This design comes from an exercise in tuning for small area, a short achievable clock period and few clock cycles per item on the open sky130 flow, not from production work.
Where RTL was checked, it was by simulation tests only, not by an equivalence proof against the original.
Some runs may be left out. An edit can pass the tests and still lose a function that they never use.
Only the layout flow was run in runs 3 to 7; the RTL was not checked for function there.

File: flow/design.v
`timescale 1 ns / 1 ps
module multiplier_mod_signed (Clock, ClkEn, Aclr, DataA, DataB, Result);
    input wire Clock;
    input wire ClkEn;
    input wire Aclr;
    input wire [15:0] DataA;
    input wire [15:0] DataB;
    output wire [31:0] Result;
    reg signed [15:0] rega;
    reg signed [15:0] regb;
    reg signed [31:0] regp;
    reg signed [31:0] rego;
    always @(posedge Clock) begin
        if (Aclr) begin
            rega <= 16'h0;
            regb <= 16'h0;
            regp <= 32'h0;
            rego <= 32'h0;
        end
        else if (ClkEn) begin
            rega <= DataA;
            regb <= DataB;
            regp <= rega * regb;
            rego <= regp;
        end
    end
    assign Result = Aclr ? 32'h0 : rego;
endmodule
`timescale 1ns/1ps
module phase_ctrl(
                  input             clk,
                  input             resetn,
                  input             i2c_wr,
                  input  [15:0]     i2c_wdata,
                  input  [3:0]      i2c_addr,
                  input             fifo_empty,
                  input  [17:0]     fifo_rdata,
                  output reg        fifo_rden,
                  output reg [17:0] fifo_wdata,
                  output reg        fifo_wren,
                  input             fifo_almost_full
                 );
reg signed [15:0]    a;
reg signed [15:0]    b;
reg signed [31:0]    v1;
reg signed [31:0]    v2;
reg signed [31:0]    v3;
reg        [15:0]    v4;
reg signed [31:0]    v5;
reg signed [31:0]    v6;
reg signed [15:0]    last_v1;
reg signed [15:0]    last_v2;
reg signed [15:0]    last_v3;
reg signed [15:0]    last_v5;
reg signed [15:0]    last_v6;
reg signed [15:0]    temp1;
reg signed [15:0]    temp2;
wire signed [31:0]    result1;
wire signed [31:0]    result2;
reg           aclr;
reg           multiplier_valid;
reg           multiplier_valid_r;
reg           multiplier_valid_r1;
reg           multiplier_valid_r2;
reg           multiplier_valid_r3;
reg          fifo_rden_r;
reg [6:0]    cs_state;
reg [6:0]    ns_state;
parameter     IDLE    =  7'b000_0001,
	      V1_PROC =  7'b000_0010,
	      V2_PROC =  7'b000_0100,
	      V3_PROC =  7'b000_1000,
	      V4_PROC =  7'b001_0000,
	      V5_PROC =  7'b010_0000,
	      V6_PROC =  7'b100_0000;
always@(posedge clk or negedge resetn)begin
      if(resetn == 1'b0)
        cs_state <= IDLE;
      else
        cs_state <= ns_state;
end
always@(*)begin
   ns_state = cs_state;
   case(cs_state)
        IDLE      :   begin
                          if(!fifo_empty && !fifo_almost_full)
                             ns_state = V1_PROC;
                          else
                             ns_state = IDLE;
                      end
         V1_PROC  :   begin
                          if(multiplier_valid)
                             ns_state = V2_PROC;
                          else
                             ns_state = V1_PROC;
                      end
         V2_PROC  :   begin
                          if(multiplier_valid)
                             ns_state = V3_PROC;
                          else
                             ns_state = V2_PROC;
                      end            
         V3_PROC  :   begin
                          if(multiplier_valid)
                             ns_state = V4_PROC;
                          else
                             ns_state = V3_PROC;
                      end       
         V4_PROC  :   begin
                          ns_state = V5_PROC;
                      end   
         V5_PROC  :   begin
                          if(multiplier_valid)
                             ns_state = V6_PROC;
                          else
                             ns_state = V5_PROC;
                      end     
         V6_PROC  :   begin
                          if(multiplier_valid)
                             ns_state = IDLE;
                          else
                             ns_state = V6_PROC;
                      end                                            
   endcase
end
always@(posedge clk or negedge resetn)begin
      if(resetn == 1'b0)
         fifo_rden <= 1'b0;
      else if(cs_state == IDLE && ns_state == V1_PROC)
         fifo_rden <= 1'b1;
      else if(cs_state == V1_PROC && ns_state == V2_PROC)
         fifo_rden <= 1'b1;
      else if(cs_state == V2_PROC && ns_state == V3_PROC)
         fifo_rden <= 1'b1;
      else if(cs_state == V3_PROC && ns_state == V4_PROC)
         fifo_rden <= 1'b1;
      else if(cs_state == V4_PROC && ns_state == V5_PROC)
         fifo_rden <= 1'b1;
      else if(cs_state == V5_PROC && ns_state == V6_PROC)
         fifo_rden <= 1'b1;
      else 
         fifo_rden <= 1'b0;
end
always@(posedge clk or negedge resetn)begin
      if(resetn == 1'b0)begin
          a <= 16'h100;
          b <= 16'h100;
      end
      else if(i2c_wr)begin
          case(i2c_addr)
            4'b0000  : a <= i2c_wdata;
            4'b0001  : b <= i2c_wdata;
            default : begin
                      a <= a;
                      b <= b;
	      end
          endcase
      end     
end
always@(posedge clk or negedge resetn)begin
      if(resetn == 1'b0)
	 v1 <= 32'h0;
      else if(cs_state == V1_PROC && ns_state == V2_PROC)
	 v1 <= result1 - result2;
end
always@(posedge clk or negedge resetn)begin
      if(resetn == 1'b0)
	 v2 <= 32'h0;
      else if(cs_state == V2_PROC && ns_state == V3_PROC)
	 v2 <= result1 - result2;
end
always@(posedge clk or negedge resetn)begin
      if(resetn == 1'b0)
	 v3 <= 32'h0;
      else if(cs_state == V3_PROC && ns_state == V4_PROC)
	 v3 <= result1 - result2;
end
always@(posedge clk or negedge resetn)begin
      if(resetn == 1'b0)
	 v5 <= 32'h0;
      else if(cs_state == V5_PROC && ns_state == V6_PROC)
	 v5 <= result1 - result2;
end
always@(posedge clk or negedge resetn)begin
      if(resetn == 1'b0)
	 v6 <= 32'h0;
      else if(cs_state == V6_PROC && multiplier_valid_r3)
	 v6 <= result1 - result2;
end
always@(posedge clk or negedge resetn)begin
      if(resetn == 1'b0)
         temp1 <= 16'h0;
      else if(cs_state == V1_PROC)
         temp1 <= fifo_rdata; 
      else if(cs_state == V2_PROC)
         temp1 <= fifo_rdata; 
      else if(cs_state == V3_PROC)
         temp1 <= fifo_rdata; 
      else if(cs_state == V5_PROC)
         temp1 <= fifo_rdata; 
      else if(cs_state == V6_PROC)
         temp1 <= fifo_rdata; 
end
always@(posedge clk or negedge resetn)begin
      if(resetn == 1'b0)
        temp2 <= 16'h0;
      else if(cs_state == IDLE && ns_state == V1_PROC)
        temp2 <= last_v1;
      else if(cs_state == V1_PROC && ns_state == V2_PROC)
        temp2 <= last_v2;
      else if(cs_state == V2_PROC && ns_state == V3_PROC)
        temp2 <= last_v3;
      else if(cs_state == V4_PROC && ns_state == V5_PROC)
        temp2 <= last_v5;
      else if(cs_state == V5_PROC && ns_state == V6_PROC)
        temp2 <= last_v6;
end
always@(posedge clk or negedge resetn)begin
      if(resetn == 1'b0)
	 fifo_rden_r <= 1'b0;
      else
	 fifo_rden_r <= fifo_rden;
end
always@(posedge clk or negedge resetn)begin
      if(resetn == 1'b0)
        aclr <= 1'b0;
      else if(cs_state == V1_PROC)
        aclr <= fifo_rden_r;
      else if(cs_state == V2_PROC)
        aclr <= fifo_rden_r;
      else if(cs_state == V3_PROC)
        aclr <= fifo_rden_r;
      else if(cs_state == V5_PROC)
        aclr <= fifo_rden_r&!aclr;
      else if(cs_state == V6_PROC)
        aclr <= fifo_rden_r;
      else
        aclr <= 1'b0;
end
always@(posedge clk or negedge resetn)begin
      if(resetn == 1'b0)begin
	 multiplier_valid <= 1'b0;
         multiplier_valid_r <= 1'b0; 
         multiplier_valid_r1 <= 1'b0; 
         multiplier_valid_r2 <= 1'b0; 
         multiplier_valid_r3 <= 1'b0;
      end 
      else begin
        multiplier_valid_r <= aclr;
	multiplier_valid_r1 <= multiplier_valid_r;
	multiplier_valid_r2 <= multiplier_valid_r1;
	multiplier_valid_r3 <= multiplier_valid_r2;
	multiplier_valid <= multiplier_valid_r3;
      end 
end
always@(posedge clk or negedge resetn)begin
      if(resetn == 1'b0)
	  fifo_wren <= 1'b0;
      else if(cs_state == V5_PROC && aclr)
	  fifo_wren <= 1'b1;
      else if(cs_state == V5_PROC && multiplier_valid_r)
	  fifo_wren <= 1'b1;
      else if(cs_state == V5_PROC && multiplier_valid_r1)
	  fifo_wren <= 1'b1;
      else if(cs_state == V5_PROC && multiplier_valid_r2)
	  fifo_wren <= 1'b1;
      else if(cs_state == V6_PROC && aclr)
	  fifo_wren <= 1'b1;
      else if(cs_state == V6_PROC && ns_state == IDLE)
	  fifo_wren <= 1'b1;
      else 
	  fifo_wren <= 1'b0;
end
always@(posedge clk or negedge resetn)begin
      if(resetn == 1'b0)
	  fifo_wdata <= 18'h0;
      else if(cs_state == V5_PROC && aclr)
	  fifo_wdata <= {2'b01,v4};
      else if(cs_state == V5_PROC && multiplier_valid_r)
	  fifo_wdata <= {2'b00,v1[23:8]};
      else if(cs_state == V5_PROC && multiplier_valid_r1)
	  fifo_wdata <= {2'b00,v2[23:8]};
      else if(cs_state == V5_PROC && multiplier_valid_r2)
	  fifo_wdata <= {2'b00,v3[23:8]};
      else if(cs_state == V6_PROC && aclr)
          fifo_wdata <= {2'b00,v5[23:8]};
      else if(cs_state == V6_PROC && ns_state == IDLE)
	  fifo_wdata <= {2'b10,v6[23:8]}; 
end
always@(posedge clk or negedge resetn)begin
      if(resetn == 1'b0)
         last_v1 <= 16'h0;
      else if(cs_state == V1_PROC && ns_state == V2_PROC)
         last_v1 <= temp1;
end  
always@(posedge clk or negedge resetn)begin
      if(resetn == 1'b0)
         last_v2 <= 16'h0;
      else if(cs_state == V2_PROC && ns_state == V3_PROC)
         last_v2 <= temp1;
end 
always@(posedge clk or negedge resetn)begin
      if(resetn == 1'b0)
         last_v3 <= 16'h0;
      else if(cs_state == V3_PROC && ns_state == V4_PROC)
         last_v3 <= temp1;
end 
always@(posedge clk or negedge resetn)begin
      if(resetn == 1'b0)
         v4 <= 16'h0;
      else if(cs_state == V5_PROC && fifo_rden_r && !aclr)
         v4 <= fifo_rdata;
end 
always@(posedge clk or negedge resetn)begin
      if(resetn == 1'b0)
         last_v5 <= 16'h0;
      else if(cs_state == V5_PROC && ns_state == V6_PROC)
         last_v5 <= temp1;
end 
always@(posedge clk or negedge resetn)begin
      if(resetn == 1'b0)
         last_v6 <= 16'h0;
      else if(cs_state == V6_PROC && ns_state == IDLE)
         last_v6 <= temp1;
end 
multiplier_mod_signed  multiplier_1
                (.Clock(clk), 
                 .ClkEn(1'b1), 
                 .Aclr(aclr), 
                 .DataA(a), 
                 .DataB(temp1), 
                 .Result(result1)
                 );
multiplier_mod_signed  multiplier_2
                (.Clock(clk), 
                 .ClkEn(1'b1), 
                 .Aclr(aclr), 
                 .DataA(b), 
                 .DataB(temp2), 
                 .Result(result2)
                 );                 
endmodule
File: flow/run.sh
#!/bin/bash
# synth_recipe.tcl (not shown) runs the flow's synth.tcl, then flattens the netlist and writes it again
# the make line also repeats each setting of config.mk as NAME=value (left out here)
make -C /OpenROAD-flow-scripts/flow DESIGN_CONFIG=/design/flow/config.mk WORK_HOME=/design/flow/orfs CLKGATE_MAP_FILE= SYNTH_SCRIPT=/design/flow/synth_recipe.tcl finish
File: flow/config.mk
export PLATFORM = sky130hd
export DESIGN_NAME = phase_ctrl
export DESIGN_NICKNAME = phase_ctrl
export VERILOG_FILES = /design/flow/design.v
export SDC_FILE = /design/flow/constraint.sdc
export NUM_CORES = 4
export LEC_CHECK = 0
export CAP_MARGIN = 20
export CORE_MARGIN = 2
export CORE_UTILIZATION = 40
export SLEW_MARGIN = 20
File: flow/constraint.sdc
create_clock -name core_clock -period 8.0 [get_ports {clk}]
set_input_delay 1.6000 -clock core_clock [delete_from_list [all_inputs] [get_ports {clk}]]
set_output_delay 1.6000 -clock core_clock [all_outputs]
set_load 0.01 [all_outputs]
==> impl_metrics.json, run 1 <==
{
  "status": "timing/DRC/antenna clean",
  "synth_common_cells": "inv_1 (490), nand2_1 (441), fa_1 (374), dfrtp_1 (271), and2_1 (233)",
  "num_vias": 21600,
  "fin_cells": 4365,
  "postCtsSetupBuffers": 0,
  "critical_path_required_ps": 8480,
  "worst_pin_slew_ps": 1040,
  "drt_iter0_drc": 1381,
  "hold_class": "reg2reg",
  "clkTransAtPathRegs_ps": 70,
  "grt_overflow_total": 0,
  "pin_count": 63,
  "setup-violations-final": 0,
  "clock-root-buffer": "clkbuf_16",
  "grt_use_met1_pct": 28.8,
  "r2r-end": "multiplier_1.regp[20]$_SDFF_PP0_",
  "die_w_um": 287,
  "synthFlopType": "dfrtp_1",
  "ys_types": 64,
  "yosysTopAreaCell": "fa_1",
  "cp.arrival_ps": 7420,
  "finalClockSkew_ps": 15.7,
  "portBuffers": 60,
  "async_reset_ff_share_pct": 63.1,
  "dr.pass1.iters": 5,
  "syn_area_per_cell_sq_um": 9.76,
  "cp_max_fo": 16,
  "core-area_sq_um": 79300,
  "wl_met2_mm": 34.2,
  "ys_seq_area_share_pct": 31.3,
  "fillers": 7716,
  "synth_edf_count": 0,
  "rsz0062_at_grt": "no",
  "min_period_ps": 6940,
  "yosysWarnings": 2,
  "worstSetupStartpoint": "multiplier_1.regb[1]$_SDFF_PP0_",
  "critPathKind": "reg2reg",
  "final.setup.tns_ps": 0,
  "clock_latency_ps": 590,
  "grt_max_degree": 157,
  "die-area_sq_um": 82500,
  "ctsHoldBuffers": 0,
  "endpoint": "multiplier_1.regp[20]$_SDFF_PP0_",
  "htree_levels": 2,
  "die_h_um": 287,
  "place_ws_ps": 1120,
  "std_cell_rows": 103,
  "rr_startpoint": "multiplier_1.regb[1]$_SDFF_PP0_",
  "post-route-drc-count": 0,
  "hold_viol_final": 0,
  "slew_violations": 0,
  "drtAntennaViolNets": 0,
  "dp_hpwl_mm": 55.3,
  "grt_pass1_vias": 22600,
  "postSynthCellCount": 3290,
  "post_cts_resized": 0,
  "clk_path_buf_depth": 3,
  "wl_met3_mm": 4.10,
  "routed.top_layer": "met4",
  "syn-num-nets": 3875,
  "area_growth_pct": 9.81,
  "routed_wl_mm": 77.3,
  "via_per_inst": 4.96,
  "timing.final.crit_share_pct": 86.8,
  "cp-start-kind": "flop",
  "setup_ws_ps": 1060,
  "grt_pass1_wl_mm": 127,
  "synth_top_area_share_pct": 23.3,
  "ys_seq_elements": 434,
  "hold_end": "multiplier_valid_r3$_DFF_PN0_",
  "r2r_setup_slack_ps": 1060,
  "cts_sinks": 434,
  "r2r_cells": 20,
  "netlist_area_sq_um": 32100,
  "hp-start": "multiplier_valid_r2$_DFF_PN0_",
  "gp_congestion": 0.836,
  "nets": 3863,
  "antenna_found_initial": 4,
  "grt_util_met2_pct": 30.6,
  "yosysMostFrequentCell": "inv_1",
  "cts_tree": "yes",
  "met1Wirelength_mm": 37.4,
  "endpoint_kind": "flop",
  "min_path_cells": 0,
  "start_util_pct": 40.5,
  "max-cap-violations": 0,
  "cts_buffers": 45,
  "drive_gt1_share_pct": 8.30,
  "max_freq_ghz": 0.144,
  "maxSlewHeadroom_pct": 30.5,
  "synth_area_leaders": "fa_1 (23%), dfrtp_1 (21%), dfxtp_1 (10%)",
  "place_inst": 4280
}
Testbench counts for the RTL of run 1, summed over its fixed seeds: cycles 15,752, frames 384.
## run 1: cell usage in the layout, fill, tap and decap left out, drive strengths merged, types with 4 or more instances in the layout
| cell type | count |
|---|---|
| nor3b | 5 |
| fa | 374 |
| o21a | 15 |
| a31oi | 4 |
| clkinv | 12 |
| clkinvlp | 4 |
| xnor2 | 62 |
| nand2b | 38 |
| mux2 | 151 |
| xor2 | 30 |
| inv | 490 |
| ha | 168 |
| nor2 | 157 |
| nor4b | 6 |
| nand2 | 443 |
| nand3 | 28 |
| dfxtp | 160 |
| a21oi | 112 |
| o41ai | 4 |
| buf | 36 |
| dfrtp | 271 |
| clkdlybuf4s50 | 59 |
| mux2i | 19 |
| nor2b | 149 |
| clkbuf | 65 |
| o21ai | 74 |
| a21o | 18 |
| and3 | 4 |
| nor3 | 18 |
| a311oi | 15 |
| a211oi | 40 |
| and2 | 233 |
## run 1: worst max-delay path: stages (launching register included)
cell and delay, ps:
dfxtp_1 920, nand2_1 180, fa_1 540, fa_1 600, fa_1 460, fa_1 550, inv_1 50, fa_1 480
inv_1 50, fa_1 490, inv_1 50, ha_1 310, and3_1 220, a221oi_1 260, nand2_1 80, a31oi_1 310
a21oi_1 230, a211o_1 370, a21o_1 200, a211o_1 270, and3b_1 180
## run 1: per-stage QoR
step | instance area (sq um) | hold WS (ps)
after floorplan | 32100 | 352
after global placement | 33700 | 372
after detailed placement | 33700 | 385
after CTS | 35200 | 402
after global routing | 35200 | 418
final | 35300 | 405
## run 1: state kept, by name (all words and copies together) (netlist names), 18 cells and up
register and cells:
fifo_wdata 18, multiplier_1.rego 24, multiplier_2.rego 24, multiplier_2.regp 24
multiplier_1.regp 24
## run 1: cell type report
class                           count  area, sq um  share of cell area [%]
Inverter                          491         1840                    5.23
Multi-Input combinational cell   2211        19600                    55.6
Antenna cell                        1         2.50                 0.00710
Tap cell                         1050         1310                    3.73
Clock inverter                     18          214                   0.607
Clock buffer                       65         1290                    3.66
Sequential cell                   434        10100                    28.6
Timing Repair Buffer               95          913                    2.59
## run 1: cells by family after synthesis
kind of cell | share of synthesized area (%)
buffers and inverters | 7.65
xor gates and xnor gates | 2.51
DFF | 31.3
adders and majority gates | 29.9
muxes | 5.89
AOI/OAI and AO/OA | 5.87
and+or+nand+nor | 16.9
### Zoomed window, run 1

Window x 200 to 230, y 200 to 230 um. Cells in grey, sequential cells in the stronger grey; small squares are vias.
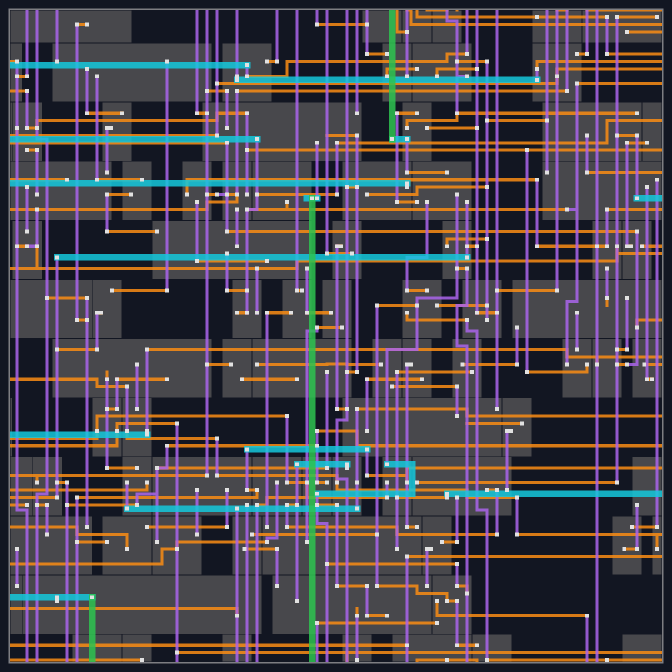
- green: M4
- cyan: M3
- orange: M1
- purple: M2
- sequential cells in the window: 0
- cells with their middle in the window: 69
- most frequent: inv_1 (16), nand2_1 (16), fa_1 (13)

### Congestion heat map, run 1

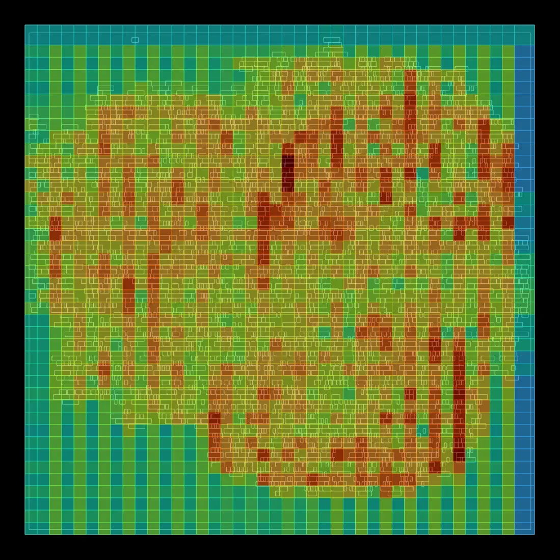
final core utilization: 44.5%
grt met3 use: 2.76%
GRT Max-Usage Layer: met2
routed len/inst: 17.7 um
GRT Overall Usage: 19.6%

### Cell sizes after repair, run 1

(2 px per um)
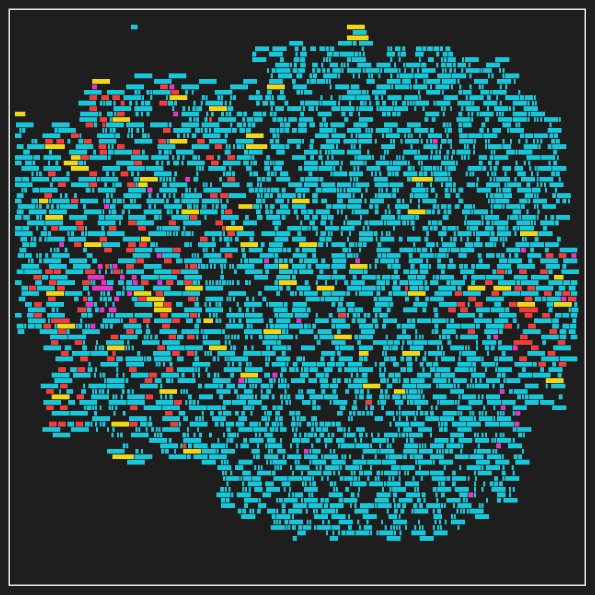
- yellow: x6 and larger (cells 63; most used clkbuf_16)
- cyan: x1 and smaller (cells 3,039; most used inv_1)
- red: x2 (cells 171; most used mux2_2)
- magenta: x3 and x4 (cells 41; most used buf_4)

### Placed cells, one colour a class, run 1

(1 px per um)
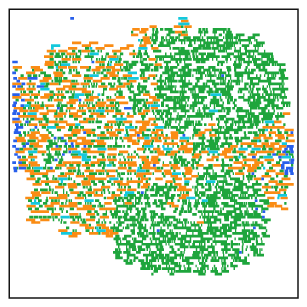

## Run 2: what changed since run 1
==> flow/design.v (replaced) <==
`timescale 1 ns / 1 ps
module multiplier_mod_signed (Clock, ClkEn, Aclr, DataA, DataB, Result);
    input wire Clock;
    input wire ClkEn;
    input wire Aclr;
    input wire [15:0] DataA;
    input wire [15:0] DataB;
    output wire [31:0] Result;
    reg signed [15:0] rega;
    reg signed [15:0] regb;
    reg signed [31:0] regp;
    reg signed [31:0] rego;
    always @(posedge Clock) begin
        if (Aclr) begin
            rega <= 16'h0;
            regb <= 16'h0;
            regp <= 32'h0;
            rego <= 32'h0;
        end
        else if (ClkEn) begin
            rega <= DataA;
            regb <= DataB;
            regp <= rega * regb;
            rego <= regp;
        end
    end
    assign Result = Aclr ? 32'h0 : rego;
endmodule
`timescale 1ns/1ps
module phase_ctrl(
                  input             clk,
                  input             resetn,
                  input             i2c_wr,
                  input  [15:0]     i2c_wdata,
                  input  [3:0]      i2c_addr,
                  input             fifo_empty,
                  input  [17:0]     fifo_rdata,
                  output            fifo_rden,
                  output reg [17:0] fifo_wdata,
                  output            fifo_wren,
                  input             fifo_almost_full
                 );
reg signed [15:0] a;
reg signed [15:0] b;
always @(posedge clk or negedge resetn) begin
    if (!resetn) begin
        a <= 16'h0100;
        b <= 16'h0100;
    end else if (i2c_wr) begin
        if (i2c_addr == 4'd0) a <= i2c_wdata;
        if (i2c_addr == 4'd1) b <= i2c_wdata;
    end
end
reg [8:0] sr;
reg       wv;            
reg [2:0] credit;        
reg       hv;            
wire mid = |sr[4:0];
wire can_wr = |credit;
wire adv = ~wv | can_wr;
wire idle = ~wv & ~|sr;
assign fifo_rden = adv & (mid | ~fifo_empty);
assign fifo_wren = wv & can_wr;
always @(posedge clk or negedge resetn) begin
    if (!resetn) begin
        sr <= 9'd0;
        wv <= 1'b0;
        hv <= 1'b0;
    end else if (adv) begin
        sr <= {sr[7:0], ~mid & ~fifo_empty};
        wv <= |sr[8:3];
        if (sr[6]) hv <= 1'b1;
    end
end
always @(posedge clk or negedge resetn) begin
    if (!resetn)
        credit <= 3'd0;
    else
        credit <= (fifo_almost_full ? (idle ? 3'd0 : credit) : 3'd6) - {2'b00, fifo_wren};
end
reg  signed [15:0] W;
reg  [15:0] H0, H1, H2, H3, H4;
reg  [23:0] PA, PB;
reg  [15:0] Y, D;
wire        rot = sr[1] | sr[2] | sr[3] | sr[5] | sr[6];
wire signed [15:0] P = hv ? H0 : 16'd0;
wire signed [31:0] pa_full = a * W;
wire signed [31:0] pb_full = b * P;
wire [23:0] diff = PA - PB;
always @(posedge clk) begin
    if (adv) begin
        W  <= fifo_rdata[15:0];
        PA <= pa_full[23:0];
        PB <= pb_full[23:0];
        Y  <= diff[23:8];
        D  <= Y;
        if (rot) begin
            H0 <= H1;
            H1 <= H2;
            H2 <= H3;
            H3 <= H4;
            H4 <= W;
        end
        if (sr[3])
            fifo_wdata <= {2'b01, fifo_rdata[15:0]};
        else if (sr[4] | sr[5] | sr[6])
            fifo_wdata <= {2'b00, D};
        else if (sr[7])
            fifo_wdata <= {2'b00, Y};
        else
            fifo_wdata <= {2'b10, Y};
    end
end
endmodule
### Placed cells, one colour a class, run 2

(1.5 px per um)
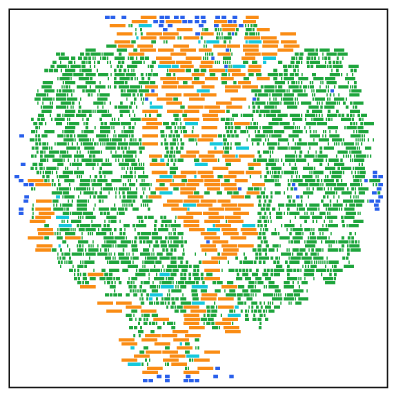
- blue: remaining buffers and delay cells (cells 74; share of their area 2.7%)
- orange: registers (cells 240; share of their area 27%)
- cyan: clock drivers and dummy loads (cells 46; share of their area 3.1%)
- green: remaining logic cells (cells 1,989; share of their area 67%)

### Selected gate families, run 2

(1.5 px per um)
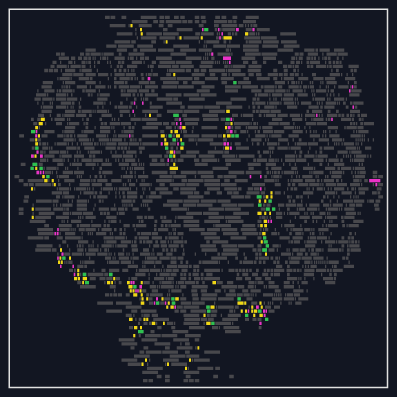
- magenta: nor cells (cells 71; most used nor2_1; where spread over the die)
- green: non-inverting ao/oa cells (cells 42; most used a21o_1)
- yellow: aoi and oai cells (cells 117; most used a21oi_1)
commonest non-fill, non-tap cell in the layout: inv_1
post-route insts no fill: 3,131
multi-input gate share of total cell area: 57.2%

### Cell sizes after repair, run 2

(3 px per um)
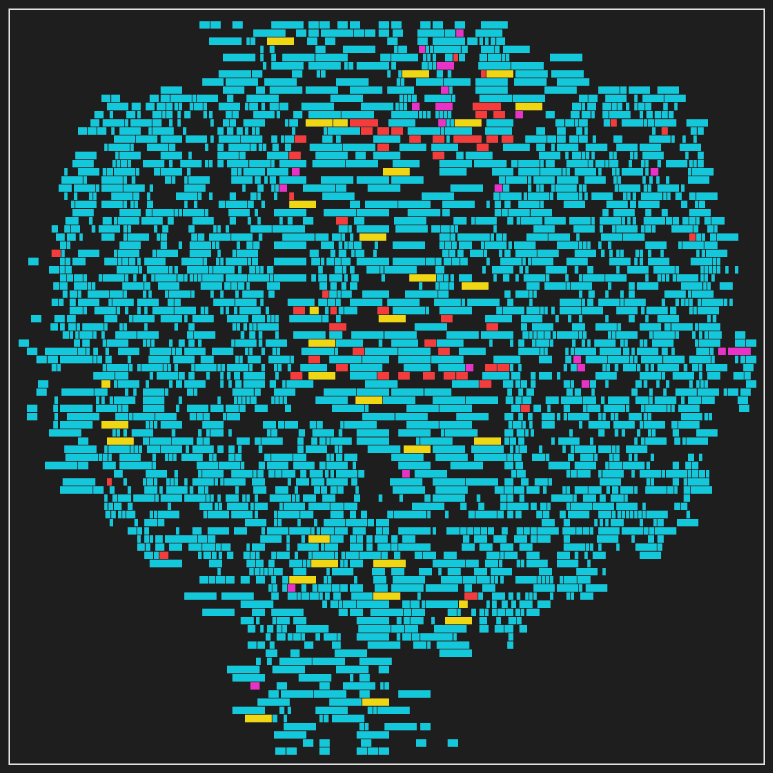
final instance area: 26,600 sq um
PnR worst setup slack: 963 ps

==> impl_metrics.json, run 2 <==
{
  "maxSlewHeadroom_pct": 30.7,
  "grt_pass1_vias": 17000,
  "routed_wl_mm": 55.7,
  "fin_util_pct": 44.1,
  "synth_common_cells": "inv_1 (513), fa_1 (374), nand2_1 (255), edfxtp_1 (194), ha_1 (170)",
  "hold_viol_final": 0,
  "place_ws_ps": 1070,
  "synth_compound_area_share_pct": 4.30,
  "post-route-drc-count": 0,
  "ys_types": 66,
  "worst_pin_slew_ps": 1040,
  "hold_class": "reg2reg",
  "grt.total_usage_pct": 18.4,
  "reg_top3": "PA (24), PB (24), fifo_wdata (18)",
  "wl_per_cell_um": 17.8,
  "yosysWarnings": 1,
  "cts_tree": "yes",
  "max_freq_ghz": 0.142,
  "num_vias": 15800,
  "syn_area_per_cell_sq_um": 10.5,
  "synth_area_leaders": "fa_1 (31%), edfxtp_1 (24%), ha_1 (8.7%)",
  "placed_cell_area_sq_um": 25800,
  "area_growth_pct": 8.85,
  "drt_iter0_drc": 930,
  "cp.arrival_ps": 7380,
  "final_cell_mix": "inv_1 (513), fa_1 (374), nand2_1 (255)",
  "min_period_ps": 7040,
  "place_inst": 3085,
  "clkTransAtPathRegs_ps": 60,
  "ys_seq_elements": 240,
  "setup-violations-final": 0,
  "netlist_area_sq_um": 24400,
  "cts_buffers": 25,
  "synthAdderAreaFrac_pct": 39.4,
  "synthFlopType": "edfxtp_1",
  "crit_family": "adder cells",
  "finalClockSkew_ps": 12.8,
  "ctsHoldBuffers": 0,
  "gp_congestion": 0.862,
  "yosysMostFrequentCell": "inv_1",
  "via_per_inst": 5.06,
  "synth_top_family_by_area": "adder cells",
  "die_h_um": 251,
  "postSynthCellCount": 2318,
  "worst_path_max_delay_cell": "dfrtp_2",
  "synth-simple-area-share_pct": 13.0,
  "critPathKind": "reg2reg",
  "cts_sinks": 240,
  "crit_chain": "buf_4 -> and2_1 -> nand2_1 -> fa_1 -> inv_1 -> fa_1 -> fa_1 -> fa_1 -> fa_1 -> inv_1 -> fa_1 -> inv_1 -> ha_1 -> a21o_1 -> a21o_1 -> a21oi_1 -> a41oi_1 -> and4b_1 -> nor4_1",
  "critical_path_required_ps": 8340,
  "critPathBufInv": 4,
  "nets": 2917,
  "clock_latency_ps": 550,
  "synth_top_area_share_pct": 30.6,
  "max-cap-violations": 0,
  "drive_gt1_share_pct": 4.34,
  "clk_path_buf_depth": 3,
  "fillers": 5661,
  "async_reset_ff_share_pct": 19.2,
  "final.setup.tns_ps": 0,
  "grt_pass1_wl_mm": 91.7,
  "whs_ps": 412,
  "pin_count": 63,
  "drtAntennaViolNets": 0,
  "cp-start-kind": "flop",
  "post_cts_resized": 0,
  "die_w_um": 251,
  "synth_edf_count": 194,
  "std_cell_rows": 90,
  "status": "timing/DRC/antenna clean",
  "max_stage_delay_ps": 850,
  "core-area_sq_um": 60400,
  "cp_max_fo": 53,
  "antenna_cells": 0,
  "dp_hpwl_mm": 43.7,
  "timing.final.crit_share_pct": 88.0,
  "die-area_sq_um": 63100,
  "yosys.area_share.xor_xnor_pct": 3.23,
  "grt_overflow_total": 0,
  "rsz0062_at_grt": "no",
  "crit_top_cell": "fa_1",
  "muxShareOfSynthArea_pct": 2.29,
  "endpoint_kind": "flop",
  "htree_levels": 1,
  "portBuffers": 60,
  "yosysTopAreaCell": "fa_1",
  "ys_seq_area_share_pct": 28.6,
  "postCtsSetupBuffers": 0,
  "slew_violations": 0,
  "start_util_pct": 40.5,
  "dr.pass1.iters": 5,
  "clock-root-buffer": "clkbuf_16",
  "antenna_found_initial": 0,
  "grt_max_degree": 81,
  "syn-num-nets": 2905
}
Testbench counts for the RTL of run 2, summed over its fixed seeds: cycles 2,344, frames 384.
run 2: cell count changes after synthesis, moves of 46 or more:
cell | before | now
clkbuf_1 | 131 | 85
dfrtp_1 | 271 | 44
a21oi_1 | 112 | 39
mux2_2 | 151 | 32
edfxtp_1 | 0 | 194
nand2_1 | 441 | 255
and2_1 | 233 | 133
nor2b_1 | 149 | 5
and3_1 | 4 | 114
dfxtp_1 | 160 | 0
nor2_1 | 157 | 43
run 2: final cells by class:
type                       instances  area (sq um)  share of cell area (%)
timing repair buffer              74           701                    2.63
sequential                       240          6980                    26.3
clock inverter                    17           138                   0.518
tap                              782           978                    3.68
inverter                         514          1930                    7.26
clock buffer                      29           651                    2.45
multi-input combinational       1475         15200                    57.2
run 2: logic make-up (layout without fill, tap and decap cells):
logic type / Yosys count / count (layout)
flip-flops: 240 / 240
multiplexers: 52 / 52
AND/OR/NAND/NOR: 630 / 630
buffers and inverters: 603 / 634
XOR/XNOR: 90 / 90
AO/OA/AOI/OAI: 159 / 159
adder cells (fa/ha/maj): 544 / 544
run 2: final timing paths:
check	startpoint	to	slack, ps	cells past startpoint
setup / recovery	hv$_DFFE_PN0P_	PB[22]$_DFFE_PP_	960	19
hold / removal	H1[7]$_DFFE_PP_	H0[7]$_DFFE_PP_	410	0
setup reg to reg	hv$_DFFE_PN0P_	PB[22]$_DFFE_PP_	960	19
hold reg to reg	H1[7]$_DFFE_PP_	H0[7]$_DFFE_PP_	410	0
max in group asynchronous	resetn	hv$_DFFE_PN0P_	6370	2
min in group asynchronous	resetn	sr[8]$_DFFE_PN0P_	1160	2
run 2: routing by layer:
| layer | share of wire [%] | global-route usage, % | vias up | wire length (um) |
|---|---|---|---|---|
| li1 | - | - | 7263 | - |
| met1 | 44 | 25.1 | 8055 | 24400 |
| met2 | 48 | 30.6 | 417 | 26600 |
| met3 | 5.7 | 2.59 | 102 | 3170 |
| met4 | 2.8 | 5.75 | 0 | 1540 |
| met5 | 0 | 0 | - | 0 |
### Congestion heat map, run 2

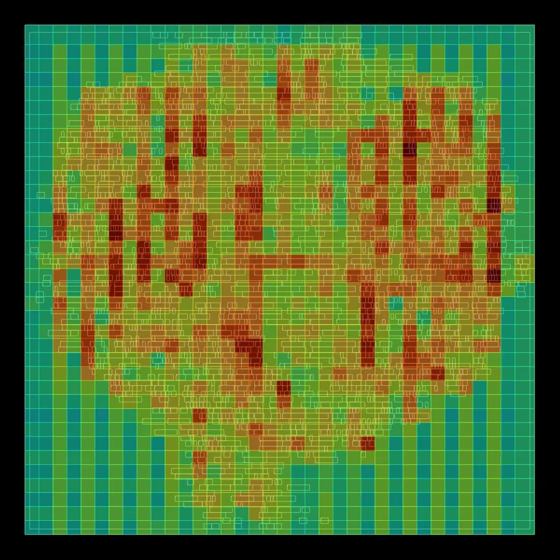

==> run 3: too many edits to list; what changed since run 2 <==
flow/design.v: 114 -> 827 lines; modules unchanged: 0
  mac_cs: new, 741 lines
  phase_ctrl: edited, 85 -> 85 lines
  removed: multiplier_mod_signed
==> module phase_ctrl as of run 3 <==
module phase_ctrl(
                  input             clk,
                  input             resetn,
                  input             i2c_wr,
                  input  [15:0]     i2c_wdata,
                  input  [3:0]      i2c_addr,
                  input             fifo_empty,
                  input  [17:0]     fifo_rdata,
                  output            fifo_rden,
                  output reg [17:0] fifo_wdata,
                  output            fifo_wren,
                  input             fifo_almost_full
                 );
reg signed [15:0] a;
reg signed [15:0] b;
always @(posedge clk or negedge resetn) begin
    if (!resetn) begin
        a <= 16'h0100;
        b <= 16'h0100;
    end else if (i2c_wr) begin
        if (i2c_addr == 4'd0) a <= i2c_wdata;
        if (i2c_addr == 4'd1) b <= i2c_wdata;
    end
end
reg [8:0] sr;
reg       wv;            
reg [2:0] credit;        
reg       hv;            
wire mid = |sr[4:0];
wire can_wr = |credit;
wire adv = ~wv | can_wr;
wire idle = ~wv & ~|sr;
assign fifo_rden = adv & (mid | ~fifo_empty);
assign fifo_wren = wv & can_wr;
always @(posedge clk or negedge resetn) begin
    if (!resetn) begin
        sr <= 9'd0;
        wv <= 1'b0;
        hv <= 1'b0;
    end else if (adv) begin
        sr <= {sr[7:0], ~mid & ~fifo_empty};
        wv <= |sr[8:3];
        if (sr[6]) hv <= 1'b1;
    end
end
always @(posedge clk or negedge resetn) begin
    if (!resetn)
        credit <= 3'd0;
    else
        credit <= (fifo_almost_full ? (idle ? 3'd0 : credit) : 3'd6) - {2'b00, fifo_wren};
end
reg  signed [15:0] W;
reg  [15:0] H0, H1, H2, H3, H4;
reg  [23:0] S, C;
wire [23:0] s_n, c_n;
reg  [15:0] Y, D;
wire        rot = sr[1] | sr[2] | sr[3] | sr[5] | sr[6];
wire signed [15:0] P = hv ? H0 : 16'd0;
wire [23:0] diff = S + C;
mac_cs mac(.a(a), .b(b), .W(W), .P(P), .s(s_n), .c(c_n));
always @(posedge clk) begin
    if (adv) begin
        W  <= fifo_rdata[15:0];
        S  <= s_n;
        C  <= c_n;
        Y  <= diff[23:8];
        D  <= Y;
        if (rot) begin
            H0 <= H1;
            H1 <= H2;
            H2 <= H3;
            H3 <= H4;
            H4 <= W;
        end
        if (sr[3])
            fifo_wdata <= {2'b01, fifo_rdata[15:0]};
        else if (sr[4] | sr[5] | sr[6])
            fifo_wdata <= {2'b00, D};
        else if (sr[7])
            fifo_wdata <= {2'b00, Y};
        else
            fifo_wdata <= {2'b10, Y};
    end
end
endmodule
--- a/flow/config.mk
+++ b/flow/config.mk
@@ -9,3 +9,4 @@
 export CORE_MARGIN = 2
 export CORE_UTILIZATION = 40
+export SETUP_SLACK_MARGIN = 4.0
 export SLEW_MARGIN = 20
### Congestion heat map, run 3

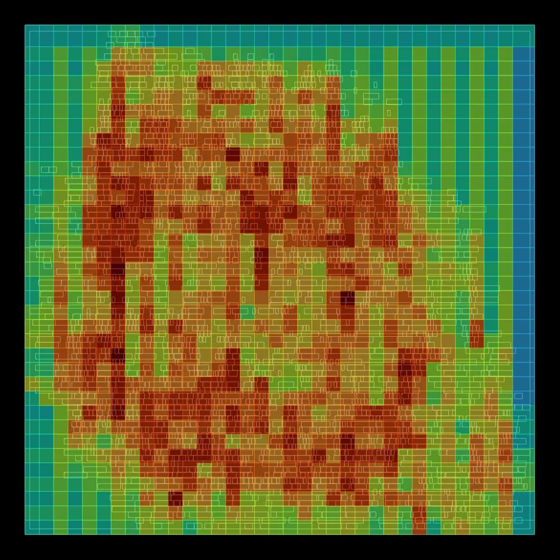
routed len/inst: 24.0 um
met2 usage: 42.3%
grt met3 use: 4.00%
final core utilization: 50.1%
met1 usage: 35.7%

### Cell sizes after repair, run 3

(3 px per um)
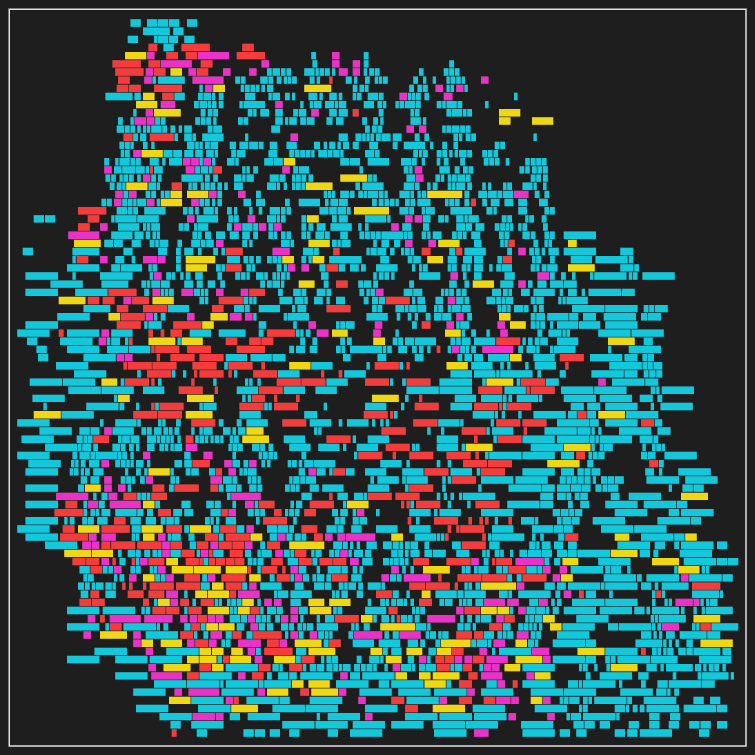
- red: x2 (cells 309; most used fa_2)
- cyan: x1 and smaller (cells 2,083; most used nand2_1)
- magenta: x3 and x4 (cells 237; most used buf_4)
- yellow: x6 and larger (cells 149; most used buf_6)
Signal buffers: 337
final instance area: 28,900 sq um
area added between synthesis and finish: 24.2%
PnR worst setup slack: 3330 ps

==> impl_metrics.json, run 3 <==
{
  "hp-start": "H2[7]$_DFFE_PP_",
  "maxSlewHeadroom_pct": 31.2,
  "via_per_inst": 6.14,
  "cts_sinks": 240,
  "syn-num-nets": 2954,
  "hold_end": "H1[7]$_DFFE_PP_",
  "antenna_found_initial": 2,
  "max_freq_ghz": 0.214,
  "yosysWarnings": 1,
  "critical_path_required_ps": 8300,
  "die_w_um": 245,
  "place_inst": 3268,
  "postSynthCellCount": 2680,
  "yosysTopAreaCell": "edfxtp_1",
  "nets": 3030,
  "fin_cells": 3544,
  "min_path_cells": 0,
  "routed.top_layer": "met4",
  "die_h_um": 245,
  "final_cell_mix": "nand2_1 (271), a21oi_1 (261), o21ai_0 (236)",
  "dp_hpwl_mm": 53.9,
  "placed_cell_area_sq_um": 24400,
  "ys_seq_elements": 240,
  "slew_violations": 0,
  "synth_edf_count": 194,
  "final_common_cell": "nand2_1",
  "synth_common_cells": "a21oi_1 (279), nand2_1 (279), o21ai_0 (254), inv_1 (218), clkbuf_1 (200)",
  "routed_wl_mm": 85.1,
  "gp_congestion": 0.908,
  "htree_levels": 1,
  "pin_count": 63,
  "drtAntennaViolNets": 0,
  "clock_latency_ps": 590,
  "post-route-drc-count": 0,
  "final.setup.tns_ps": 0,
  "cp-start-kind": "flop",
  "r2r_cells": 15,
  "grt.total_usage_pct": 26.7,
  "clock-root-buffer": "clkbuf_16",
  "clkTransAtPathRegs_ps": 70,
  "max-cap-violations": 0,
  "drt_iter0_drc": 2945,
  "num_vias": 21800,
  "min_period_ps": 4670,
  "r2r-end": "C[20]$_DFFE_PP_",
  "whs_ps": 415,
  "grt_overflow_total": 0,
  "status": "timing/DRC/antenna clean",
  "reg_top3": "C (24), S (24), fifo_wdata (18)",
  "r2r_setup_slack_ps": 3330,
  "met1Wirelength_mm": 33.0,
  "die-area_sq_um": 60100,
  "timing.final.crit_share_pct": 58.4,
  "synth_area_leaders": "edfxtp_1 (25%), fa_1 (16%), a21oi_1 (6.0%)",
  "hold_class": "reg2reg",
  "async_reset_ff_share_pct": 19.2,
  "finalClockSkew_ps": 36.7,
  "grt_pass1_wl_mm": 123,
  "netlist_area_sq_um": 23200,
  "cp.arrival_ps": 4970,
  "synthFlopType": "edfxtp_1",
  "place_ws_ps": 2600,
  "portBuffers": 60,
  "ys_seq_area_share_pct": 30.0,
  "setup-violations-final": 0,
  "endpoint_kind": "flop",
  "worst_pin_slew_ps": 1030,
  "syn_area_per_cell_sq_um": 8.67,
  "synth_top_area_share_pct": 25.1,
  "cts_buffers": 28,
  "grt_max_degree": 87,
  "critPathKind": "reg2reg",
  "clk_path_buf_depth": 3,
  "dr.pass1.iters": 8,
  "core-area_sq_um": 57600,
  "cp_max_fo": 5,
  "grt_busiest_layer": "met2",
  "drive_gt1_share_pct": 25.0,
  "std_cell_rows": 88,
  "wl_met3_mm": 8.20
}
### Zoomed window, run 3

Window x 169 to 199, y 169 to 199 um. Cells in grey, sequential cells in the stronger grey; small squares are vias.
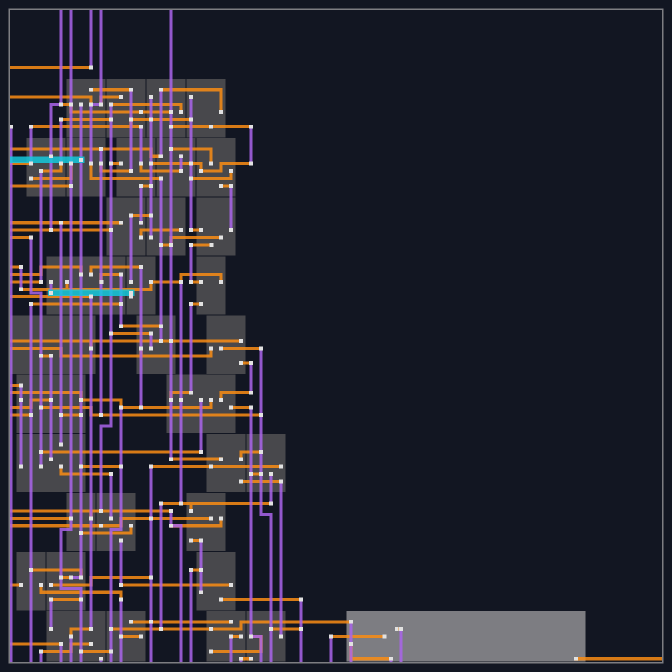
- purple: M2
- cyan: M3
- orange: M1
- cells with their middle in the window: 34
- netlist names of flops here include: `S` (1)
- most frequent: a21oi_1 (11), o21ai_0 (8), nand3_1 (4)
- sequential cells in the window: 1

## run 3: cell types whose count changed in the layout (fill, tap and decap cells not counted), sizes merged, moves of 113 or more
cell	before	now
and2	134	16
ha	170	47
and3	114	1
inv	518	214
fa	374	184
a21oi	39	281
buf	15	266
nor2	43	180
o21ai	35	259
## run 3: cell families (layout without fill, tap and decap cells)
group                    count (synthesis)  count (layout)  share of synthesized area [%]
XOR/XNOR                                67              67                           2.52
adder cells (fa/ha/maj)                270             270                           20.1
other                                    0               1                              0
AND/OR/NAND/NOR                        602             603                           11.1
multiplexers                            64              64                           2.93
flip-flops                             240             240                           30.0
AO/OA/AOI/OAI                          919             919                           24.7
buffers and inverters                  518             615                           8.65
## run 3: repair_timing
action | CTS | global route
cloned | 8 | 8
pin swaps | 67 | 119
hold buffers | 0 | 0
setup endpoints to repair | 38 | 36
buffers inserted | 142 | 65
gates resized for setup | 246 | 165
## run 3: area by class of cell
cell class	count	area [sq um]
clock inverters	18	189
diodes	1	2.50
repair buffers	337	3670
flip-flops and latches	240	7040
multi-input cells	1923	15400
clock buffers	34	733
repair inverters	2	12.5
inverters	224	910
fillers	5182	28700
well taps	765	957
## run 3: how the worst max path moves through the flow
stage | startpoint | endpoint | slack [ps]
floorplan | a[7]$_DFFE_PN0P_ | C[20]$_DFFE_PP_ | 3590
global placement | a[4]$_DFFE_PN0P_ | C[20]$_DFFE_PP_ | 2680
detailed placement | a[4]$_DFFE_PN0P_ | C[20]$_DFFE_PP_ | 2600
CTS | a[5]$_DFFE_PN0P_ | C[19]$_DFFE_PP_ | 3390
global route | a[5]$_DFFE_PN0P_ | C[19]$_DFFE_PP_ | 3250
finish | a[5]$_DFFE_PN0P_ | C[20]$_DFFE_PP_ | 3330
## run 3: worst max-delay path, cell delays in order, from the launching register on
cell	delay [ps]
dfrtp_4	520
buf_4	170
inv_8	60
nand2_1	70
o21ai_0	250
a21oi_2	130
fa_2	580
inv_2	70
fa_2	550
inv_1	50
fa_2	530
inv_2	40
fa_2	330
fa_2	530
inv_1	50
fa_2	450
### Placed cells, one colour a class, run 3

(1.5 px per um)
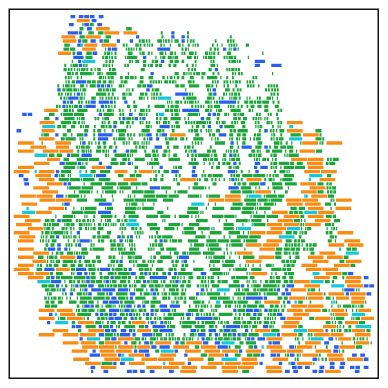

## Run 4: what changed since run 3
--- a/flow/config.mk
+++ b/flow/config.mk
@@ -6,4 +6,5 @@
 export NUM_CORES = 4
 export LEC_CHECK = 0
+export ABC_AREA = 1
 export CAP_MARGIN = 20
 export CORE_MARGIN = 2
### Placed cells, one colour a class, run 4

(1.5 px per um)
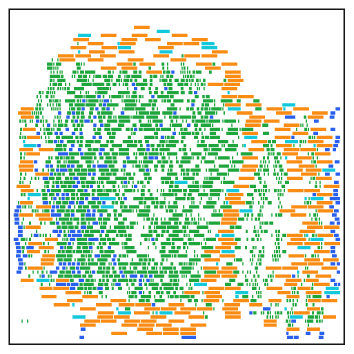
- cyan: clock drivers and dummy loads (cells 52; share of their area 4.0%)
- green: remaining logic cells (cells 1,579; share of their area 56%)
- blue: remaining buffers and delay cells (cells 230; share of their area 9.3%)
- orange: registers (cells 240; share of their area 31%)
final instance area: 23,600 sq um
sequential share of cell area: 29.7%

### Congestion heat map, run 4

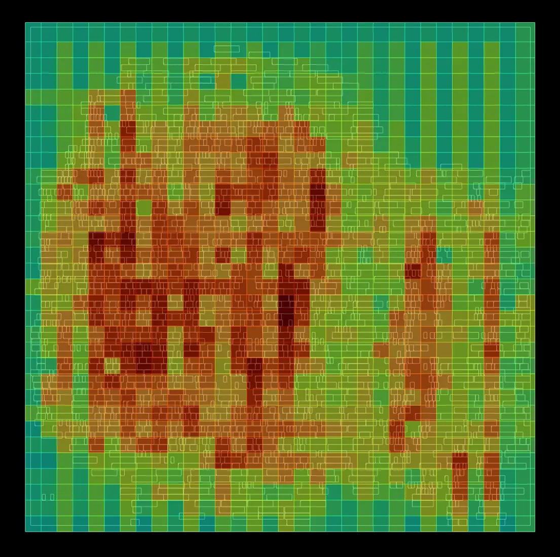
routed len/inst: 21.4 um
grt met3 use: 5.42%

### Selected gate families, run 4

(1.5 px per um)
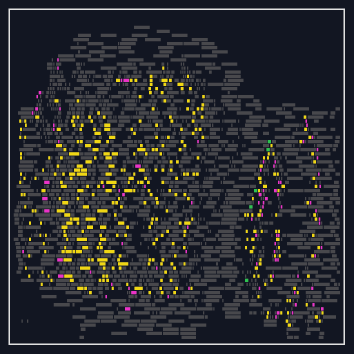
- green: non-inverting ao/oa cells (cells 5; most used a21o_1; where east)
- yellow: aoi and oai cells (cells 349; most used o22ai_1)
- magenta: nor cells (cells 87; most used nor2_1)
multi-input gate share of total cell area: 48.2%
post-route insts no fill: 2,716

==> impl_metrics.json, run 4 <==
{
  "clock_latency_ps": 590,
  "r2r-end": "C[19]$_DFFE_PP_",
  "maxSlewHeadroom_pct": 36.5,
  "setup-violations-final": 0,
  "routed_wl_mm": 58.2,
  "grt_overflow_total": 0,
  "antenna_cells": 0,
  "synth_top_family_by_area": "adder cells",
  "postSynthCellCount": 1908,
  "reg_top3": "C (24), S (24), fifo_wdata (18)",
  "syn-num-nets": 2182,
  "dp_hpwl_mm": 40.6,
  "synth_area_leaders": "edfxtp_1 (31%), fa_1 (19%), xor2_1 (11%)",
  "synthAdderAreaFrac_pct": 22.4,
  "drtAntennaViolNets": 0,
  "yosysWarnings": 1,
  "pin_count": 63,
  "critical_path_required_ps": 8310,
  "final_cell_mix": "inv_1 (231), nand2_1 (223), xor2_1 (221)",
  "clk_path_buf_depth": 3,
  "cp.arrival_ps": 4980,
  "grt_pass1_vias": 14900,
  "fin_util_pct": 49.8,
  "grt_max_degree": 81,
  "max-cap-violations": 0,
  "synth_edf_count": 194,
  "r2r_cells": 14,
  "num_vias": 14800,
  "cts_tree": "yes",
  "start_util_pct": 40.2,
  "htree_levels": 1,
  "clkTransAtPathRegs_ps": 60,
  "placed_cell_area_sq_um": 20400,
  "muxShareOfSynthArea_pct": 0,
  "post-route-drc-count": 0,
  "slew_violations": 0,
  "hold_end": "H3[7]$_DFFE_PP_",
  "synth-simple-area-share_pct": 9.15,
  "die-area_sq_um": 49400,
  "hold_viol_final": 0,
  "antenna_found_initial": 0,
  "portBuffers": 60,
  "final_common_cell": "inv_1",
  "clock-root-buffer": "clkbuf_16",
  "ys_seq_elements": 240,
  "place_inst": 2498,
  "cts_sinks": 240,
  "core-area_sq_um": 47400,
  "netlist_area_sq_um": 19100,
  "synthFlopType": "edfxtp_1",
  "min_path_cells": 0,
  "std_cell_rows": 80,
  "r2r_setup_slack_ps": 3330,
  "final.setup.tns_ps": 0,
  "via_per_inst": 5.44,
  "status": "timing/DRC/antenna clean",
  "worst_pin_slew_ps": 953,
  "hp-start": "H4[7]$_DFFE_PP_",
  "critPathKind": "reg2reg",
  "grt_pass1_wl_mm": 87.9,
  "gp_congestion": 0.891,
  "min_period_ps": 4670,
  "hold_class": "reg2reg",
  "rsz0062_at_grt": "yes",
  "endpoint_kind": "flop",
  "cp_max_fo": 4,
  "cts_buffers": 28,
  "yosysMostFrequentCell": "inv_1",
  "syn_area_per_cell_sq_um": 10.0,
  "cp-start-kind": "flop",
  "drt_iter0_drc": 1470,
  "area_growth_pct": 23.8,
  "synth_top_area_share_pct": 30.5,
  "timing.final.crit_share_pct": 58.3,
  "die_w_um": 222,
  "finalClockSkew_ps": 23.1,
  "ys_seq_area_share_pct": 36.6
}
run 4: cell count changes after synthesis, moves of 54 or more:
cell      delta
clkbuf_1   -165
a22oi_1     -54
o21ai_0    -187
o22ai_1    +130
a21oi_1    -252
inv_1       +88
xor2_1     +207
nor2_1     -107
run 4: through the flow:
stage | worst slack [ps] | hold slack [ps]
2_1_floorplan | 3640 | 400
3_3_place_gp | 2530 | 400
3_5_place_dp | 2490 | 405
4_1_cts | 3380 | 415
5_1_grt | 3250 | 426
6_report | 3330 | 414
run 4: how the worst max path moves through the flow:
stage	from	to	slack, ps
5_1_grt	a[7]$_DFFE_PN0P_	C[23]$_DFFE_PP_	3250
3_3_place_gp	b[5]$_DFFE_PN0P_	C[19]$_DFFE_PP_	2530
2_1_floorplan	a[8]$_DFFE_PN1P_	C[20]$_DFFE_PP_	3640
6_report	a[3]$_DFFE_PN0P_	C[19]$_DFFE_PP_	3330
4_1_cts	a[3]$_DFFE_PN0P_	C[19]$_DFFE_PP_	3380
3_5_place_dp	b[5]$_DFFE_PN0P_	C[23]$_DFFE_PP_	2490
run 4: critical path, stage by stage, from the launching register on:
cell and delay [ps]:
dfrtp_4 540, buf_12 160, buf_4 140, a211oi_2 260, a21oi_2 100, fa_2 590, inv_1 90, fa_2 560
inv_1 60, fa_2 540, inv_2 40, fa_2 340, fa_1 480, inv_1 60, fa_2 430
run 4: repair_timing:
item	in CTS	in global routing
setup buffers	132	27
pin swaps	50	64
resized for setup	179	120
hold buffers	0	0
setup endpoints to repair	40	36
gates cloned	4	1
run 4: layout make-up:
| type | instances | area [sq um] |
|---|---|---|
| fillers | 4299 | 23800 |
| repair buffers | 230 | 2120 |
| inverters | 328 | 1400 |
| multi-input cells | 1249 | 11400 |
| flip-flops and latches | 240 | 7020 |
| clock buffers | 36 | 752 |
| well taps | 615 | 769 |
| clock inverters | 16 | 158 |
| repair inverters | 2 | 8.76 |
run 4: logic make-up after synthesis:
| kind of cell | after synthesis |
|---|---|
| AOI/OAI and AO/OA | 354 |
| and+or+nand+nor | 409 |
| DFF | 240 |
| xor gates and xnor gates | 252 |
| adders and majority gates | 231 |
| buffers and inverters | 422 |
run 4: routing by layer:
layer / GRT usage (%) / vias to the layer above / wire (um)
met5: 0 / - / 0
met4: 9.72 / 0 / 2860
met3: 5.42 / 183 / 5360
met2: 36.5 / 715 / 26300
met1: 30.9 / 7281 / 23700
li1: - / 6595 / -
### Zoomed window, run 4

Window x 152 to 182, y 152 to 182 um. Cells in grey, sequential cells in the stronger grey; small squares are vias.
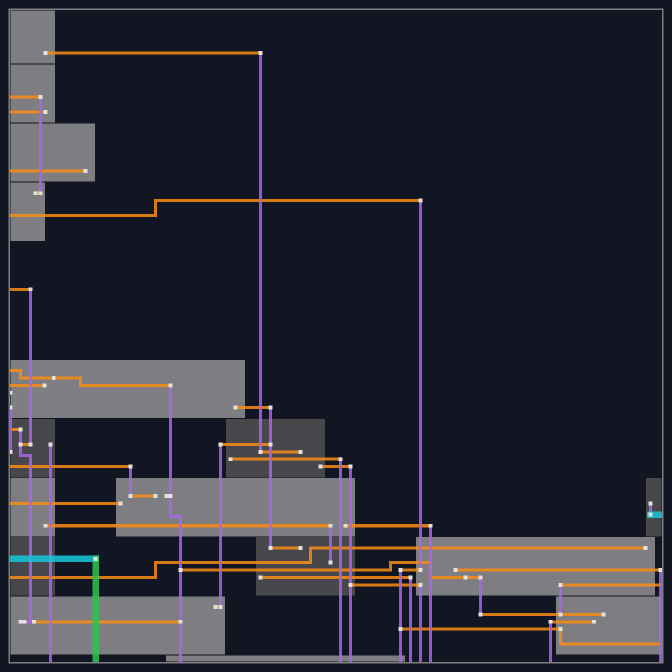

==> run 5: too many edits to list; what changed since run 4 <==
flow/design.v: 827 -> 827 lines; modules unchanged: 0
  mac_s1: new, 660 lines
  mac_s2: new, 67 lines
  phase_ctrl: edited, 85 -> 99 lines
  removed: mac_cs
==> module mac_s2 as of run 5 <==
module mac_s2(input [49:0] x, output [15:0] y);
wire q0 = x[0] ^ x[1];
wire q1 = x[0] & x[1];
wire q2 = x[5] ^ x[6];
wire q3 = x[5] & x[6];
wire q4 = x[8] ^ x[9];
wire q5 = x[8] & x[9];
wire q6 = x[11] ^ x[12];
wire q7 = x[11] & x[12];
wire q8 = x[14] ^ x[15];
wire q9 = x[14] & x[15];
wire q10 = x[17] ^ x[18];
wire q11 = x[17] & x[18];
wire q12 = x[20] ^ x[21];
wire q13 = x[20] & x[21];
wire q14 = x[23] ^ x[24];
wire q15 = x[23] & x[24];
wire q16 = x[26] ^ x[27];
wire q17 = x[26] & x[27];
wire q18 = x[29] ^ x[30];
wire q19 = x[29] & x[30];
wire q20 = x[32] ^ x[33];
wire q21 = x[32] & x[33];
wire q22 = x[35] ^ x[36];
wire q23 = x[35] & x[36];
wire q24 = x[38] ^ x[39];
wire q25 = x[38] & x[39];
wire q26 = x[41] ^ x[42];
wire q27 = x[41] & x[42];
wire q28 = x[44] ^ x[45];
wire q29 = x[44] & x[45];
wire q30 = x[47] ^ x[48];
wire q31 = x[47] & x[48];
wire q32 = q0 ^ x[2];
wire q33 = q0 & x[2];
wire q34 = q1 ^ q2 ^ x[7];
wire q35 = (q1 & q2) | (q1 & x[7]) | (q2 & x[7]);
wire q36 = q3 ^ q4 ^ x[10];
wire q37 = (q3 & q4) | (q3 & x[10]) | (q4 & x[10]);
wire q38 = q5 ^ q6 ^ x[13];
wire q39 = (q5 & q6) | (q5 & x[13]) | (q6 & x[13]);
wire q40 = q7 ^ q8 ^ x[16];
wire q41 = (q7 & q8) | (q7 & x[16]) | (q8 & x[16]);
wire q42 = q9 ^ q10 ^ x[19];
wire q43 = (q9 & q10) | (q9 & x[19]) | (q10 & x[19]);
wire q44 = q11 ^ q12 ^ x[22];
wire q45 = (q11 & q12) | (q11 & x[22]) | (q12 & x[22]);
wire q46 = q13 ^ q14 ^ x[25];
wire q47 = (q13 & q14) | (q13 & x[25]) | (q14 & x[25]);
wire q48 = q15 ^ q16 ^ x[28];
wire q49 = (q15 & q16) | (q15 & x[28]) | (q16 & x[28]);
wire q50 = q17 ^ q18 ^ x[31];
wire q51 = (q17 & q18) | (q17 & x[31]) | (q18 & x[31]);
wire q52 = q19 ^ q20 ^ x[34];
wire q53 = (q19 & q20) | (q19 & x[34]) | (q20 & x[34]);
wire q54 = q21 ^ q22 ^ x[37];
wire q55 = (q21 & q22) | (q21 & x[37]) | (q22 & x[37]);
wire q56 = q23 ^ q24 ^ x[40];
wire q57 = (q23 & q24) | (q23 & x[40]) | (q24 & x[40]);
wire q58 = q25 ^ q26 ^ x[43];
wire q59 = (q25 & q26) | (q25 & x[43]) | (q26 & x[43]);
wire q60 = q27 ^ q28 ^ x[46];
wire q61 = (q27 & q28) | (q27 & x[46]) | (q28 & x[46]);
wire q62 = q29 ^ q30 ^ x[49];
wire q63 = (q29 & q30) | (q29 & x[49]) | (q30 & x[49]);
assign y = {q61, q59, q57, q55, q53, q51, q49, q47, q45, q43, q41, q39, q37, q35, q33, q32} + {q62, q60, q58, q56, q54, q52, q50, q48, q46, q44, q42, q40, q38, q36, q34, x[3]} + x[4];
endmodule
==> module phase_ctrl as of run 5 <==
module phase_ctrl(
                  input             clk,
                  input             resetn,
                  input             i2c_wr,
                  input  [15:0]     i2c_wdata,
                  input  [3:0]      i2c_addr,
                  input             fifo_empty,
                  input  [17:0]     fifo_rdata,
                  output            fifo_rden,
                  output reg [17:0] fifo_wdata,
                  output            fifo_wren,
                  input             fifo_almost_full
                 );
localparam NX = 50;
wire [23:0] enc_a, enc_b;
genvar k;
generate
    for (k = 0; k < 8; k = k + 1) begin : benc
        wire hi  = i2c_wdata[2*k+1];
        wire mid = i2c_wdata[2*k];
        wire lo  = (k == 0) ? 1'b0 : i2c_wdata[(k == 0) ? 0 : 2*k-1];
        wire one = mid ^ lo;
        wire two = (hi & ~mid & ~lo) | (~hi & mid & lo);
        assign enc_a[3*k+2:3*k] = {hi, two, one};
        assign enc_b[3*k+2:3*k] = {~hi, two, one};
    end
endgenerate
reg [23:0] ae;   
reg [23:0] be;   
always @(posedge clk or negedge resetn) begin
    if (!resetn) begin
        ae <= 24'h001000;
        be <= 24'h925924;
    end else if (i2c_wr) begin
        if (i2c_addr == 4'd0) ae <= enc_a;
        if (i2c_addr == 4'd1) be <= enc_b;
    end
end
reg [8:0] sr;
reg       wv;            
reg [2:0] credit;        
reg       hv;            
wire mid = |sr[4:0];
wire can_wr = |credit;
wire adv = ~wv | can_wr;
wire idle = ~wv & ~|sr;
assign fifo_rden = adv & (mid | ~fifo_empty);
assign fifo_wren = wv & can_wr;
always @(posedge clk or negedge resetn) begin
    if (!resetn) begin
        sr <= 9'd0;
        wv <= 1'b0;
        hv <= 1'b0;
    end else if (adv) begin
        sr <= {sr[7:0], ~mid & ~fifo_empty};
        wv <= |sr[8:3];
        if (sr[6]) hv <= 1'b1;
    end
end
always @(posedge clk or negedge resetn) begin
    if (!resetn)
        credit <= 3'd0;
    else
        credit <= (fifo_almost_full ? (idle ? 3'd0 : credit) : 3'd6) - {2'b00, fifo_wren};
end
reg  [15:0]   W;
reg  [15:0]   H0, H1, H2, H3, H4;
reg  [NX-1:0] X;
reg  [15:0]   Y, D;
wire [NX-1:0] x_n;
wire [15:0]   y_n;
wire        rot = sr[1] | sr[2] | sr[3] | sr[5] | sr[6];
wire [15:0] P = H0 & {16{hv}};
mac_s1 s1(.ae(ae), .be(be), .W(W), .P(P), .x(x_n));
mac_s2 s2(.x(X), .y(y_n));
always @(posedge clk) begin
    if (adv) begin
        W <= fifo_rdata[15:0];
        X <= x_n;
        Y <= y_n;
        D <= Y;
        if (rot) begin
            H0 <= H1;
            H1 <= H2;
            H2 <= H3;
            H3 <= H4;
            H4 <= W;
        end
        if (sr[3])
            fifo_wdata <= {2'b01, fifo_rdata[15:0]};
        else if (sr[4] | sr[5] | sr[6])
            fifo_wdata <= {2'b00, D};
        else if (sr[7])
            fifo_wdata <= {2'b00, Y};
        else
            fifo_wdata <= {2'b10, Y};
    end
end
endmodule
--- a/flow/config.mk
+++ b/flow/config.mk
@@ -10,4 +10,4 @@
 export CORE_MARGIN = 2
 export CORE_UTILIZATION = 40
-export SETUP_SLACK_MARGIN = 4.0
+export SETUP_SLACK_MARGIN = 4.4
 export SLEW_MARGIN = 20
### Zoomed window, run 5

Window x 153 to 183, y 153 to 183 um. Cells in grey, sequential cells in the stronger grey; small squares are vias.
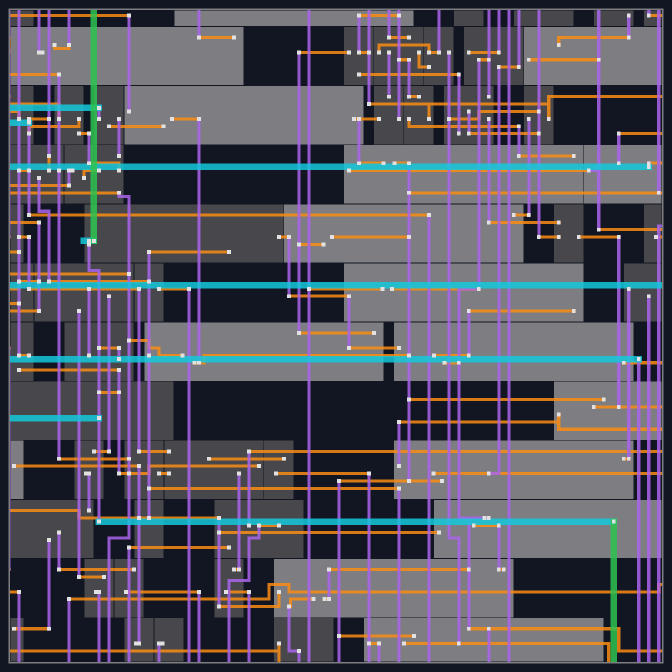
- cyan: M3
- green: M4
- orange: M1
- purple: M2
- cells with their middle in the window: 49
- most frequent: edfxtp_1 (11), nand2_1 (9), inv_1 (9)
- netlist names of flops here include: `Y` (3), `D` (2), `H3` (2)
- sequential cells in the window: 12

### Congestion heat map, run 5

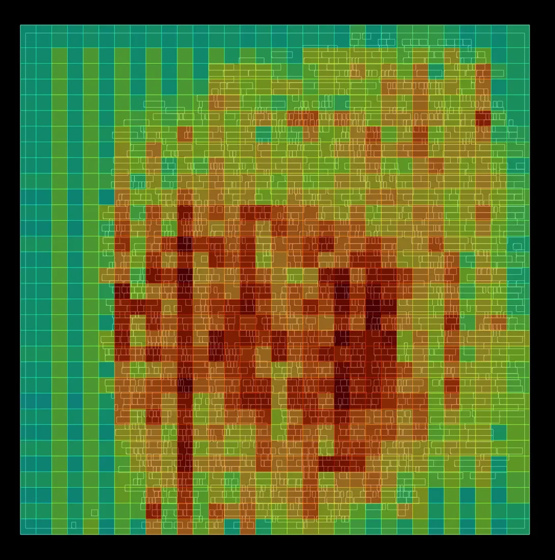
final core utilization: 49.1%
GRT Overall Usage: 23.1%

### Cell sizes after repair, run 5

(3 px per um)
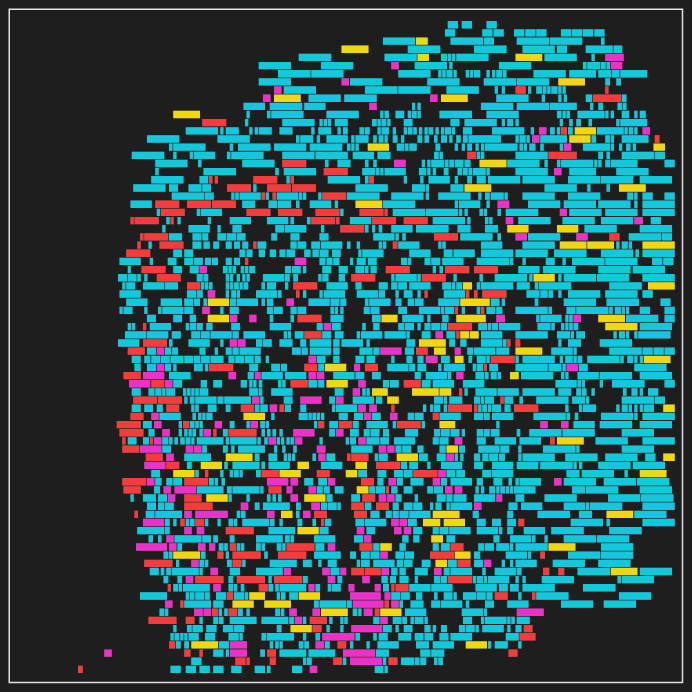
final instance area: 23,400 sq um
area added between synthesis and finish: 21.2%
PnR worst setup slack: 4020 ps
Signal buffers: 191

==> impl_metrics.json, run 5 <==
{
  "die-area_sq_um": 50100,
  "std_cell_rows": 80,
  "clock_latency_ps": 560,
  "final.setup.tns_ps": 0,
  "hold_class": "reg2reg",
  "synthAdderAreaFrac_pct": 23.2,
  "final_common_cell": "inv_1",
  "portBuffers": 60,
  "cts_sinks": 258,
  "crit_chain": "clkinvlp_4 -> buf_6 -> buf_6 -> o22ai_2 -> xor2_1 -> fa_1 -> inv_2 -> fa_2 -> fa_2 -> inv_2 -> fa_2 -> inv_2 -> fa_2",
  "yosysMostFrequentCell": "inv_1",
  "muxShareOfSynthArea_pct": 0.110,
  "ys_seq_elements": 258,
  "wl_met2_mm": 26.3,
  "reg_top3": "X (50), ae (24), be (24)",
  "critPathBufInv": 6,
  "syn-num-nets": 2164,
  "htree_levels": 1,
  "clock-root-buffer": "clkbuf_16",
  "max_stage_delay_ps": 560,
  "max-cap-violations": 0,
  "finalClockSkew_ps": 15.2,
  "dr.pass1.iters": 5,
  "cp.arrival_ps": 4290,
  "cp-start-kind": "flop",
  "antenna_found_initial": 0,
  "routed.top_layer": "met4",
  "num_vias": 14500,
  "wl_met3_mm": 4.62,
  "status": "timing/DRC/antenna clean",
  "largest_reg_flops": 50,
  "synth_area_leaders": "edfxtp_1 (30%), fa_1 (19%), xor2_1 (11%)",
  "async_reset_ff_share_pct": 24.0,
  "top_register": "X",
  "synth_top_area_share_pct": 30.4,
  "grt_pass1_vias": 14700,
  "rsz0062_at_grt": "yes",
  "dp_hpwl_mm": 39.1,
  "slew_violations": 0,
  "synth_compound_area_share_pct": 10.8,
  "synth-simple-area-share_pct": 6.77,
  "min_period_ps": 3980,
  "crit_top_cell": "fa_2",
  "final_cell_mix": "inv_1 (274), xor2_1 (224), nand2_1 (208)",
  "placed_cell_area_sq_um": 20400,
  "synth_edf_count": 196,
  "post-route-drc-count": 0,
  "worst_pin_slew_ps": 913,
  "syn_area_per_cell_sq_um": 10.3,
  "postSynthCellCount": 1874,
  "clkTransAtPathRegs_ps": 60,
  "drtAntennaViolNets": 0,
  "synthFlopType": "edfxtp_1",
  "wl_per_cell_um": 21.7,
  "die_h_um": 224,
  "cts_tree": "yes",
  "start_util_pct": 40.5,
  "crit_family": "adder cells",
  "drive_gt1_share_pct": 21.4,
  "setup-violations-final": 0
}
run 5: cell families after synthesis:
family / Yosys count
adders and majority gates: 247
AOI/OAI and AO/OA: 347
buffers and inverters: 461
and+or+nand+nor: 311
muxes: 2
DFF: 258
xor gates and xnor gates: 248
run 5: final cells by class:
type | count | area, sq um
Fill cell | 4270 | 24300
Multi-Input combinational cell | 1157 | 10800
Timing Repair Buffer | 191 | 1960
Clock inverter | 13 | 128
Inverter | 371 | 1580
Tap cell | 615 | 769
Antenna cell | 5 | 12.5
Sequential cell | 258 | 7490
Clock buffer | 38 | 738
run 5: repair_timing:
| action | CTS | global route |
|---|---|---|
| hold endpoints to repair | 0 | 0 |
| buffers inserted | 98 | 24 |
| pin swaps | 60 | 56 |
| hold buffers | 0 | 0 |
| gates cloned | 4 | 1 |
| endpoints found under the setup margin | 45 | 31 |
| gates resized for setup | 194 | 83 |
run 5: path summary, 6_finish.rpt:
check | startpoint | endpoint | slack [ps] | cells after the start
min in group asynchronous | resetn | ae[6]$_DFFE_PN0P_ | 1240 | 2
hold reg to reg | H4[0]$_DFFE_PP_ | H3[0]$_DFFE_PP_ | 420 | 0
setup reg to reg | W[12]$_DFFE_PP_ | X[18]$_DFFE_PP_ | 4020 | 13
max in group asynchronous | resetn | ae[8]$_DFFE_PN0P_ | 6050 | 2
hold / removal | H4[0]$_DFFE_PP_ | H3[0]$_DFFE_PP_ | 420 | 0
setup / recovery | W[12]$_DFFE_PP_ | X[18]$_DFFE_PP_ | 4020 | 13
run 5: routing by layer:
layer,track usage [%],vias to the layer above
met3,3.91,210
met4,13.1,0
li1,-,6412
met2,37.1,660
met1,29.6,7234
met5,0,-
run 5: through the flow:
stage	setup WS, ps	hold WS [ps]
after floorplan	4200	400
after global placement	3240	400
after detailed placement	3200	405
after CTS	4000	415
after global routing	3920	417
final	4020	416
run 5: worst register-to-register path, delay by kind of cell, from the launching register on:
family	cells	cell delay, ps
fa+ha+maj	5	2240
buf+inv	6	660
flops	1	500
xor+xnor	1	200
compound gates	1	140
### Placed cells, one colour a class, run 5

(1.5 px per um)
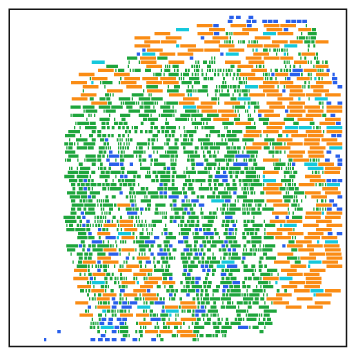

## Run 6: what changed since run 5
--- a/flow/design.v
+++ b/flow/design.v
@@ -1,3 +1,3 @@
-module mac_s1(input [23:0] ae, input [23:0] be, input [15:0] W, input [15:0] P, output [49:0] x);
+module mac_s1(input [23:0] ae, input [23:0] be, input [15:0] W, input [15:0] P, output [66:0] x);
 wire p0 = ((ae[0] & W[0])) ^ ae[2];
 wire p1 = ((ae[0] & W[1]) | (ae[1] & W[0])) ^ ae[2];
@@ -608,121 +608,121 @@
 wire p606 = p523 ^ p525 ^ p526;
 wire p607 = (p523 & p525) | (p523 & p526) | (p525 & p526);
-wire p608 = p527 ^ p529 ^ p530;
-wire p609 = (p527 & p529) | (p527 & p530) | (p529 & p530);
-wire p610 = p531 ^ p533 ^ p534;
-wire p611 = (p531 & p533) | (p531 & p534) | (p533 & p534);
-wire p612 = p535 ^ p537 ^ p538;
-wire p613 = (p535 & p537) | (p535 & p538) | (p537 & p538);
-wire p614 = p539 ^ p541 ^ p542;
-wire p615 = (p539 & p541) | (p539 & p542) | (p541 & p542);
-wire p616 = p543 ^ p545 ^ p546;
-wire p617 = (p543 & p545) | (p543 & p546) | (p545 & p546);
-wire p618 = p547 ^ p549 ^ p550;
-wire p619 = (p547 & p549) | (p547 & p550) | (p549 & p550);
-wire p620 = p551 ^ p553 ^ p554;
-wire p621 = (p551 & p553) | (p551 & p554) | (p553 & p554);
-wire p622 = p555 ^ p557 ^ p558;
-wire p623 = (p555 & p557) | (p555 & p558) | (p557 & p558);
-wire p624 = p559 ^ p561 ^ p562;
-wire p625 = (p559 & p561) | (p559 & p562) | (p561 & p562);
-wire p626 = p563 ^ p565 ^ p566;
-wire p627 = (p563 & p565) | (p563 & p566) | (p565 & p566);
-wire p628 = p567 ^ p569 ^ p570;
-wire p629 = (p567 & p569) | (p567 & p570) | (p569 & p570);
-wire p630 = p571 ^ p573 ^ p574;
-wire p631 = (p571 & p573) | (p571 & p574) | (p573 & p574);
-wire p632 = p575 ^ p577 ^ p578;
-wire p633 = (p575 & p577) | (p575 & p578) | (p577 & p578);
-wire p634 = p579 ^ p581 ^ p582;
-wire p635 = (p579 & p581) | (p579 & p582) | (p581 & p582);
-wire p636 = p583 ^ p585 ^ p586;
-wire p637 = (p583 & p585) | (p583 & p586) | (p585 & p586);
-wire p638 = p587 ^ p589 ^ p590;
-wire p639 = (p587 & p589) | (p587 & p590) | (p589 & p590);
-wire p640 = p594 ^ p120;
-wire p641 = p594 & p120;
-wire p642 = p595 ^ p1 ^ p121;
-wire p643 = (p595 & p1) | (p595 & p121) | (p1 & p121);
-wire p644 = p596 ^ p137 ^ be[5];
-wire p645 = (p596 & p137) | (p596 & be[5]) | (p137 & be[5]);
-wire p646 = p597 ^ p598 ^ p138;
-wire p647 = (p597 & p598) | (p597 & p138) | (p598 & p138);
-wire p648 = p599 ^ p600 ^ be[8];
-wire p649 = (p599 & p600) | (p599 & be[8]) | (p600 & be[8]);
-wire p650 = p601 ^ p602 ^ p520;
-wire p651 = (p601 & p602) | (p601 & p520) | (p602 & p520);
-wire p652 = p603 ^ p604 ^ p524;
-wire p653 = (p603 & p604) | (p603 & p524) | (p604 & p524);
-wire p654 = p605 ^ p606 ^ p528;
-wire p655 = (p605 & p606) | (p605 & p528) | (p606 & p528);
-wire [8:0] lo_sum = {1'b0, p653, p651, p649, p647, p645, p643, p641, p640} + {1'b0, p654, p652, p650, p648, p646, p644, p642, be[2]};
-assign x = {p592, p638, p637, p588, p636, p635, p584, p634, p633, p580, p632, p631, p576, p630, p629, p572, p628, p627, p568, p626, p625, p564, p624, p623, p560, p622, p621, p556, p620, p619, p552, p618, p617, p548, p616, p615, p544, p614, p613, p540, p612, p611, p536, p610, p609, lo_sum[8], p655, p532, p608, p607};
+wire p608 = p594 ^ p120;
+wire p609 = p594 & p120;
+wire p610 = p595 ^ p1 ^ p121;
+wire p611 = (p595 & p1) | (p595 & p121) | (p1 & p121);
+wire p612 = p596 ^ p137 ^ be[5];
+wire p613 = (p596 & p137) | (p596 & be[5]) | (p137 & be[5]);
+wire p614 = p597 ^ p598 ^ p138;
+wire p615 = (p597 & p598) | (p597 & p138) | (p598 & p138);
+wire p616 = p599 ^ p600 ^ be[8];
+wire p617 = (p599 & p600) | (p599 & be[8]) | (p600 & be[8]);
+wire p618 = p601 ^ p602 ^ p520;
+wire p619 = (p601 & p602) | (p601 & p520) | (p602 & p520);
+wire p620 = p603 ^ p604 ^ p524;
+wire p621 = (p603 & p604) | (p603 & p524) | (p604 & p524);
+wire p622 = p605 ^ p606 ^ p528;
+wire p623 = (p605 & p606) | (p605 & p528) | (p606 & p528);
+wire [8:0] lo_sum = {1'b0, p621, p619, p617, p615, p613, p611, p609, p608} + {1'b0, p622, p620, p618, p616, p614, p612, p610, be[2]};
+assign x = {p592, p590, p589, p587, p588, p586, p585, p583, p584, p582, p581, p579, p580, p578, p577, p575, p576, p574, p573, p571, p572, p570, p569, p567, p568, p566, p565, p563, p564, p562, p561, p559, p560, p558, p557, p555, p556, p554, p553, p551, p552, p550, p549, p547, p548, p546, p545, p543, p544, p542, p541, p539, p540, p538, p537, p535, p536, p534, p533, p531, lo_sum[8], p623, p607, p532, p530, p529, p527};
 endmodule
-module mac_s2(input [49:0] x, output [15:0] y);
-wire q0 = x[0] ^ x[1];
-wire q1 = x[0] & x[1];
-wire q2 = x[5] ^ x[6];
-wire q3 = x[5] & x[6];
-wire q4 = x[8] ^ x[9];
-wire q5 = x[8] & x[9];
-wire q6 = x[11] ^ x[12];
-wire q7 = x[11] & x[12];
-wire q8 = x[14] ^ x[15];
-wire q9 = x[14] & x[15];
-wire q10 = x[17] ^ x[18];
-wire q11 = x[17] & x[18];
-wire q12 = x[20] ^ x[21];
-wire q13 = x[20] & x[21];
-wire q14 = x[23] ^ x[24];
-wire q15 = x[23] & x[24];
-wire q16 = x[26] ^ x[27];
-wire q17 = x[26] & x[27];
-wire q18 = x[29] ^ x[30];
-wire q19 = x[29] & x[30];
-wire q20 = x[32] ^ x[33];
-wire q21 = x[32] & x[33];
-wire q22 = x[35] ^ x[36];
-wire q23 = x[35] & x[36];
-wire q24 = x[38] ^ x[39];
-wire q25 = x[38] & x[39];
-wire q26 = x[41] ^ x[42];
-wire q27 = x[41] & x[42];
-wire q28 = x[44] ^ x[45];
-wire q29 = x[44] & x[45];
-wire q30 = x[47] ^ x[48];
-wire q31 = x[47] & x[48];
-wire q32 = q0 ^ x[2];
-wire q33 = q0 & x[2];
-wire q34 = q1 ^ q2 ^ x[7];
-wire q35 = (q1 & q2) | (q1 & x[7]) | (q2 & x[7]);
-wire q36 = q3 ^ q4 ^ x[10];
-wire q37 = (q3 & q4) | (q3 & x[10]) | (q4 & x[10]);
-wire q38 = q5 ^ q6 ^ x[13];
-wire q39 = (q5 & q6) | (q5 & x[13]) | (q6 & x[13]);
-wire q40 = q7 ^ q8 ^ x[16];
-wire q41 = (q7 & q8) | (q7 & x[16]) | (q8 & x[16]);
-wire q42 = q9 ^ q10 ^ x[19];
-wire q43 = (q9 & q10) | (q9 & x[19]) | (q10 & x[19]);
-wire q44 = q11 ^ q12 ^ x[22];
-wire q45 = (q11 & q12) | (q11 & x[22]) | (q12 & x[22]);
-wire q46 = q13 ^ q14 ^ x[25];
-wire q47 = (q13 & q14) | (q13 & x[25]) | (q14 & x[25]);
-wire q48 = q15 ^ q16 ^ x[28];
-wire q49 = (q15 & q16) | (q15 & x[28]) | (q16 & x[28]);
-wire q50 = q17 ^ q18 ^ x[31];
-wire q51 = (q17 & q18) | (q17 & x[31]) | (q18 & x[31]);
-wire q52 = q19 ^ q20 ^ x[34];
-wire q53 = (q19 & q20) | (q19 & x[34]) | (q20 & x[34]);
-wire q54 = q21 ^ q22 ^ x[37];
-wire q55 = (q21 & q22) | (q21 & x[37]) | (q22 & x[37]);
-wire q56 = q23 ^ q24 ^ x[40];
-wire q57 = (q23 & q24) | (q23 & x[40]) | (q24 & x[40]);
-wire q58 = q25 ^ q26 ^ x[43];
-wire q59 = (q25 & q26) | (q25 & x[43]) | (q26 & x[43]);
-wire q60 = q27 ^ q28 ^ x[46];
-wire q61 = (q27 & q28) | (q27 & x[46]) | (q28 & x[46]);
-wire q62 = q29 ^ q30 ^ x[49];
-wire q63 = (q29 & q30) | (q29 & x[49]) | (q30 & x[49]);
-assign y = {q61, q59, q57, q55, q53, q51, q49, q47, q45, q43, q41, q39, q37, q35, q33, q32} + {q62, q60, q58, q56, q54, q52, q50, q48, q46, q44, q42, q40, q38, q36, q34, x[3]} + x[4];
+module mac_s2(input [66:0] x, output [15:0] y);
+wire q0 = x[0] ^ x[1] ^ x[2];
+wire q1 = (x[0] & x[1]) | (x[0] & x[2]) | (x[1] & x[2]);
+wire q2 = x[7] ^ x[8];
+wire q3 = x[7] & x[8];
+wire q4 = x[11] ^ x[12];
+wire q5 = x[11] & x[12];
+wire q6 = x[15] ^ x[16];
+wire q7 = x[15] & x[16];
+wire q8 = x[19] ^ x[20];
+wire q9 = x[19] & x[20];
+wire q10 = x[23] ^ x[24];
+wire q11 = x[23] & x[24];
+wire q12 = x[27] ^ x[28];
+wire q13 = x[27] & x[28];
+wire q14 = x[31] ^ x[32];
+wire q15 = x[31] & x[32];
+wire q16 = x[35] ^ x[36];
+wire q17 = x[35] & x[36];
+wire q18 = x[39] ^ x[40];
+wire q19 = x[39] & x[40];
+wire q20 = x[43] ^ x[44];
+wire q21 = x[43] & x[44];
+wire q22 = x[47] ^ x[48];
+wire q23 = x[47] & x[48];
+wire q24 = x[51] ^ x[52];
+wire q25 = x[51] & x[52];
+wire q26 = x[55] ^ x[56];
+wire q27 = x[55] & x[56];
+wire q28 = x[59] ^ x[60];
+wire q29 = x[59] & x[60];
+wire q30 = x[63] ^ x[64];
+wire q31 = x[63] & x[64];
+wire q32 = q0 ^ x[3];
+wire q33 = q0 & x[3];
+wire q34 = q1 ^ q2 ^ x[9];
+wire q35 = (q1 & q2) | (q1 & x[9]) | (q2 & x[9]);
+wire q36 = q3 ^ q4 ^ x[13];
+wire q37 = (q3 & q4) | (q3 & x[13]) | (q4 & x[13]);
+wire q38 = q5 ^ q6 ^ x[17];
+wire q39 = (q5 & q6) | (q5 & x[17]) | (q6 & x[17]);
+wire q40 = q7 ^ q8 ^ x[21];
+wire q41 = (q7 & q8) | (q7 & x[21]) | (q8 & x[21]);
+wire q42 = q9 ^ q10 ^ x[25];
+wire q43 = (q9 & q10) | (q9 & x[25]) | (q10 & x[25]);
+wire q44 = q11 ^ q12 ^ x[29];
+wire q45 = (q11 & q12) | (q11 & x[29]) | (q12 & x[29]);
+wire q46 = q13 ^ q14 ^ x[33];
+wire q47 = (q13 & q14) | (q13 & x[33]) | (q14 & x[33]);
+wire q48 = q15 ^ q16 ^ x[37];
+wire q49 = (q15 & q16) | (q15 & x[37]) | (q16 & x[37]);
+wire q50 = q17 ^ q18 ^ x[41];
+wire q51 = (q17 & q18) | (q17 & x[41]) | (q18 & x[41]);
+wire q52 = q19 ^ q20 ^ x[45];
+wire q53 = (q19 & q20) | (q19 & x[45]) | (q20 & x[45]);
+wire q54 = q21 ^ q22 ^ x[49];
+wire q55 = (q21 & q22) | (q21 & x[49]) | (q22 & x[49]);
+wire q56 = q23 ^ q24 ^ x[53];
+wire q57 = (q23 & q24) | (q23 & x[53]) | (q24 & x[53]);
+wire q58 = q25 ^ q26 ^ x[57];
+wire q59 = (q25 & q26) | (q25 & x[57]) | (q26 & x[57]);
+wire q60 = q27 ^ q28 ^ x[61];
+wire q61 = (q27 & q28) | (q27 & x[61]) | (q28 & x[61]);
+wire q62 = q29 ^ q30 ^ x[65];
+wire q63 = (q29 & q30) | (q29 & x[65]) | (q30 & x[65]);
+wire q64 = q32 ^ x[4];
+wire q65 = q32 & x[4];
+wire q66 = q33 ^ q34 ^ x[10];
+wire q67 = (q33 & q34) | (q33 & x[10]) | (q34 & x[10]);
+wire q68 = q35 ^ q36 ^ x[14];
+wire q69 = (q35 & q36) | (q35 & x[14]) | (q36 & x[14]);
+wire q70 = q37 ^ q38 ^ x[18];
+wire q71 = (q37 & q38) | (q37 & x[18]) | (q38 & x[18]);
+wire q72 = q39 ^ q40 ^ x[22];
+wire q73 = (q39 & q40) | (q39 & x[22]) | (q40 & x[22]);
+wire q74 = q41 ^ q42 ^ x[26];
+wire q75 = (q41 & q42) | (q41 & x[26]) | (q42 & x[26]);
+wire q76 = q43 ^ q44 ^ x[30];
+wire q77 = (q43 & q44) | (q43 & x[30]) | (q44 & x[30]);
+wire q78 = q45 ^ q46 ^ x[34];
+wire q79 = (q45 & q46) | (q45 & x[34]) | (q46 & x[34]);
+wire q80 = q47 ^ q48 ^ x[38];
+wire q81 = (q47 & q48) | (q47 & x[38]) | (q48 & x[38]);
+wire q82 = q49 ^ q50 ^ x[42];
+wire q83 = (q49 & q50) | (q49 & x[42]) | (q50 & x[42]);
+wire q84 = q51 ^ q52 ^ x[46];
+wire q85 = (q51 & q52) | (q51 & x[46]) | (q52 & x[46]);
+wire q86 = q53 ^ q54 ^ x[50];
+wire q87 = (q53 & q54) | (q53 & x[50]) | (q54 & x[50]);
+wire q88 = q55 ^ q56 ^ x[54];
+wire q89 = (q55 & q56) | (q55 & x[54]) | (q56 & x[54]);
+wire q90 = q57 ^ q58 ^ x[58];
+wire q91 = (q57 & q58) | (q57 & x[58]) | (q58 & x[58]);
+wire q92 = q59 ^ q60 ^ x[62];
+wire q93 = (q59 & q60) | (q59 & x[62]) | (q60 & x[62]);
+wire q94 = q61 ^ q62 ^ x[66];
+wire q95 = (q61 & q62) | (q61 & x[66]) | (q62 & x[66]);
+assign y = {q93, q91, q89, q87, q85, q83, q81, q79, q77, q75, q73, q71, q69, q67, q65, q64} + {q94, q92, q90, q88, q86, q84, q82, q80, q78, q76, q74, q72, q70, q68, q66, x[5]} + x[6];
 endmodule
 `timescale 1ns/1ps
@@ -740,5 +740,5 @@
                   input             fifo_almost_full
                  );
-localparam NX = 50;
+localparam NX = 67;
 wire [23:0] enc_a, enc_b;
 genvar k;
### Placed cells, one colour a class, run 6

(1.5 px per um)
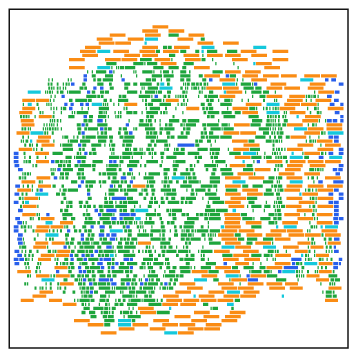
- blue: remaining buffers and delay cells (cells 166; share of their area 7.0%)
- cyan: clock drivers and dummy loads (cells 62; share of their area 4.9%)
- green: remaining logic cells (cells 1,461; share of their area 53%)
- orange: registers (cells 275; share of their area 35%)
sequential share of cell area: 34.2%
final core utilization: 48.6%
Rows: 80
core area: 47,900 sq um
final instance area: 23,300 sq um

### Zoomed window, run 6

Window x 154 to 184, y 154 to 184 um. Cells in grey, sequential cells in the stronger grey; small squares are vias.
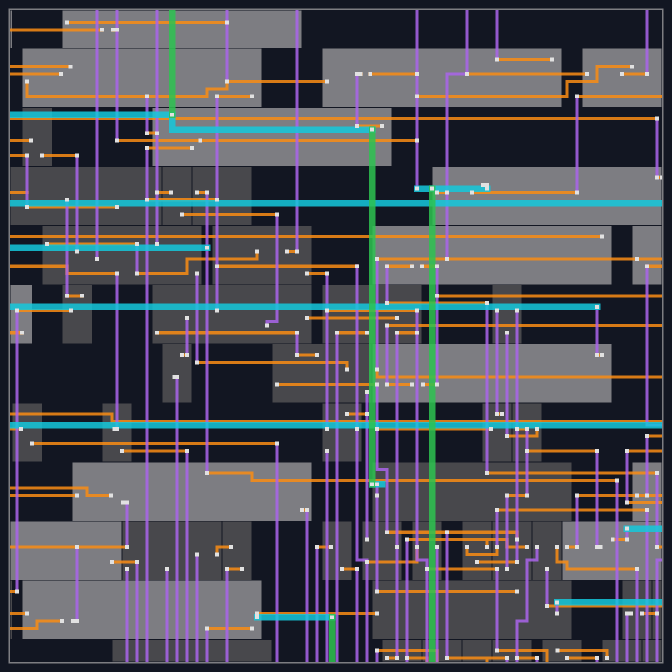
- purple: M2
- orange: M1
- cyan: M3
- green: M4
- sequential cells in the window: 9
- cells with their middle in the window: 37
- most frequent: inv_1 (10), edfxtp_1 (9), nand2_1 (5)
- netlist names of flops here include: `X` (3), `H3` (2), `W` (2)

==> impl_metrics.json, run 6 <==
{
  "reg_top3": "X (67), ae (24), be (24)",
  "nets": 2228,
  "die_w_um": 225,
  "wl_per_cell_um": 22.5,
  "final_cell_mix": "xor2_1 (226), inv_1 (216), nand2_1 (214)",
  "cts_buffers": 34,
  "antenna_cells": 0,
  "cp-start-kind": "flop",
  "num_vias": 14000,
  "netlist_area_sq_um": 19500,
  "endpoint_kind": "flop",
  "synthFlopType": "edfxtp_1",
  "yosysMostFrequentCell": "inv_1",
  "dr.pass1.iters": 7,
  "max_stage_delay_ps": 520,
  "hold_class": "reg2reg",
  "clock-root-buffer": "clkbuf_16",
  "cp_max_fo": 4,
  "post-route-drc-count": 0,
  "via_per_inst": 5.43,
  "critPathKind": "reg2reg",
  "drt_iter0_drc": 1213,
  "grt_max_degree": 81,
  "finalClockSkew_ps": 27.4,
  "pin_count": 63,
  "clkTransAtPathRegs_ps": 60,
  "status": "timing/DRC/antenna clean",
  "synth_top_area_share_pct": 32.8,
  "synth_edf_count": 213,
  "gp_congestion": 0.927,
  "die-area_sq_um": 50500,
  "die_h_um": 225,
  "fin_cells": 2579,
  "fillers": 4365,
  "crit_chain": "inv_4 -> o22ai_2 -> xor2_1 -> ha_2 -> fa_2 -> fa_1 -> inv_1 -> fa_1 -> fa_1 -> inv_2 -> ha_4 -> a21oi_2 -> o21ai_1",
  "drtAntennaViolNets": 0,
  "start_util_pct": 40.7,
  "hold_viol_final": 0,
  "top_register": "X",
  "yosysTopAreaCell": "edfxtp_1",
  "worst_pin_slew_ps": 973,
  "async_reset_ff_share_pct": 22.5,
  "synth_common_cells": "inv_1 (269), xor2_1 (234), nand2_1 (220), edfxtp_1 (213), o22ai_1 (208)",
  "rsz0062_at_grt": "yes",
  "postSynthCellCount": 1826,
  "slew_violations": 0,
  "cts_sinks": 275,
  "critical_path_required_ps": 8310,
  "cts_tree": "yes",
  "timing.final.crit_share_pct": 49.7,
  "place_inst": 2414,
  "grt_overflow_total": 0,
  "clk_path_buf_depth": 3,
  "drive_gt1_share_pct": 18.3,
  "crit_family": "adder cells",
  "whs_ps": 412,
  "ctsHoldBuffers": 0,
  "setup_ws_ps": 4030,
  "htree_levels": 2,
  "maxSlewHeadroom_pct": 35.1,
  "yosysWarnings": 1,
  "area_growth_pct": 19.4,
  "syn_area_per_cell_sq_um": 10.7,
  "portBuffers": 60,
  "dp_hpwl_mm": 41.0,
  "critPathBufInv": 3,
  "final_common_cell": "xor2_1",
  "setup-violations-final": 0,
  "final.setup.tns_ps": 0,
  "worst_path_max_delay_cell": "fa_1",
  "max_freq_ghz": 0.252,
  "ys_seq_area_share_pct": 40.8,
  "min_period_ps": 3970,
  "clock_latency_ps": 560,
  "placed_cell_area_sq_um": 20500,
  "crit_top_cell": "fa_1",
  "ys_types": 34,
  "grt_pass1_wl_mm": 87.5,
  "antenna_found_initial": 0,
  "max-cap-violations": 0,
  "r2r_setup_slack_ps": 4030,
  "ys_seq_elements": 275,
  "grt.total_usage_pct": 23.2,
  "seq_area_sq_um": 7970,
  "grt_pass1_vias": 14400,
  "routed_wl_mm": 57.9,
  "place_ws_ps": 3510,
  "largest_reg_flops": 67,
  "syn-num-nets": 2116,
  "cp.arrival_ps": 4280,
  "multi_input_area_sq_um": 10700,
  "synth_area_leaders": "edfxtp_1 (33%), fa_1 (19%), xor2_1 (11%)"
}
### Cell sizes after repair, run 6

(3 px per um)
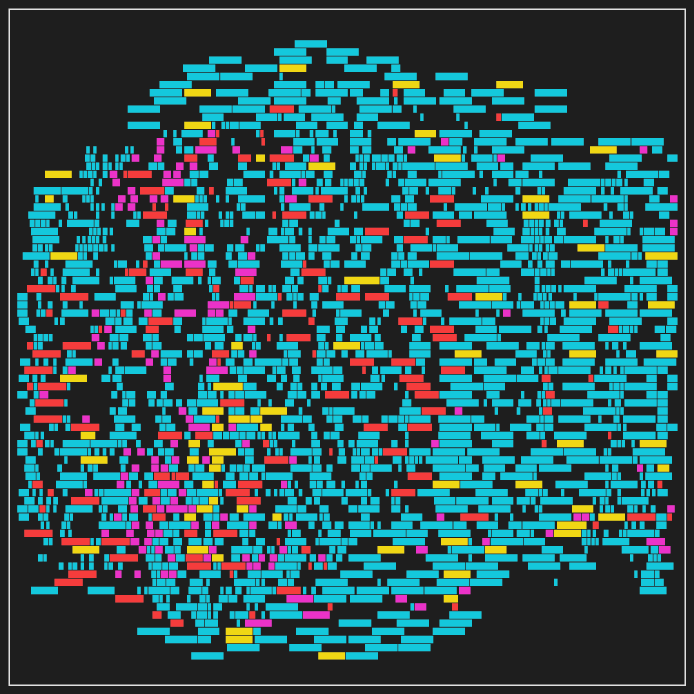
- red: x2 (cells 145; most used fa_2)
- cyan: x1 and smaller (cells 1,604; most used xor2_1)
- yellow: x6 and larger (cells 69; most used clkbuf_16)
- magenta: x3 and x4 (cells 146; most used buf_4)

run 6: cell count changes in the layout (fill, tap and decap cells not counted), moves of 14 or more:
cell | before | now
o21ai_0 | 52 | 76
inv_1 | 274 | 216
inv_2 | 42 | 27
edfxtp_1 | 196 | 213
nand3_1 | 28 | 42
run 6: area by class of cell:
type / count / share of cell area [%]
inverters: 286 / 5.17
multi-input cells: 1175 / 45.8
repair buffers: 166 / 6.79
well taps: 615 / 3.31
clock buffers: 41 / 4.05
flip-flops and latches: 275 / 34.2
clock inverters: 21 / 0.688
run 6: logic make-up after synthesis:
| logic type | synth area share [%] |
|---|---|
| and+or+nand+nor | 6.85 |
| DFF | 40.8 |
| muxes | 0.0513 |
| xor gates and xnor gates | 11.3 |
| buffers and inverters | 7.53 |
| AOI/OAI and AO/OA | 10.5 |
| adders and majority gates | 23.0 |
run 6: path summary, 6_finish.rpt:
path	startpoint	end	cells after the start
max in group asynchronous	resetn	ae[14]$_DFFE_PN0P_	2
max	W[4]$_DFFE_PP_	X[6]$_DFFE_PP_	13
max reg2reg	W[4]$_DFFE_PP_	X[6]$_DFFE_PP_	13
min reg2reg	H2[12]$_DFFE_PP_	H1[12]$_DFFE_PP_	0
min	H2[12]$_DFFE_PP_	H1[12]$_DFFE_PP_	0
min in group asynchronous	resetn	sr[4]$_DFFE_PN0P_	2
run 6: layer usage:
layer,wire (um),GRT usage (%)
met1,25000,31.5
met2,25900,36.2
met3,5040,5.90
met4,1920,7.73
met5,0,0
run 6: worst reg2reg max path: cells and delay by family, from the launching register on:
kind	cells	cell delay, ps
fa+ha+maj	6	2430
flops	1	490
compound gates	3	410
buf+inv	3	210
xor+xnor	1	210
run 6: what timing repair did:
item / CTS / global route
cloned: 4 / 0
pin swaps: 70 / 50
endpoints found under the setup margin: 58 / 57
setup buffers: 87 / 11
gates resized for setup: 145 / 75
### Congestion heat map, run 6

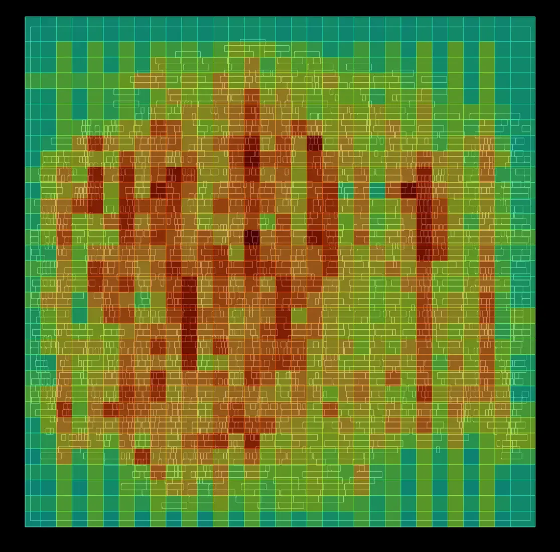

--- run 7: outline of the changes from run 6 ---
flow/design.v: 827 -> 798 lines; modules unchanged: 0
  mac_s1: edited, 628 -> 663 lines
  mac_s2: edited, 99 -> 30 lines
  phase_ctrl: edited, 99 -> 104 lines
==> module mac_s2 as of run 7 <==
module mac_s2(input [60:0] x, output [15:0] y);
wire q0 = x[22] ^ x[23];
wire q1 = x[22] & x[23];
wire q2 = x[25] ^ x[26] ^ x[27];
wire q3 = (x[25] & x[26]) | (x[25] & x[27]) | (x[26] & x[27]);
wire q4 = x[28] ^ x[29] ^ x[30];
wire q5 = (x[28] & x[29]) | (x[28] & x[30]) | (x[29] & x[30]);
wire q6 = x[31] ^ x[32] ^ x[33];
wire q7 = (x[31] & x[32]) | (x[31] & x[33]) | (x[32] & x[33]);
wire q8 = x[34] ^ x[35] ^ x[36];
wire q9 = (x[34] & x[35]) | (x[34] & x[36]) | (x[35] & x[36]);
wire q10 = x[37] ^ x[38] ^ x[39];
wire q11 = (x[37] & x[38]) | (x[37] & x[39]) | (x[38] & x[39]);
wire q12 = x[40] ^ x[41] ^ x[42];
wire q13 = (x[40] & x[41]) | (x[40] & x[42]) | (x[41] & x[42]);
wire q14 = x[43] ^ x[44] ^ x[45];
wire q15 = (x[43] & x[44]) | (x[43] & x[45]) | (x[44] & x[45]);
wire q16 = x[46] ^ x[47] ^ x[48];
wire q17 = (x[46] & x[47]) | (x[46] & x[48]) | (x[47] & x[48]);
wire q18 = x[49] ^ x[50] ^ x[51];
wire q19 = (x[49] & x[50]) | (x[49] & x[51]) | (x[50] & x[51]);
wire q20 = x[52] ^ x[53] ^ x[54];
wire q21 = (x[52] & x[53]) | (x[52] & x[54]) | (x[53] & x[54]);
wire q22 = x[55] ^ x[56] ^ x[57];
wire q23 = (x[55] & x[56]) | (x[55] & x[57]) | (x[56] & x[57]);
wire q24 = x[58] ^ x[59] ^ x[60];
wire q25 = (x[58] & x[59]) | (x[58] & x[60]) | (x[59] & x[60]);
wire [23:0] sum = {q23, q21, q19, q17, q15, q13, q11, q9, q7, q5, q3, q1, x[24], x[20], x[18], x[16], x[14], x[12], x[10], x[8], x[6], x[4], x[2], x[0]} + {q24, q22, q20, q18, q16, q14, q12, q10, q8, q6, q4, q2, q0, x[21], x[19], x[17], x[15], x[13], x[11], x[9], x[7], x[5], x[3], x[1]};
assign y = sum[23:8];
endmodule
==> module phase_ctrl as of run 7 <==
module phase_ctrl(
                  input             clk,
                  input             resetn,
                  input             i2c_wr,
                  input  [15:0]     i2c_wdata,
                  input  [3:0]      i2c_addr,
                  input             fifo_empty,
                  input  [17:0]     fifo_rdata,
                  output            fifo_rden,
                  output reg [17:0] fifo_wdata,
                  output            fifo_wren,
                  input             fifo_almost_full
                 );
localparam NX = 61;
wire [23:0] enc_a, enc_b;
genvar k;
generate
    for (k = 0; k < 8; k = k + 1) begin : benc
        wire hi  = i2c_wdata[2*k+1];
        wire mid = i2c_wdata[2*k];
        wire lo  = (k == 0) ? 1'b0 : i2c_wdata[(k == 0) ? 0 : 2*k-1];
        wire one = mid ^ lo;
        wire two = (hi & ~mid & ~lo) | (~hi & mid & lo);
        assign enc_a[3*k+2:3*k] = {hi, two, one};
        assign enc_b[3*k+2:3*k] = {~hi, two, one};
    end
endgenerate
reg [23:0] ae;   
reg [23:0] be;   
always @(posedge clk or negedge resetn) begin
    if (!resetn) begin
        ae <= 24'h001000;
        be <= 24'h925924;
    end else if (i2c_wr) begin
        if (i2c_addr == 4'd0) ae <= enc_a;
        if (i2c_addr == 4'd1) be <= enc_b;
    end
end
reg [8:0] sr;
reg       wv;            
reg [2:0] credit;        
reg       hv;            
reg       adv;           
wire mid = |sr[4:0];
wire can_wr = |credit;
wire idle = ~wv & ~|sr;
assign fifo_rden = (adv & mid) | (adv & ~fifo_empty);
assign fifo_wren = wv & can_wr;
wire       wv_n = adv ? |sr[8:3] : wv;
wire [2:0] credit_n = (fifo_almost_full ? (idle ? 3'd0 : credit) : 3'd6) - {2'b00, fifo_wren};
always @(posedge clk or negedge resetn) begin
    if (!resetn) begin
        sr <= 9'd0;
        hv <= 1'b0;
    end else if (adv) begin
        sr <= {sr[7:0], ~mid & ~fifo_empty};
        if (sr[6]) hv <= 1'b1;
    end
end
always @(posedge clk or negedge resetn) begin
    if (!resetn) begin
        wv <= 1'b0;
        credit <= 3'd0;
        adv <= 1'b1;
    end else begin
        wv <= wv_n;
        credit <= credit_n;
        adv <= ~wv_n | (|credit_n);
    end
end
reg  [15:0]   W;
reg  [15:0]   H0, H1, H2, H3, H4;
reg  [NX-1:0] X;
reg  [15:0]   Y, D;
wire [NX-1:0] x_n;
wire [15:0]   y_n;
wire        rot = sr[1] | sr[2] | sr[3] | sr[5] | sr[6];
wire [15:0] P = H0 & {16{hv}};
mac_s1 s1(.ae(ae), .be(be), .W(W), .P(P), .x(x_n));
mac_s2 s2(.x(X), .y(y_n));
always @(posedge clk) begin
    if (adv) begin
        W <= fifo_rdata[15:0];
        X <= x_n;
        Y <= y_n;
        D <= Y;
        if (rot) begin
            H0 <= H1;
            H1 <= H2;
            H2 <= H3;
            H3 <= H4;
            H4 <= W;
        end
        if (sr[3])
            fifo_wdata <= {2'b01, fifo_rdata[15:0]};
        else if (sr[4] | sr[5] | sr[6])
            fifo_wdata <= {2'b00, D};
        else if (sr[7])
            fifo_wdata <= {2'b00, Y};
        else
            fifo_wdata <= {2'b10, Y};
    end
end
endmodule
### Congestion heat map, run 7

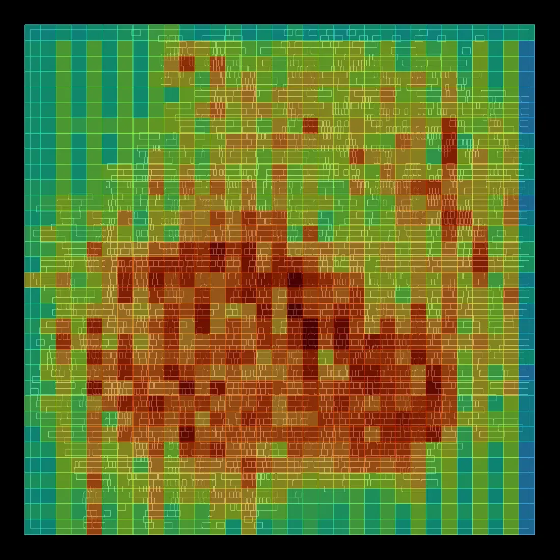
met2 usage: 37.8%
final core utilization: 49.8%
grt met3 use: 4.16%
GRT Overall Usage: 23.3%

### Cell sizes after repair, run 7

(3 px per um)
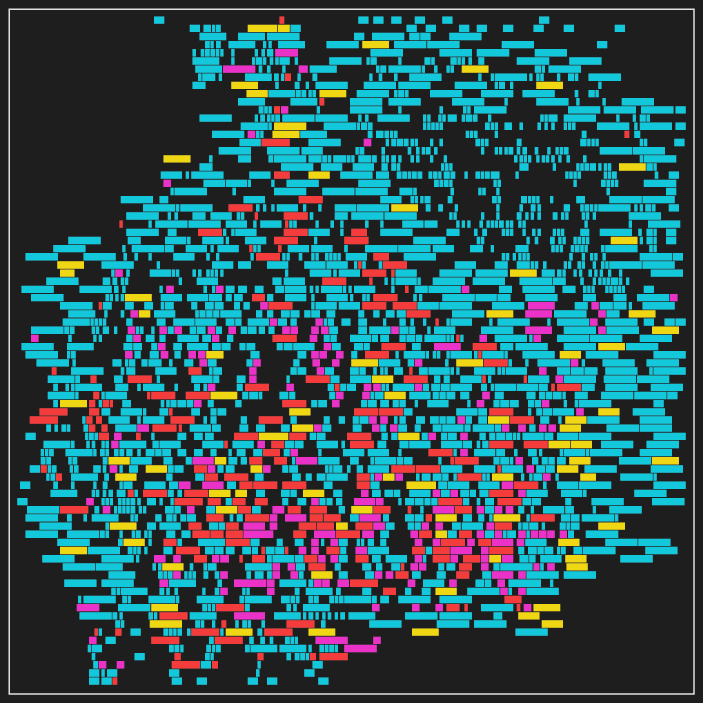
- yellow: x6 and larger (cells 82; most used clkbuf_16)
- cyan: x1 and smaller (cells 1,710; most used nand2_1)
- magenta: x3 and x4 (cells 201; most used buf_4)
- red: x2 (cells 194; most used fa_2)

### Zoomed window, run 7

Window x 156 to 186, y 156 to 186 um. Cells in grey, sequential cells in the stronger grey; small squares are vias.
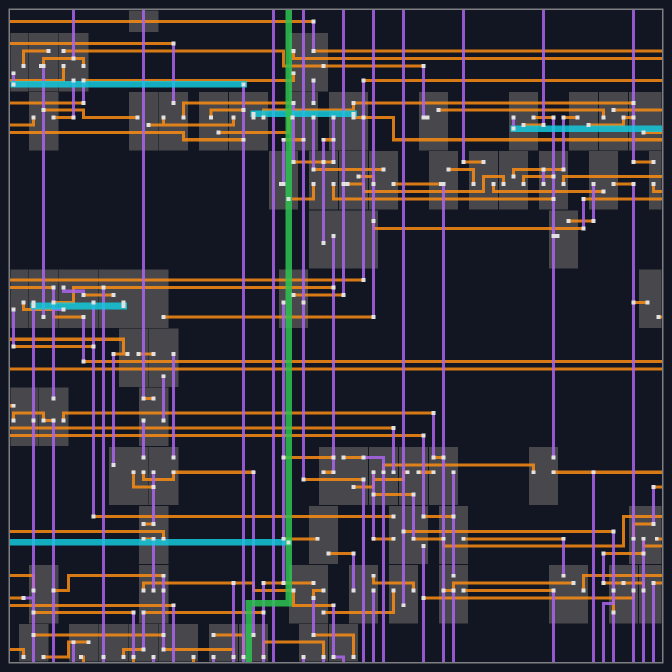
- purple: M2
- orange: M1
- cyan: M3
- green: M4
- sequential cells in the window: 0
- cells with their middle in the window: 66
- most frequent: nand2_1 (27), inv_1 (14), nor2_1 (11)

==> impl_metrics.json, run 7 <==
{
  "crit_chain": "buf_12 -> buf_16 -> buf_12 -> nand2_8 -> buf_8 -> buf_4 -> o22ai_1 -> xor2_1 -> fa_2 -> fa_1 -> fa_1 -> inv_1 -> ha_1 -> ha_1",
  "final_common_cell": "nand2_1",
  "syn-num-nets": 2288,
  "drt_iter0_drc": 1654,
  "clock-root-buffer": "clkbuf_16",
  "post-route-drc-count": 0,
  "grt_max_degree": 76,
  "die_h_um": 228,
  "cp.arrival_ps": 4390,
  "via_per_inst": 5.41,
  "reg_top3": "X (61), ae (24), be (24)",
  "drtAntennaViolNets": 0,
  "nets": 2445,
  "die-area_sq_um": 51900,
  "rsz0062_at_grt": "yes",
  "routed_wl_mm": 62.5,
  "setup-violations-final": 0,
  "synth_common_cells": "inv_1 (346), nand2_1 (330), xor2_1 (241), o22ai_1 (209), edfxtp_1 (207)",
  "cp_max_fo": 8,
  "clk_path_buf_depth": 3,
  "cts_tree": "yes",
  "hold_class": "reg2reg",
  "ys_types": 33,
  "clkTransAtPathRegs_ps": 60,
  "num_vias": 15500,
  "clock_latency_ps": 590,
  "std_cell_rows": 82,
  "worst_path_max_delay_cell": "fa_1",
  "timing.final.crit_share_pct": 50.7,
  "yosysMostFrequentCell": "inv_1",
  "finalClockSkew_ps": 14.0,
  "hp-start": "H2[6]$_DFFE_PP_",
  "worst_pin_slew_ps": 943,
  "syn_area_per_cell_sq_um": 9.98,
  "drive_gt1_share_pct": 21.8,
  "rr_startpoint": "hv$_DFFE_PN0P_",
  "synth_area_leaders": "edfxtp_1 (31%), fa_1 (19%), xor2_1 (11%)",
  "crit_family": "adder cells",
  "core-area_sq_um": 49800,
  "synthFlopType": "edfxtp_1",
  "antenna_found_initial": 0,
  "ctsHoldBuffers": 0,
  "max_freq_ghz": 0.246,
  "maxSlewHeadroom_pct": 37.2,
  "final_cell_mix": "nand2_1 (308), inv_1 (280), xor2_1 (222)",
  "gp_congestion": 0.926,
  "dp_hpwl_mm": 43.4,
  "synth_top_area_share_pct": 31.0,
  "r2r-end": "X[21]$_DFFE_PP_",
  "endpoint_kind": "flop",
  "final.setup.tns_ps": 0,
  "r2r_cells": 14,
  "critPathKind": "reg2reg",
  "grt_pass1_vias": 15500,
  "dr.pass1.iters": 5,
  "wl_per_cell_um": 21.9,
  "cp-start-kind": "flop",
  "grt_overflow_total": 0,
  "largest_reg_flops": 61,
  "postSynthCellCount": 2007,
  "ys_seq_elements": 270,
  "yosysTopAreaCell": "edfxtp_1",
  "max-cap-violations": 0,
  "cts_sinks": 270,
  "start_util_pct": 40.3,
  "status": "timing/DRC/antenna clean",
  "antenna_cells": 0,
  "worstSetupStartpoint": "hv$_DFFE_PN0P_",
  "r2r_setup_slack_ps": 3940,
  "synth_edf_count": 207,
  "grt_pass1_wl_mm": 92.4,
  "critical_path_required_ps": 8330,
  "cts_buffers": 30,
  "area_growth_pct": 23.7,
  "hold_end": "H1[6]$_DFFE_PP_",
  "die_w_um": 228,
  "max_stage_delay_ps": 550,
  "hold_viol_final": 0,
  "top_register": "X",
  "critPathBufInv": 6,
  "ys_seq_area_share_pct": 39.0,
  "portBuffers": 60,
  "min_path_cells": 0,
  "netlist_area_sq_um": 20000,
  "slew_violations": 0,
  "async_reset_ff_share_pct": 23.3,
  "min_period_ps": 4060,
  "htree_levels": 1,
  "pin_count": 63,
  "yosysWarnings": 1
}
[run 7: changes by cell type in the layout (fill, tap and decap cells not counted), moves of 17 or more]
cell        before  now
nor2_1          37   56
ha_1            57   40
o22ai_1        185  162
nand2_1        214  308
buf_4           84  117
clkinvlp_4      26   45
inv_1          216  280
o22ai_2         10   35
[run 7: worst max-delay path by stage]
stage | endpoint | cells past startpoint
finish | X[21]$_DFFE_PP_ | 14
CTS | X[42]$_DFFE_PP_ | 11
detailed placement | X[42]$_DFFE_PP_ | 8
floorplan | X[21]$_DFFE_PP_ | 12
global route | X[60]$_DFFE_PP_ | 24
global placement | X[42]$_DFFE_PP_ | 8
[run 7: kinds of logic after synthesis]
group | Yosys count | synth area share (%)
compound gates | 329 | 9.69
xor+xnor | 246 | 10.8
fa+ha+maj | 238 | 22.0
buf+inv | 456 | 9.03
flops | 270 | 39.0
simple gates | 468 | 9.53
[run 7: stage by stage]
step	setup slack, ps	cells	hold slack (ps)	instance area (sq um)
3_3_place_gp	3560	2652	401	21200
5_1_grt	3820	2859	415	24800
3_5_place_dp	3530	2652	405	21200
4_1_cts	3990	2781	416	23200
2_1_floorplan	4320	2007	400	20200
6_report	3940	2859	413	24800
[run 7: repair_timing]
item                       CTS  global route
gates resized for setup    108           188
gates cloned                 5             5
setup endpoints to repair   48            46
pin swaps                   24            65
setup buffers               69            73
[run 7: final cells by class]
class,instances,area [sq um]
Sequential cell,270,7840
Inverter,362,1530
Fill cell,4489,25000
Timing Repair Buffer,212,2110
Tap cell,672,841
Clock buffer,36,783
Clock inverter,19,160
Multi-Input combinational cell,1288,11500
[run 7: metal layers]
layer	track usage, %	routed length (um)	share of wire, %	vias to the layer above
li1	-	-	-	6849
met1	30.2	24500	39	7699
met2	37.8	28900	46	734
met3	4.16	5350	8.6	188
met4	11.1	3720	6.0	0
met5	0	0	0	-

## Gallery

Selected gate families.
(1.5 px per um)
shot_01.png
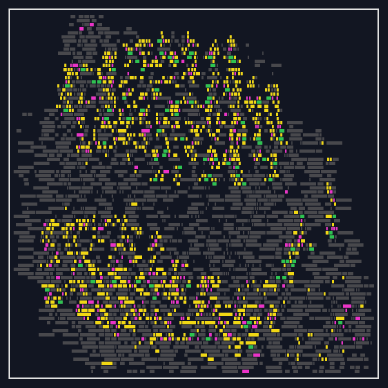
shot_02.png
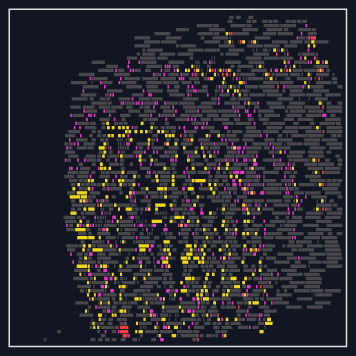
shot_03.png
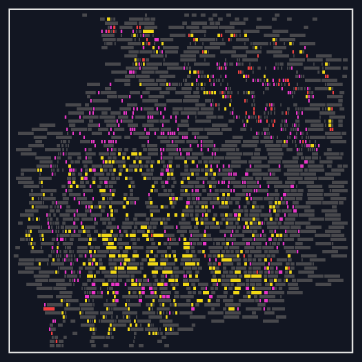
shot_04.png
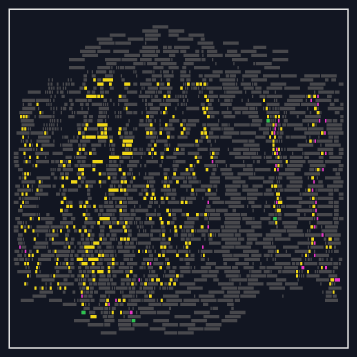
run 6 -> shot_04.png
run 7 -> shot_03.png
run 5 -> shot_02.png
run 3 -> shot_01.png
Of these, largest die: shot_01.png
Of these, most cells: shot_01.png

Key to shot_04.png:
- magenta: nor cells (cells 42; most used nor2_1)
- yellow: aoi and oai cells (cells 345; most used o22ai_1)
- green: non-inverting ao/oa cells (cells 4; most used a21o_1)

==> what the ideal ports hide <==
Ports are ideal in the flow. The routed layouts listed here were re-timed in OpenROAD. Step 1 sets driving cells, clkbuf_16 on the clock port and buf_2 on the other inputs (assumed; they add their load-dependent delay and slew). Step 2, shift: input delay + t, output delay - t, t = (earliest + latest rising clock arrival at the registers) / 2. This alone moves slack from input paths to output paths. Three values: ideal ports, drivers, drivers and shift; two values: the first two.
run	t (ns)	setup WS [ns]	worst data-port slew with drivers (ns)
run 1	0.642	1.058 / 1.058 / 1.058	0.05
run 2	0.595	0.963 / 0.963 / 0.963	0.04
run 3	0.626	3.325 / 3.325 / 3.325	0.04
run 4	0.637	3.335 / 3.335 / 3.335	0.04
run 5	0.607	4.017 / 4.017 / 4.017	0.05
run 6	0.605	4.026 / 4.026 / 4.026	0.04
run 7	0.641	3.943 / 3.943 / 3.943	0.04
After both steps every run listed still meets setup and hold.
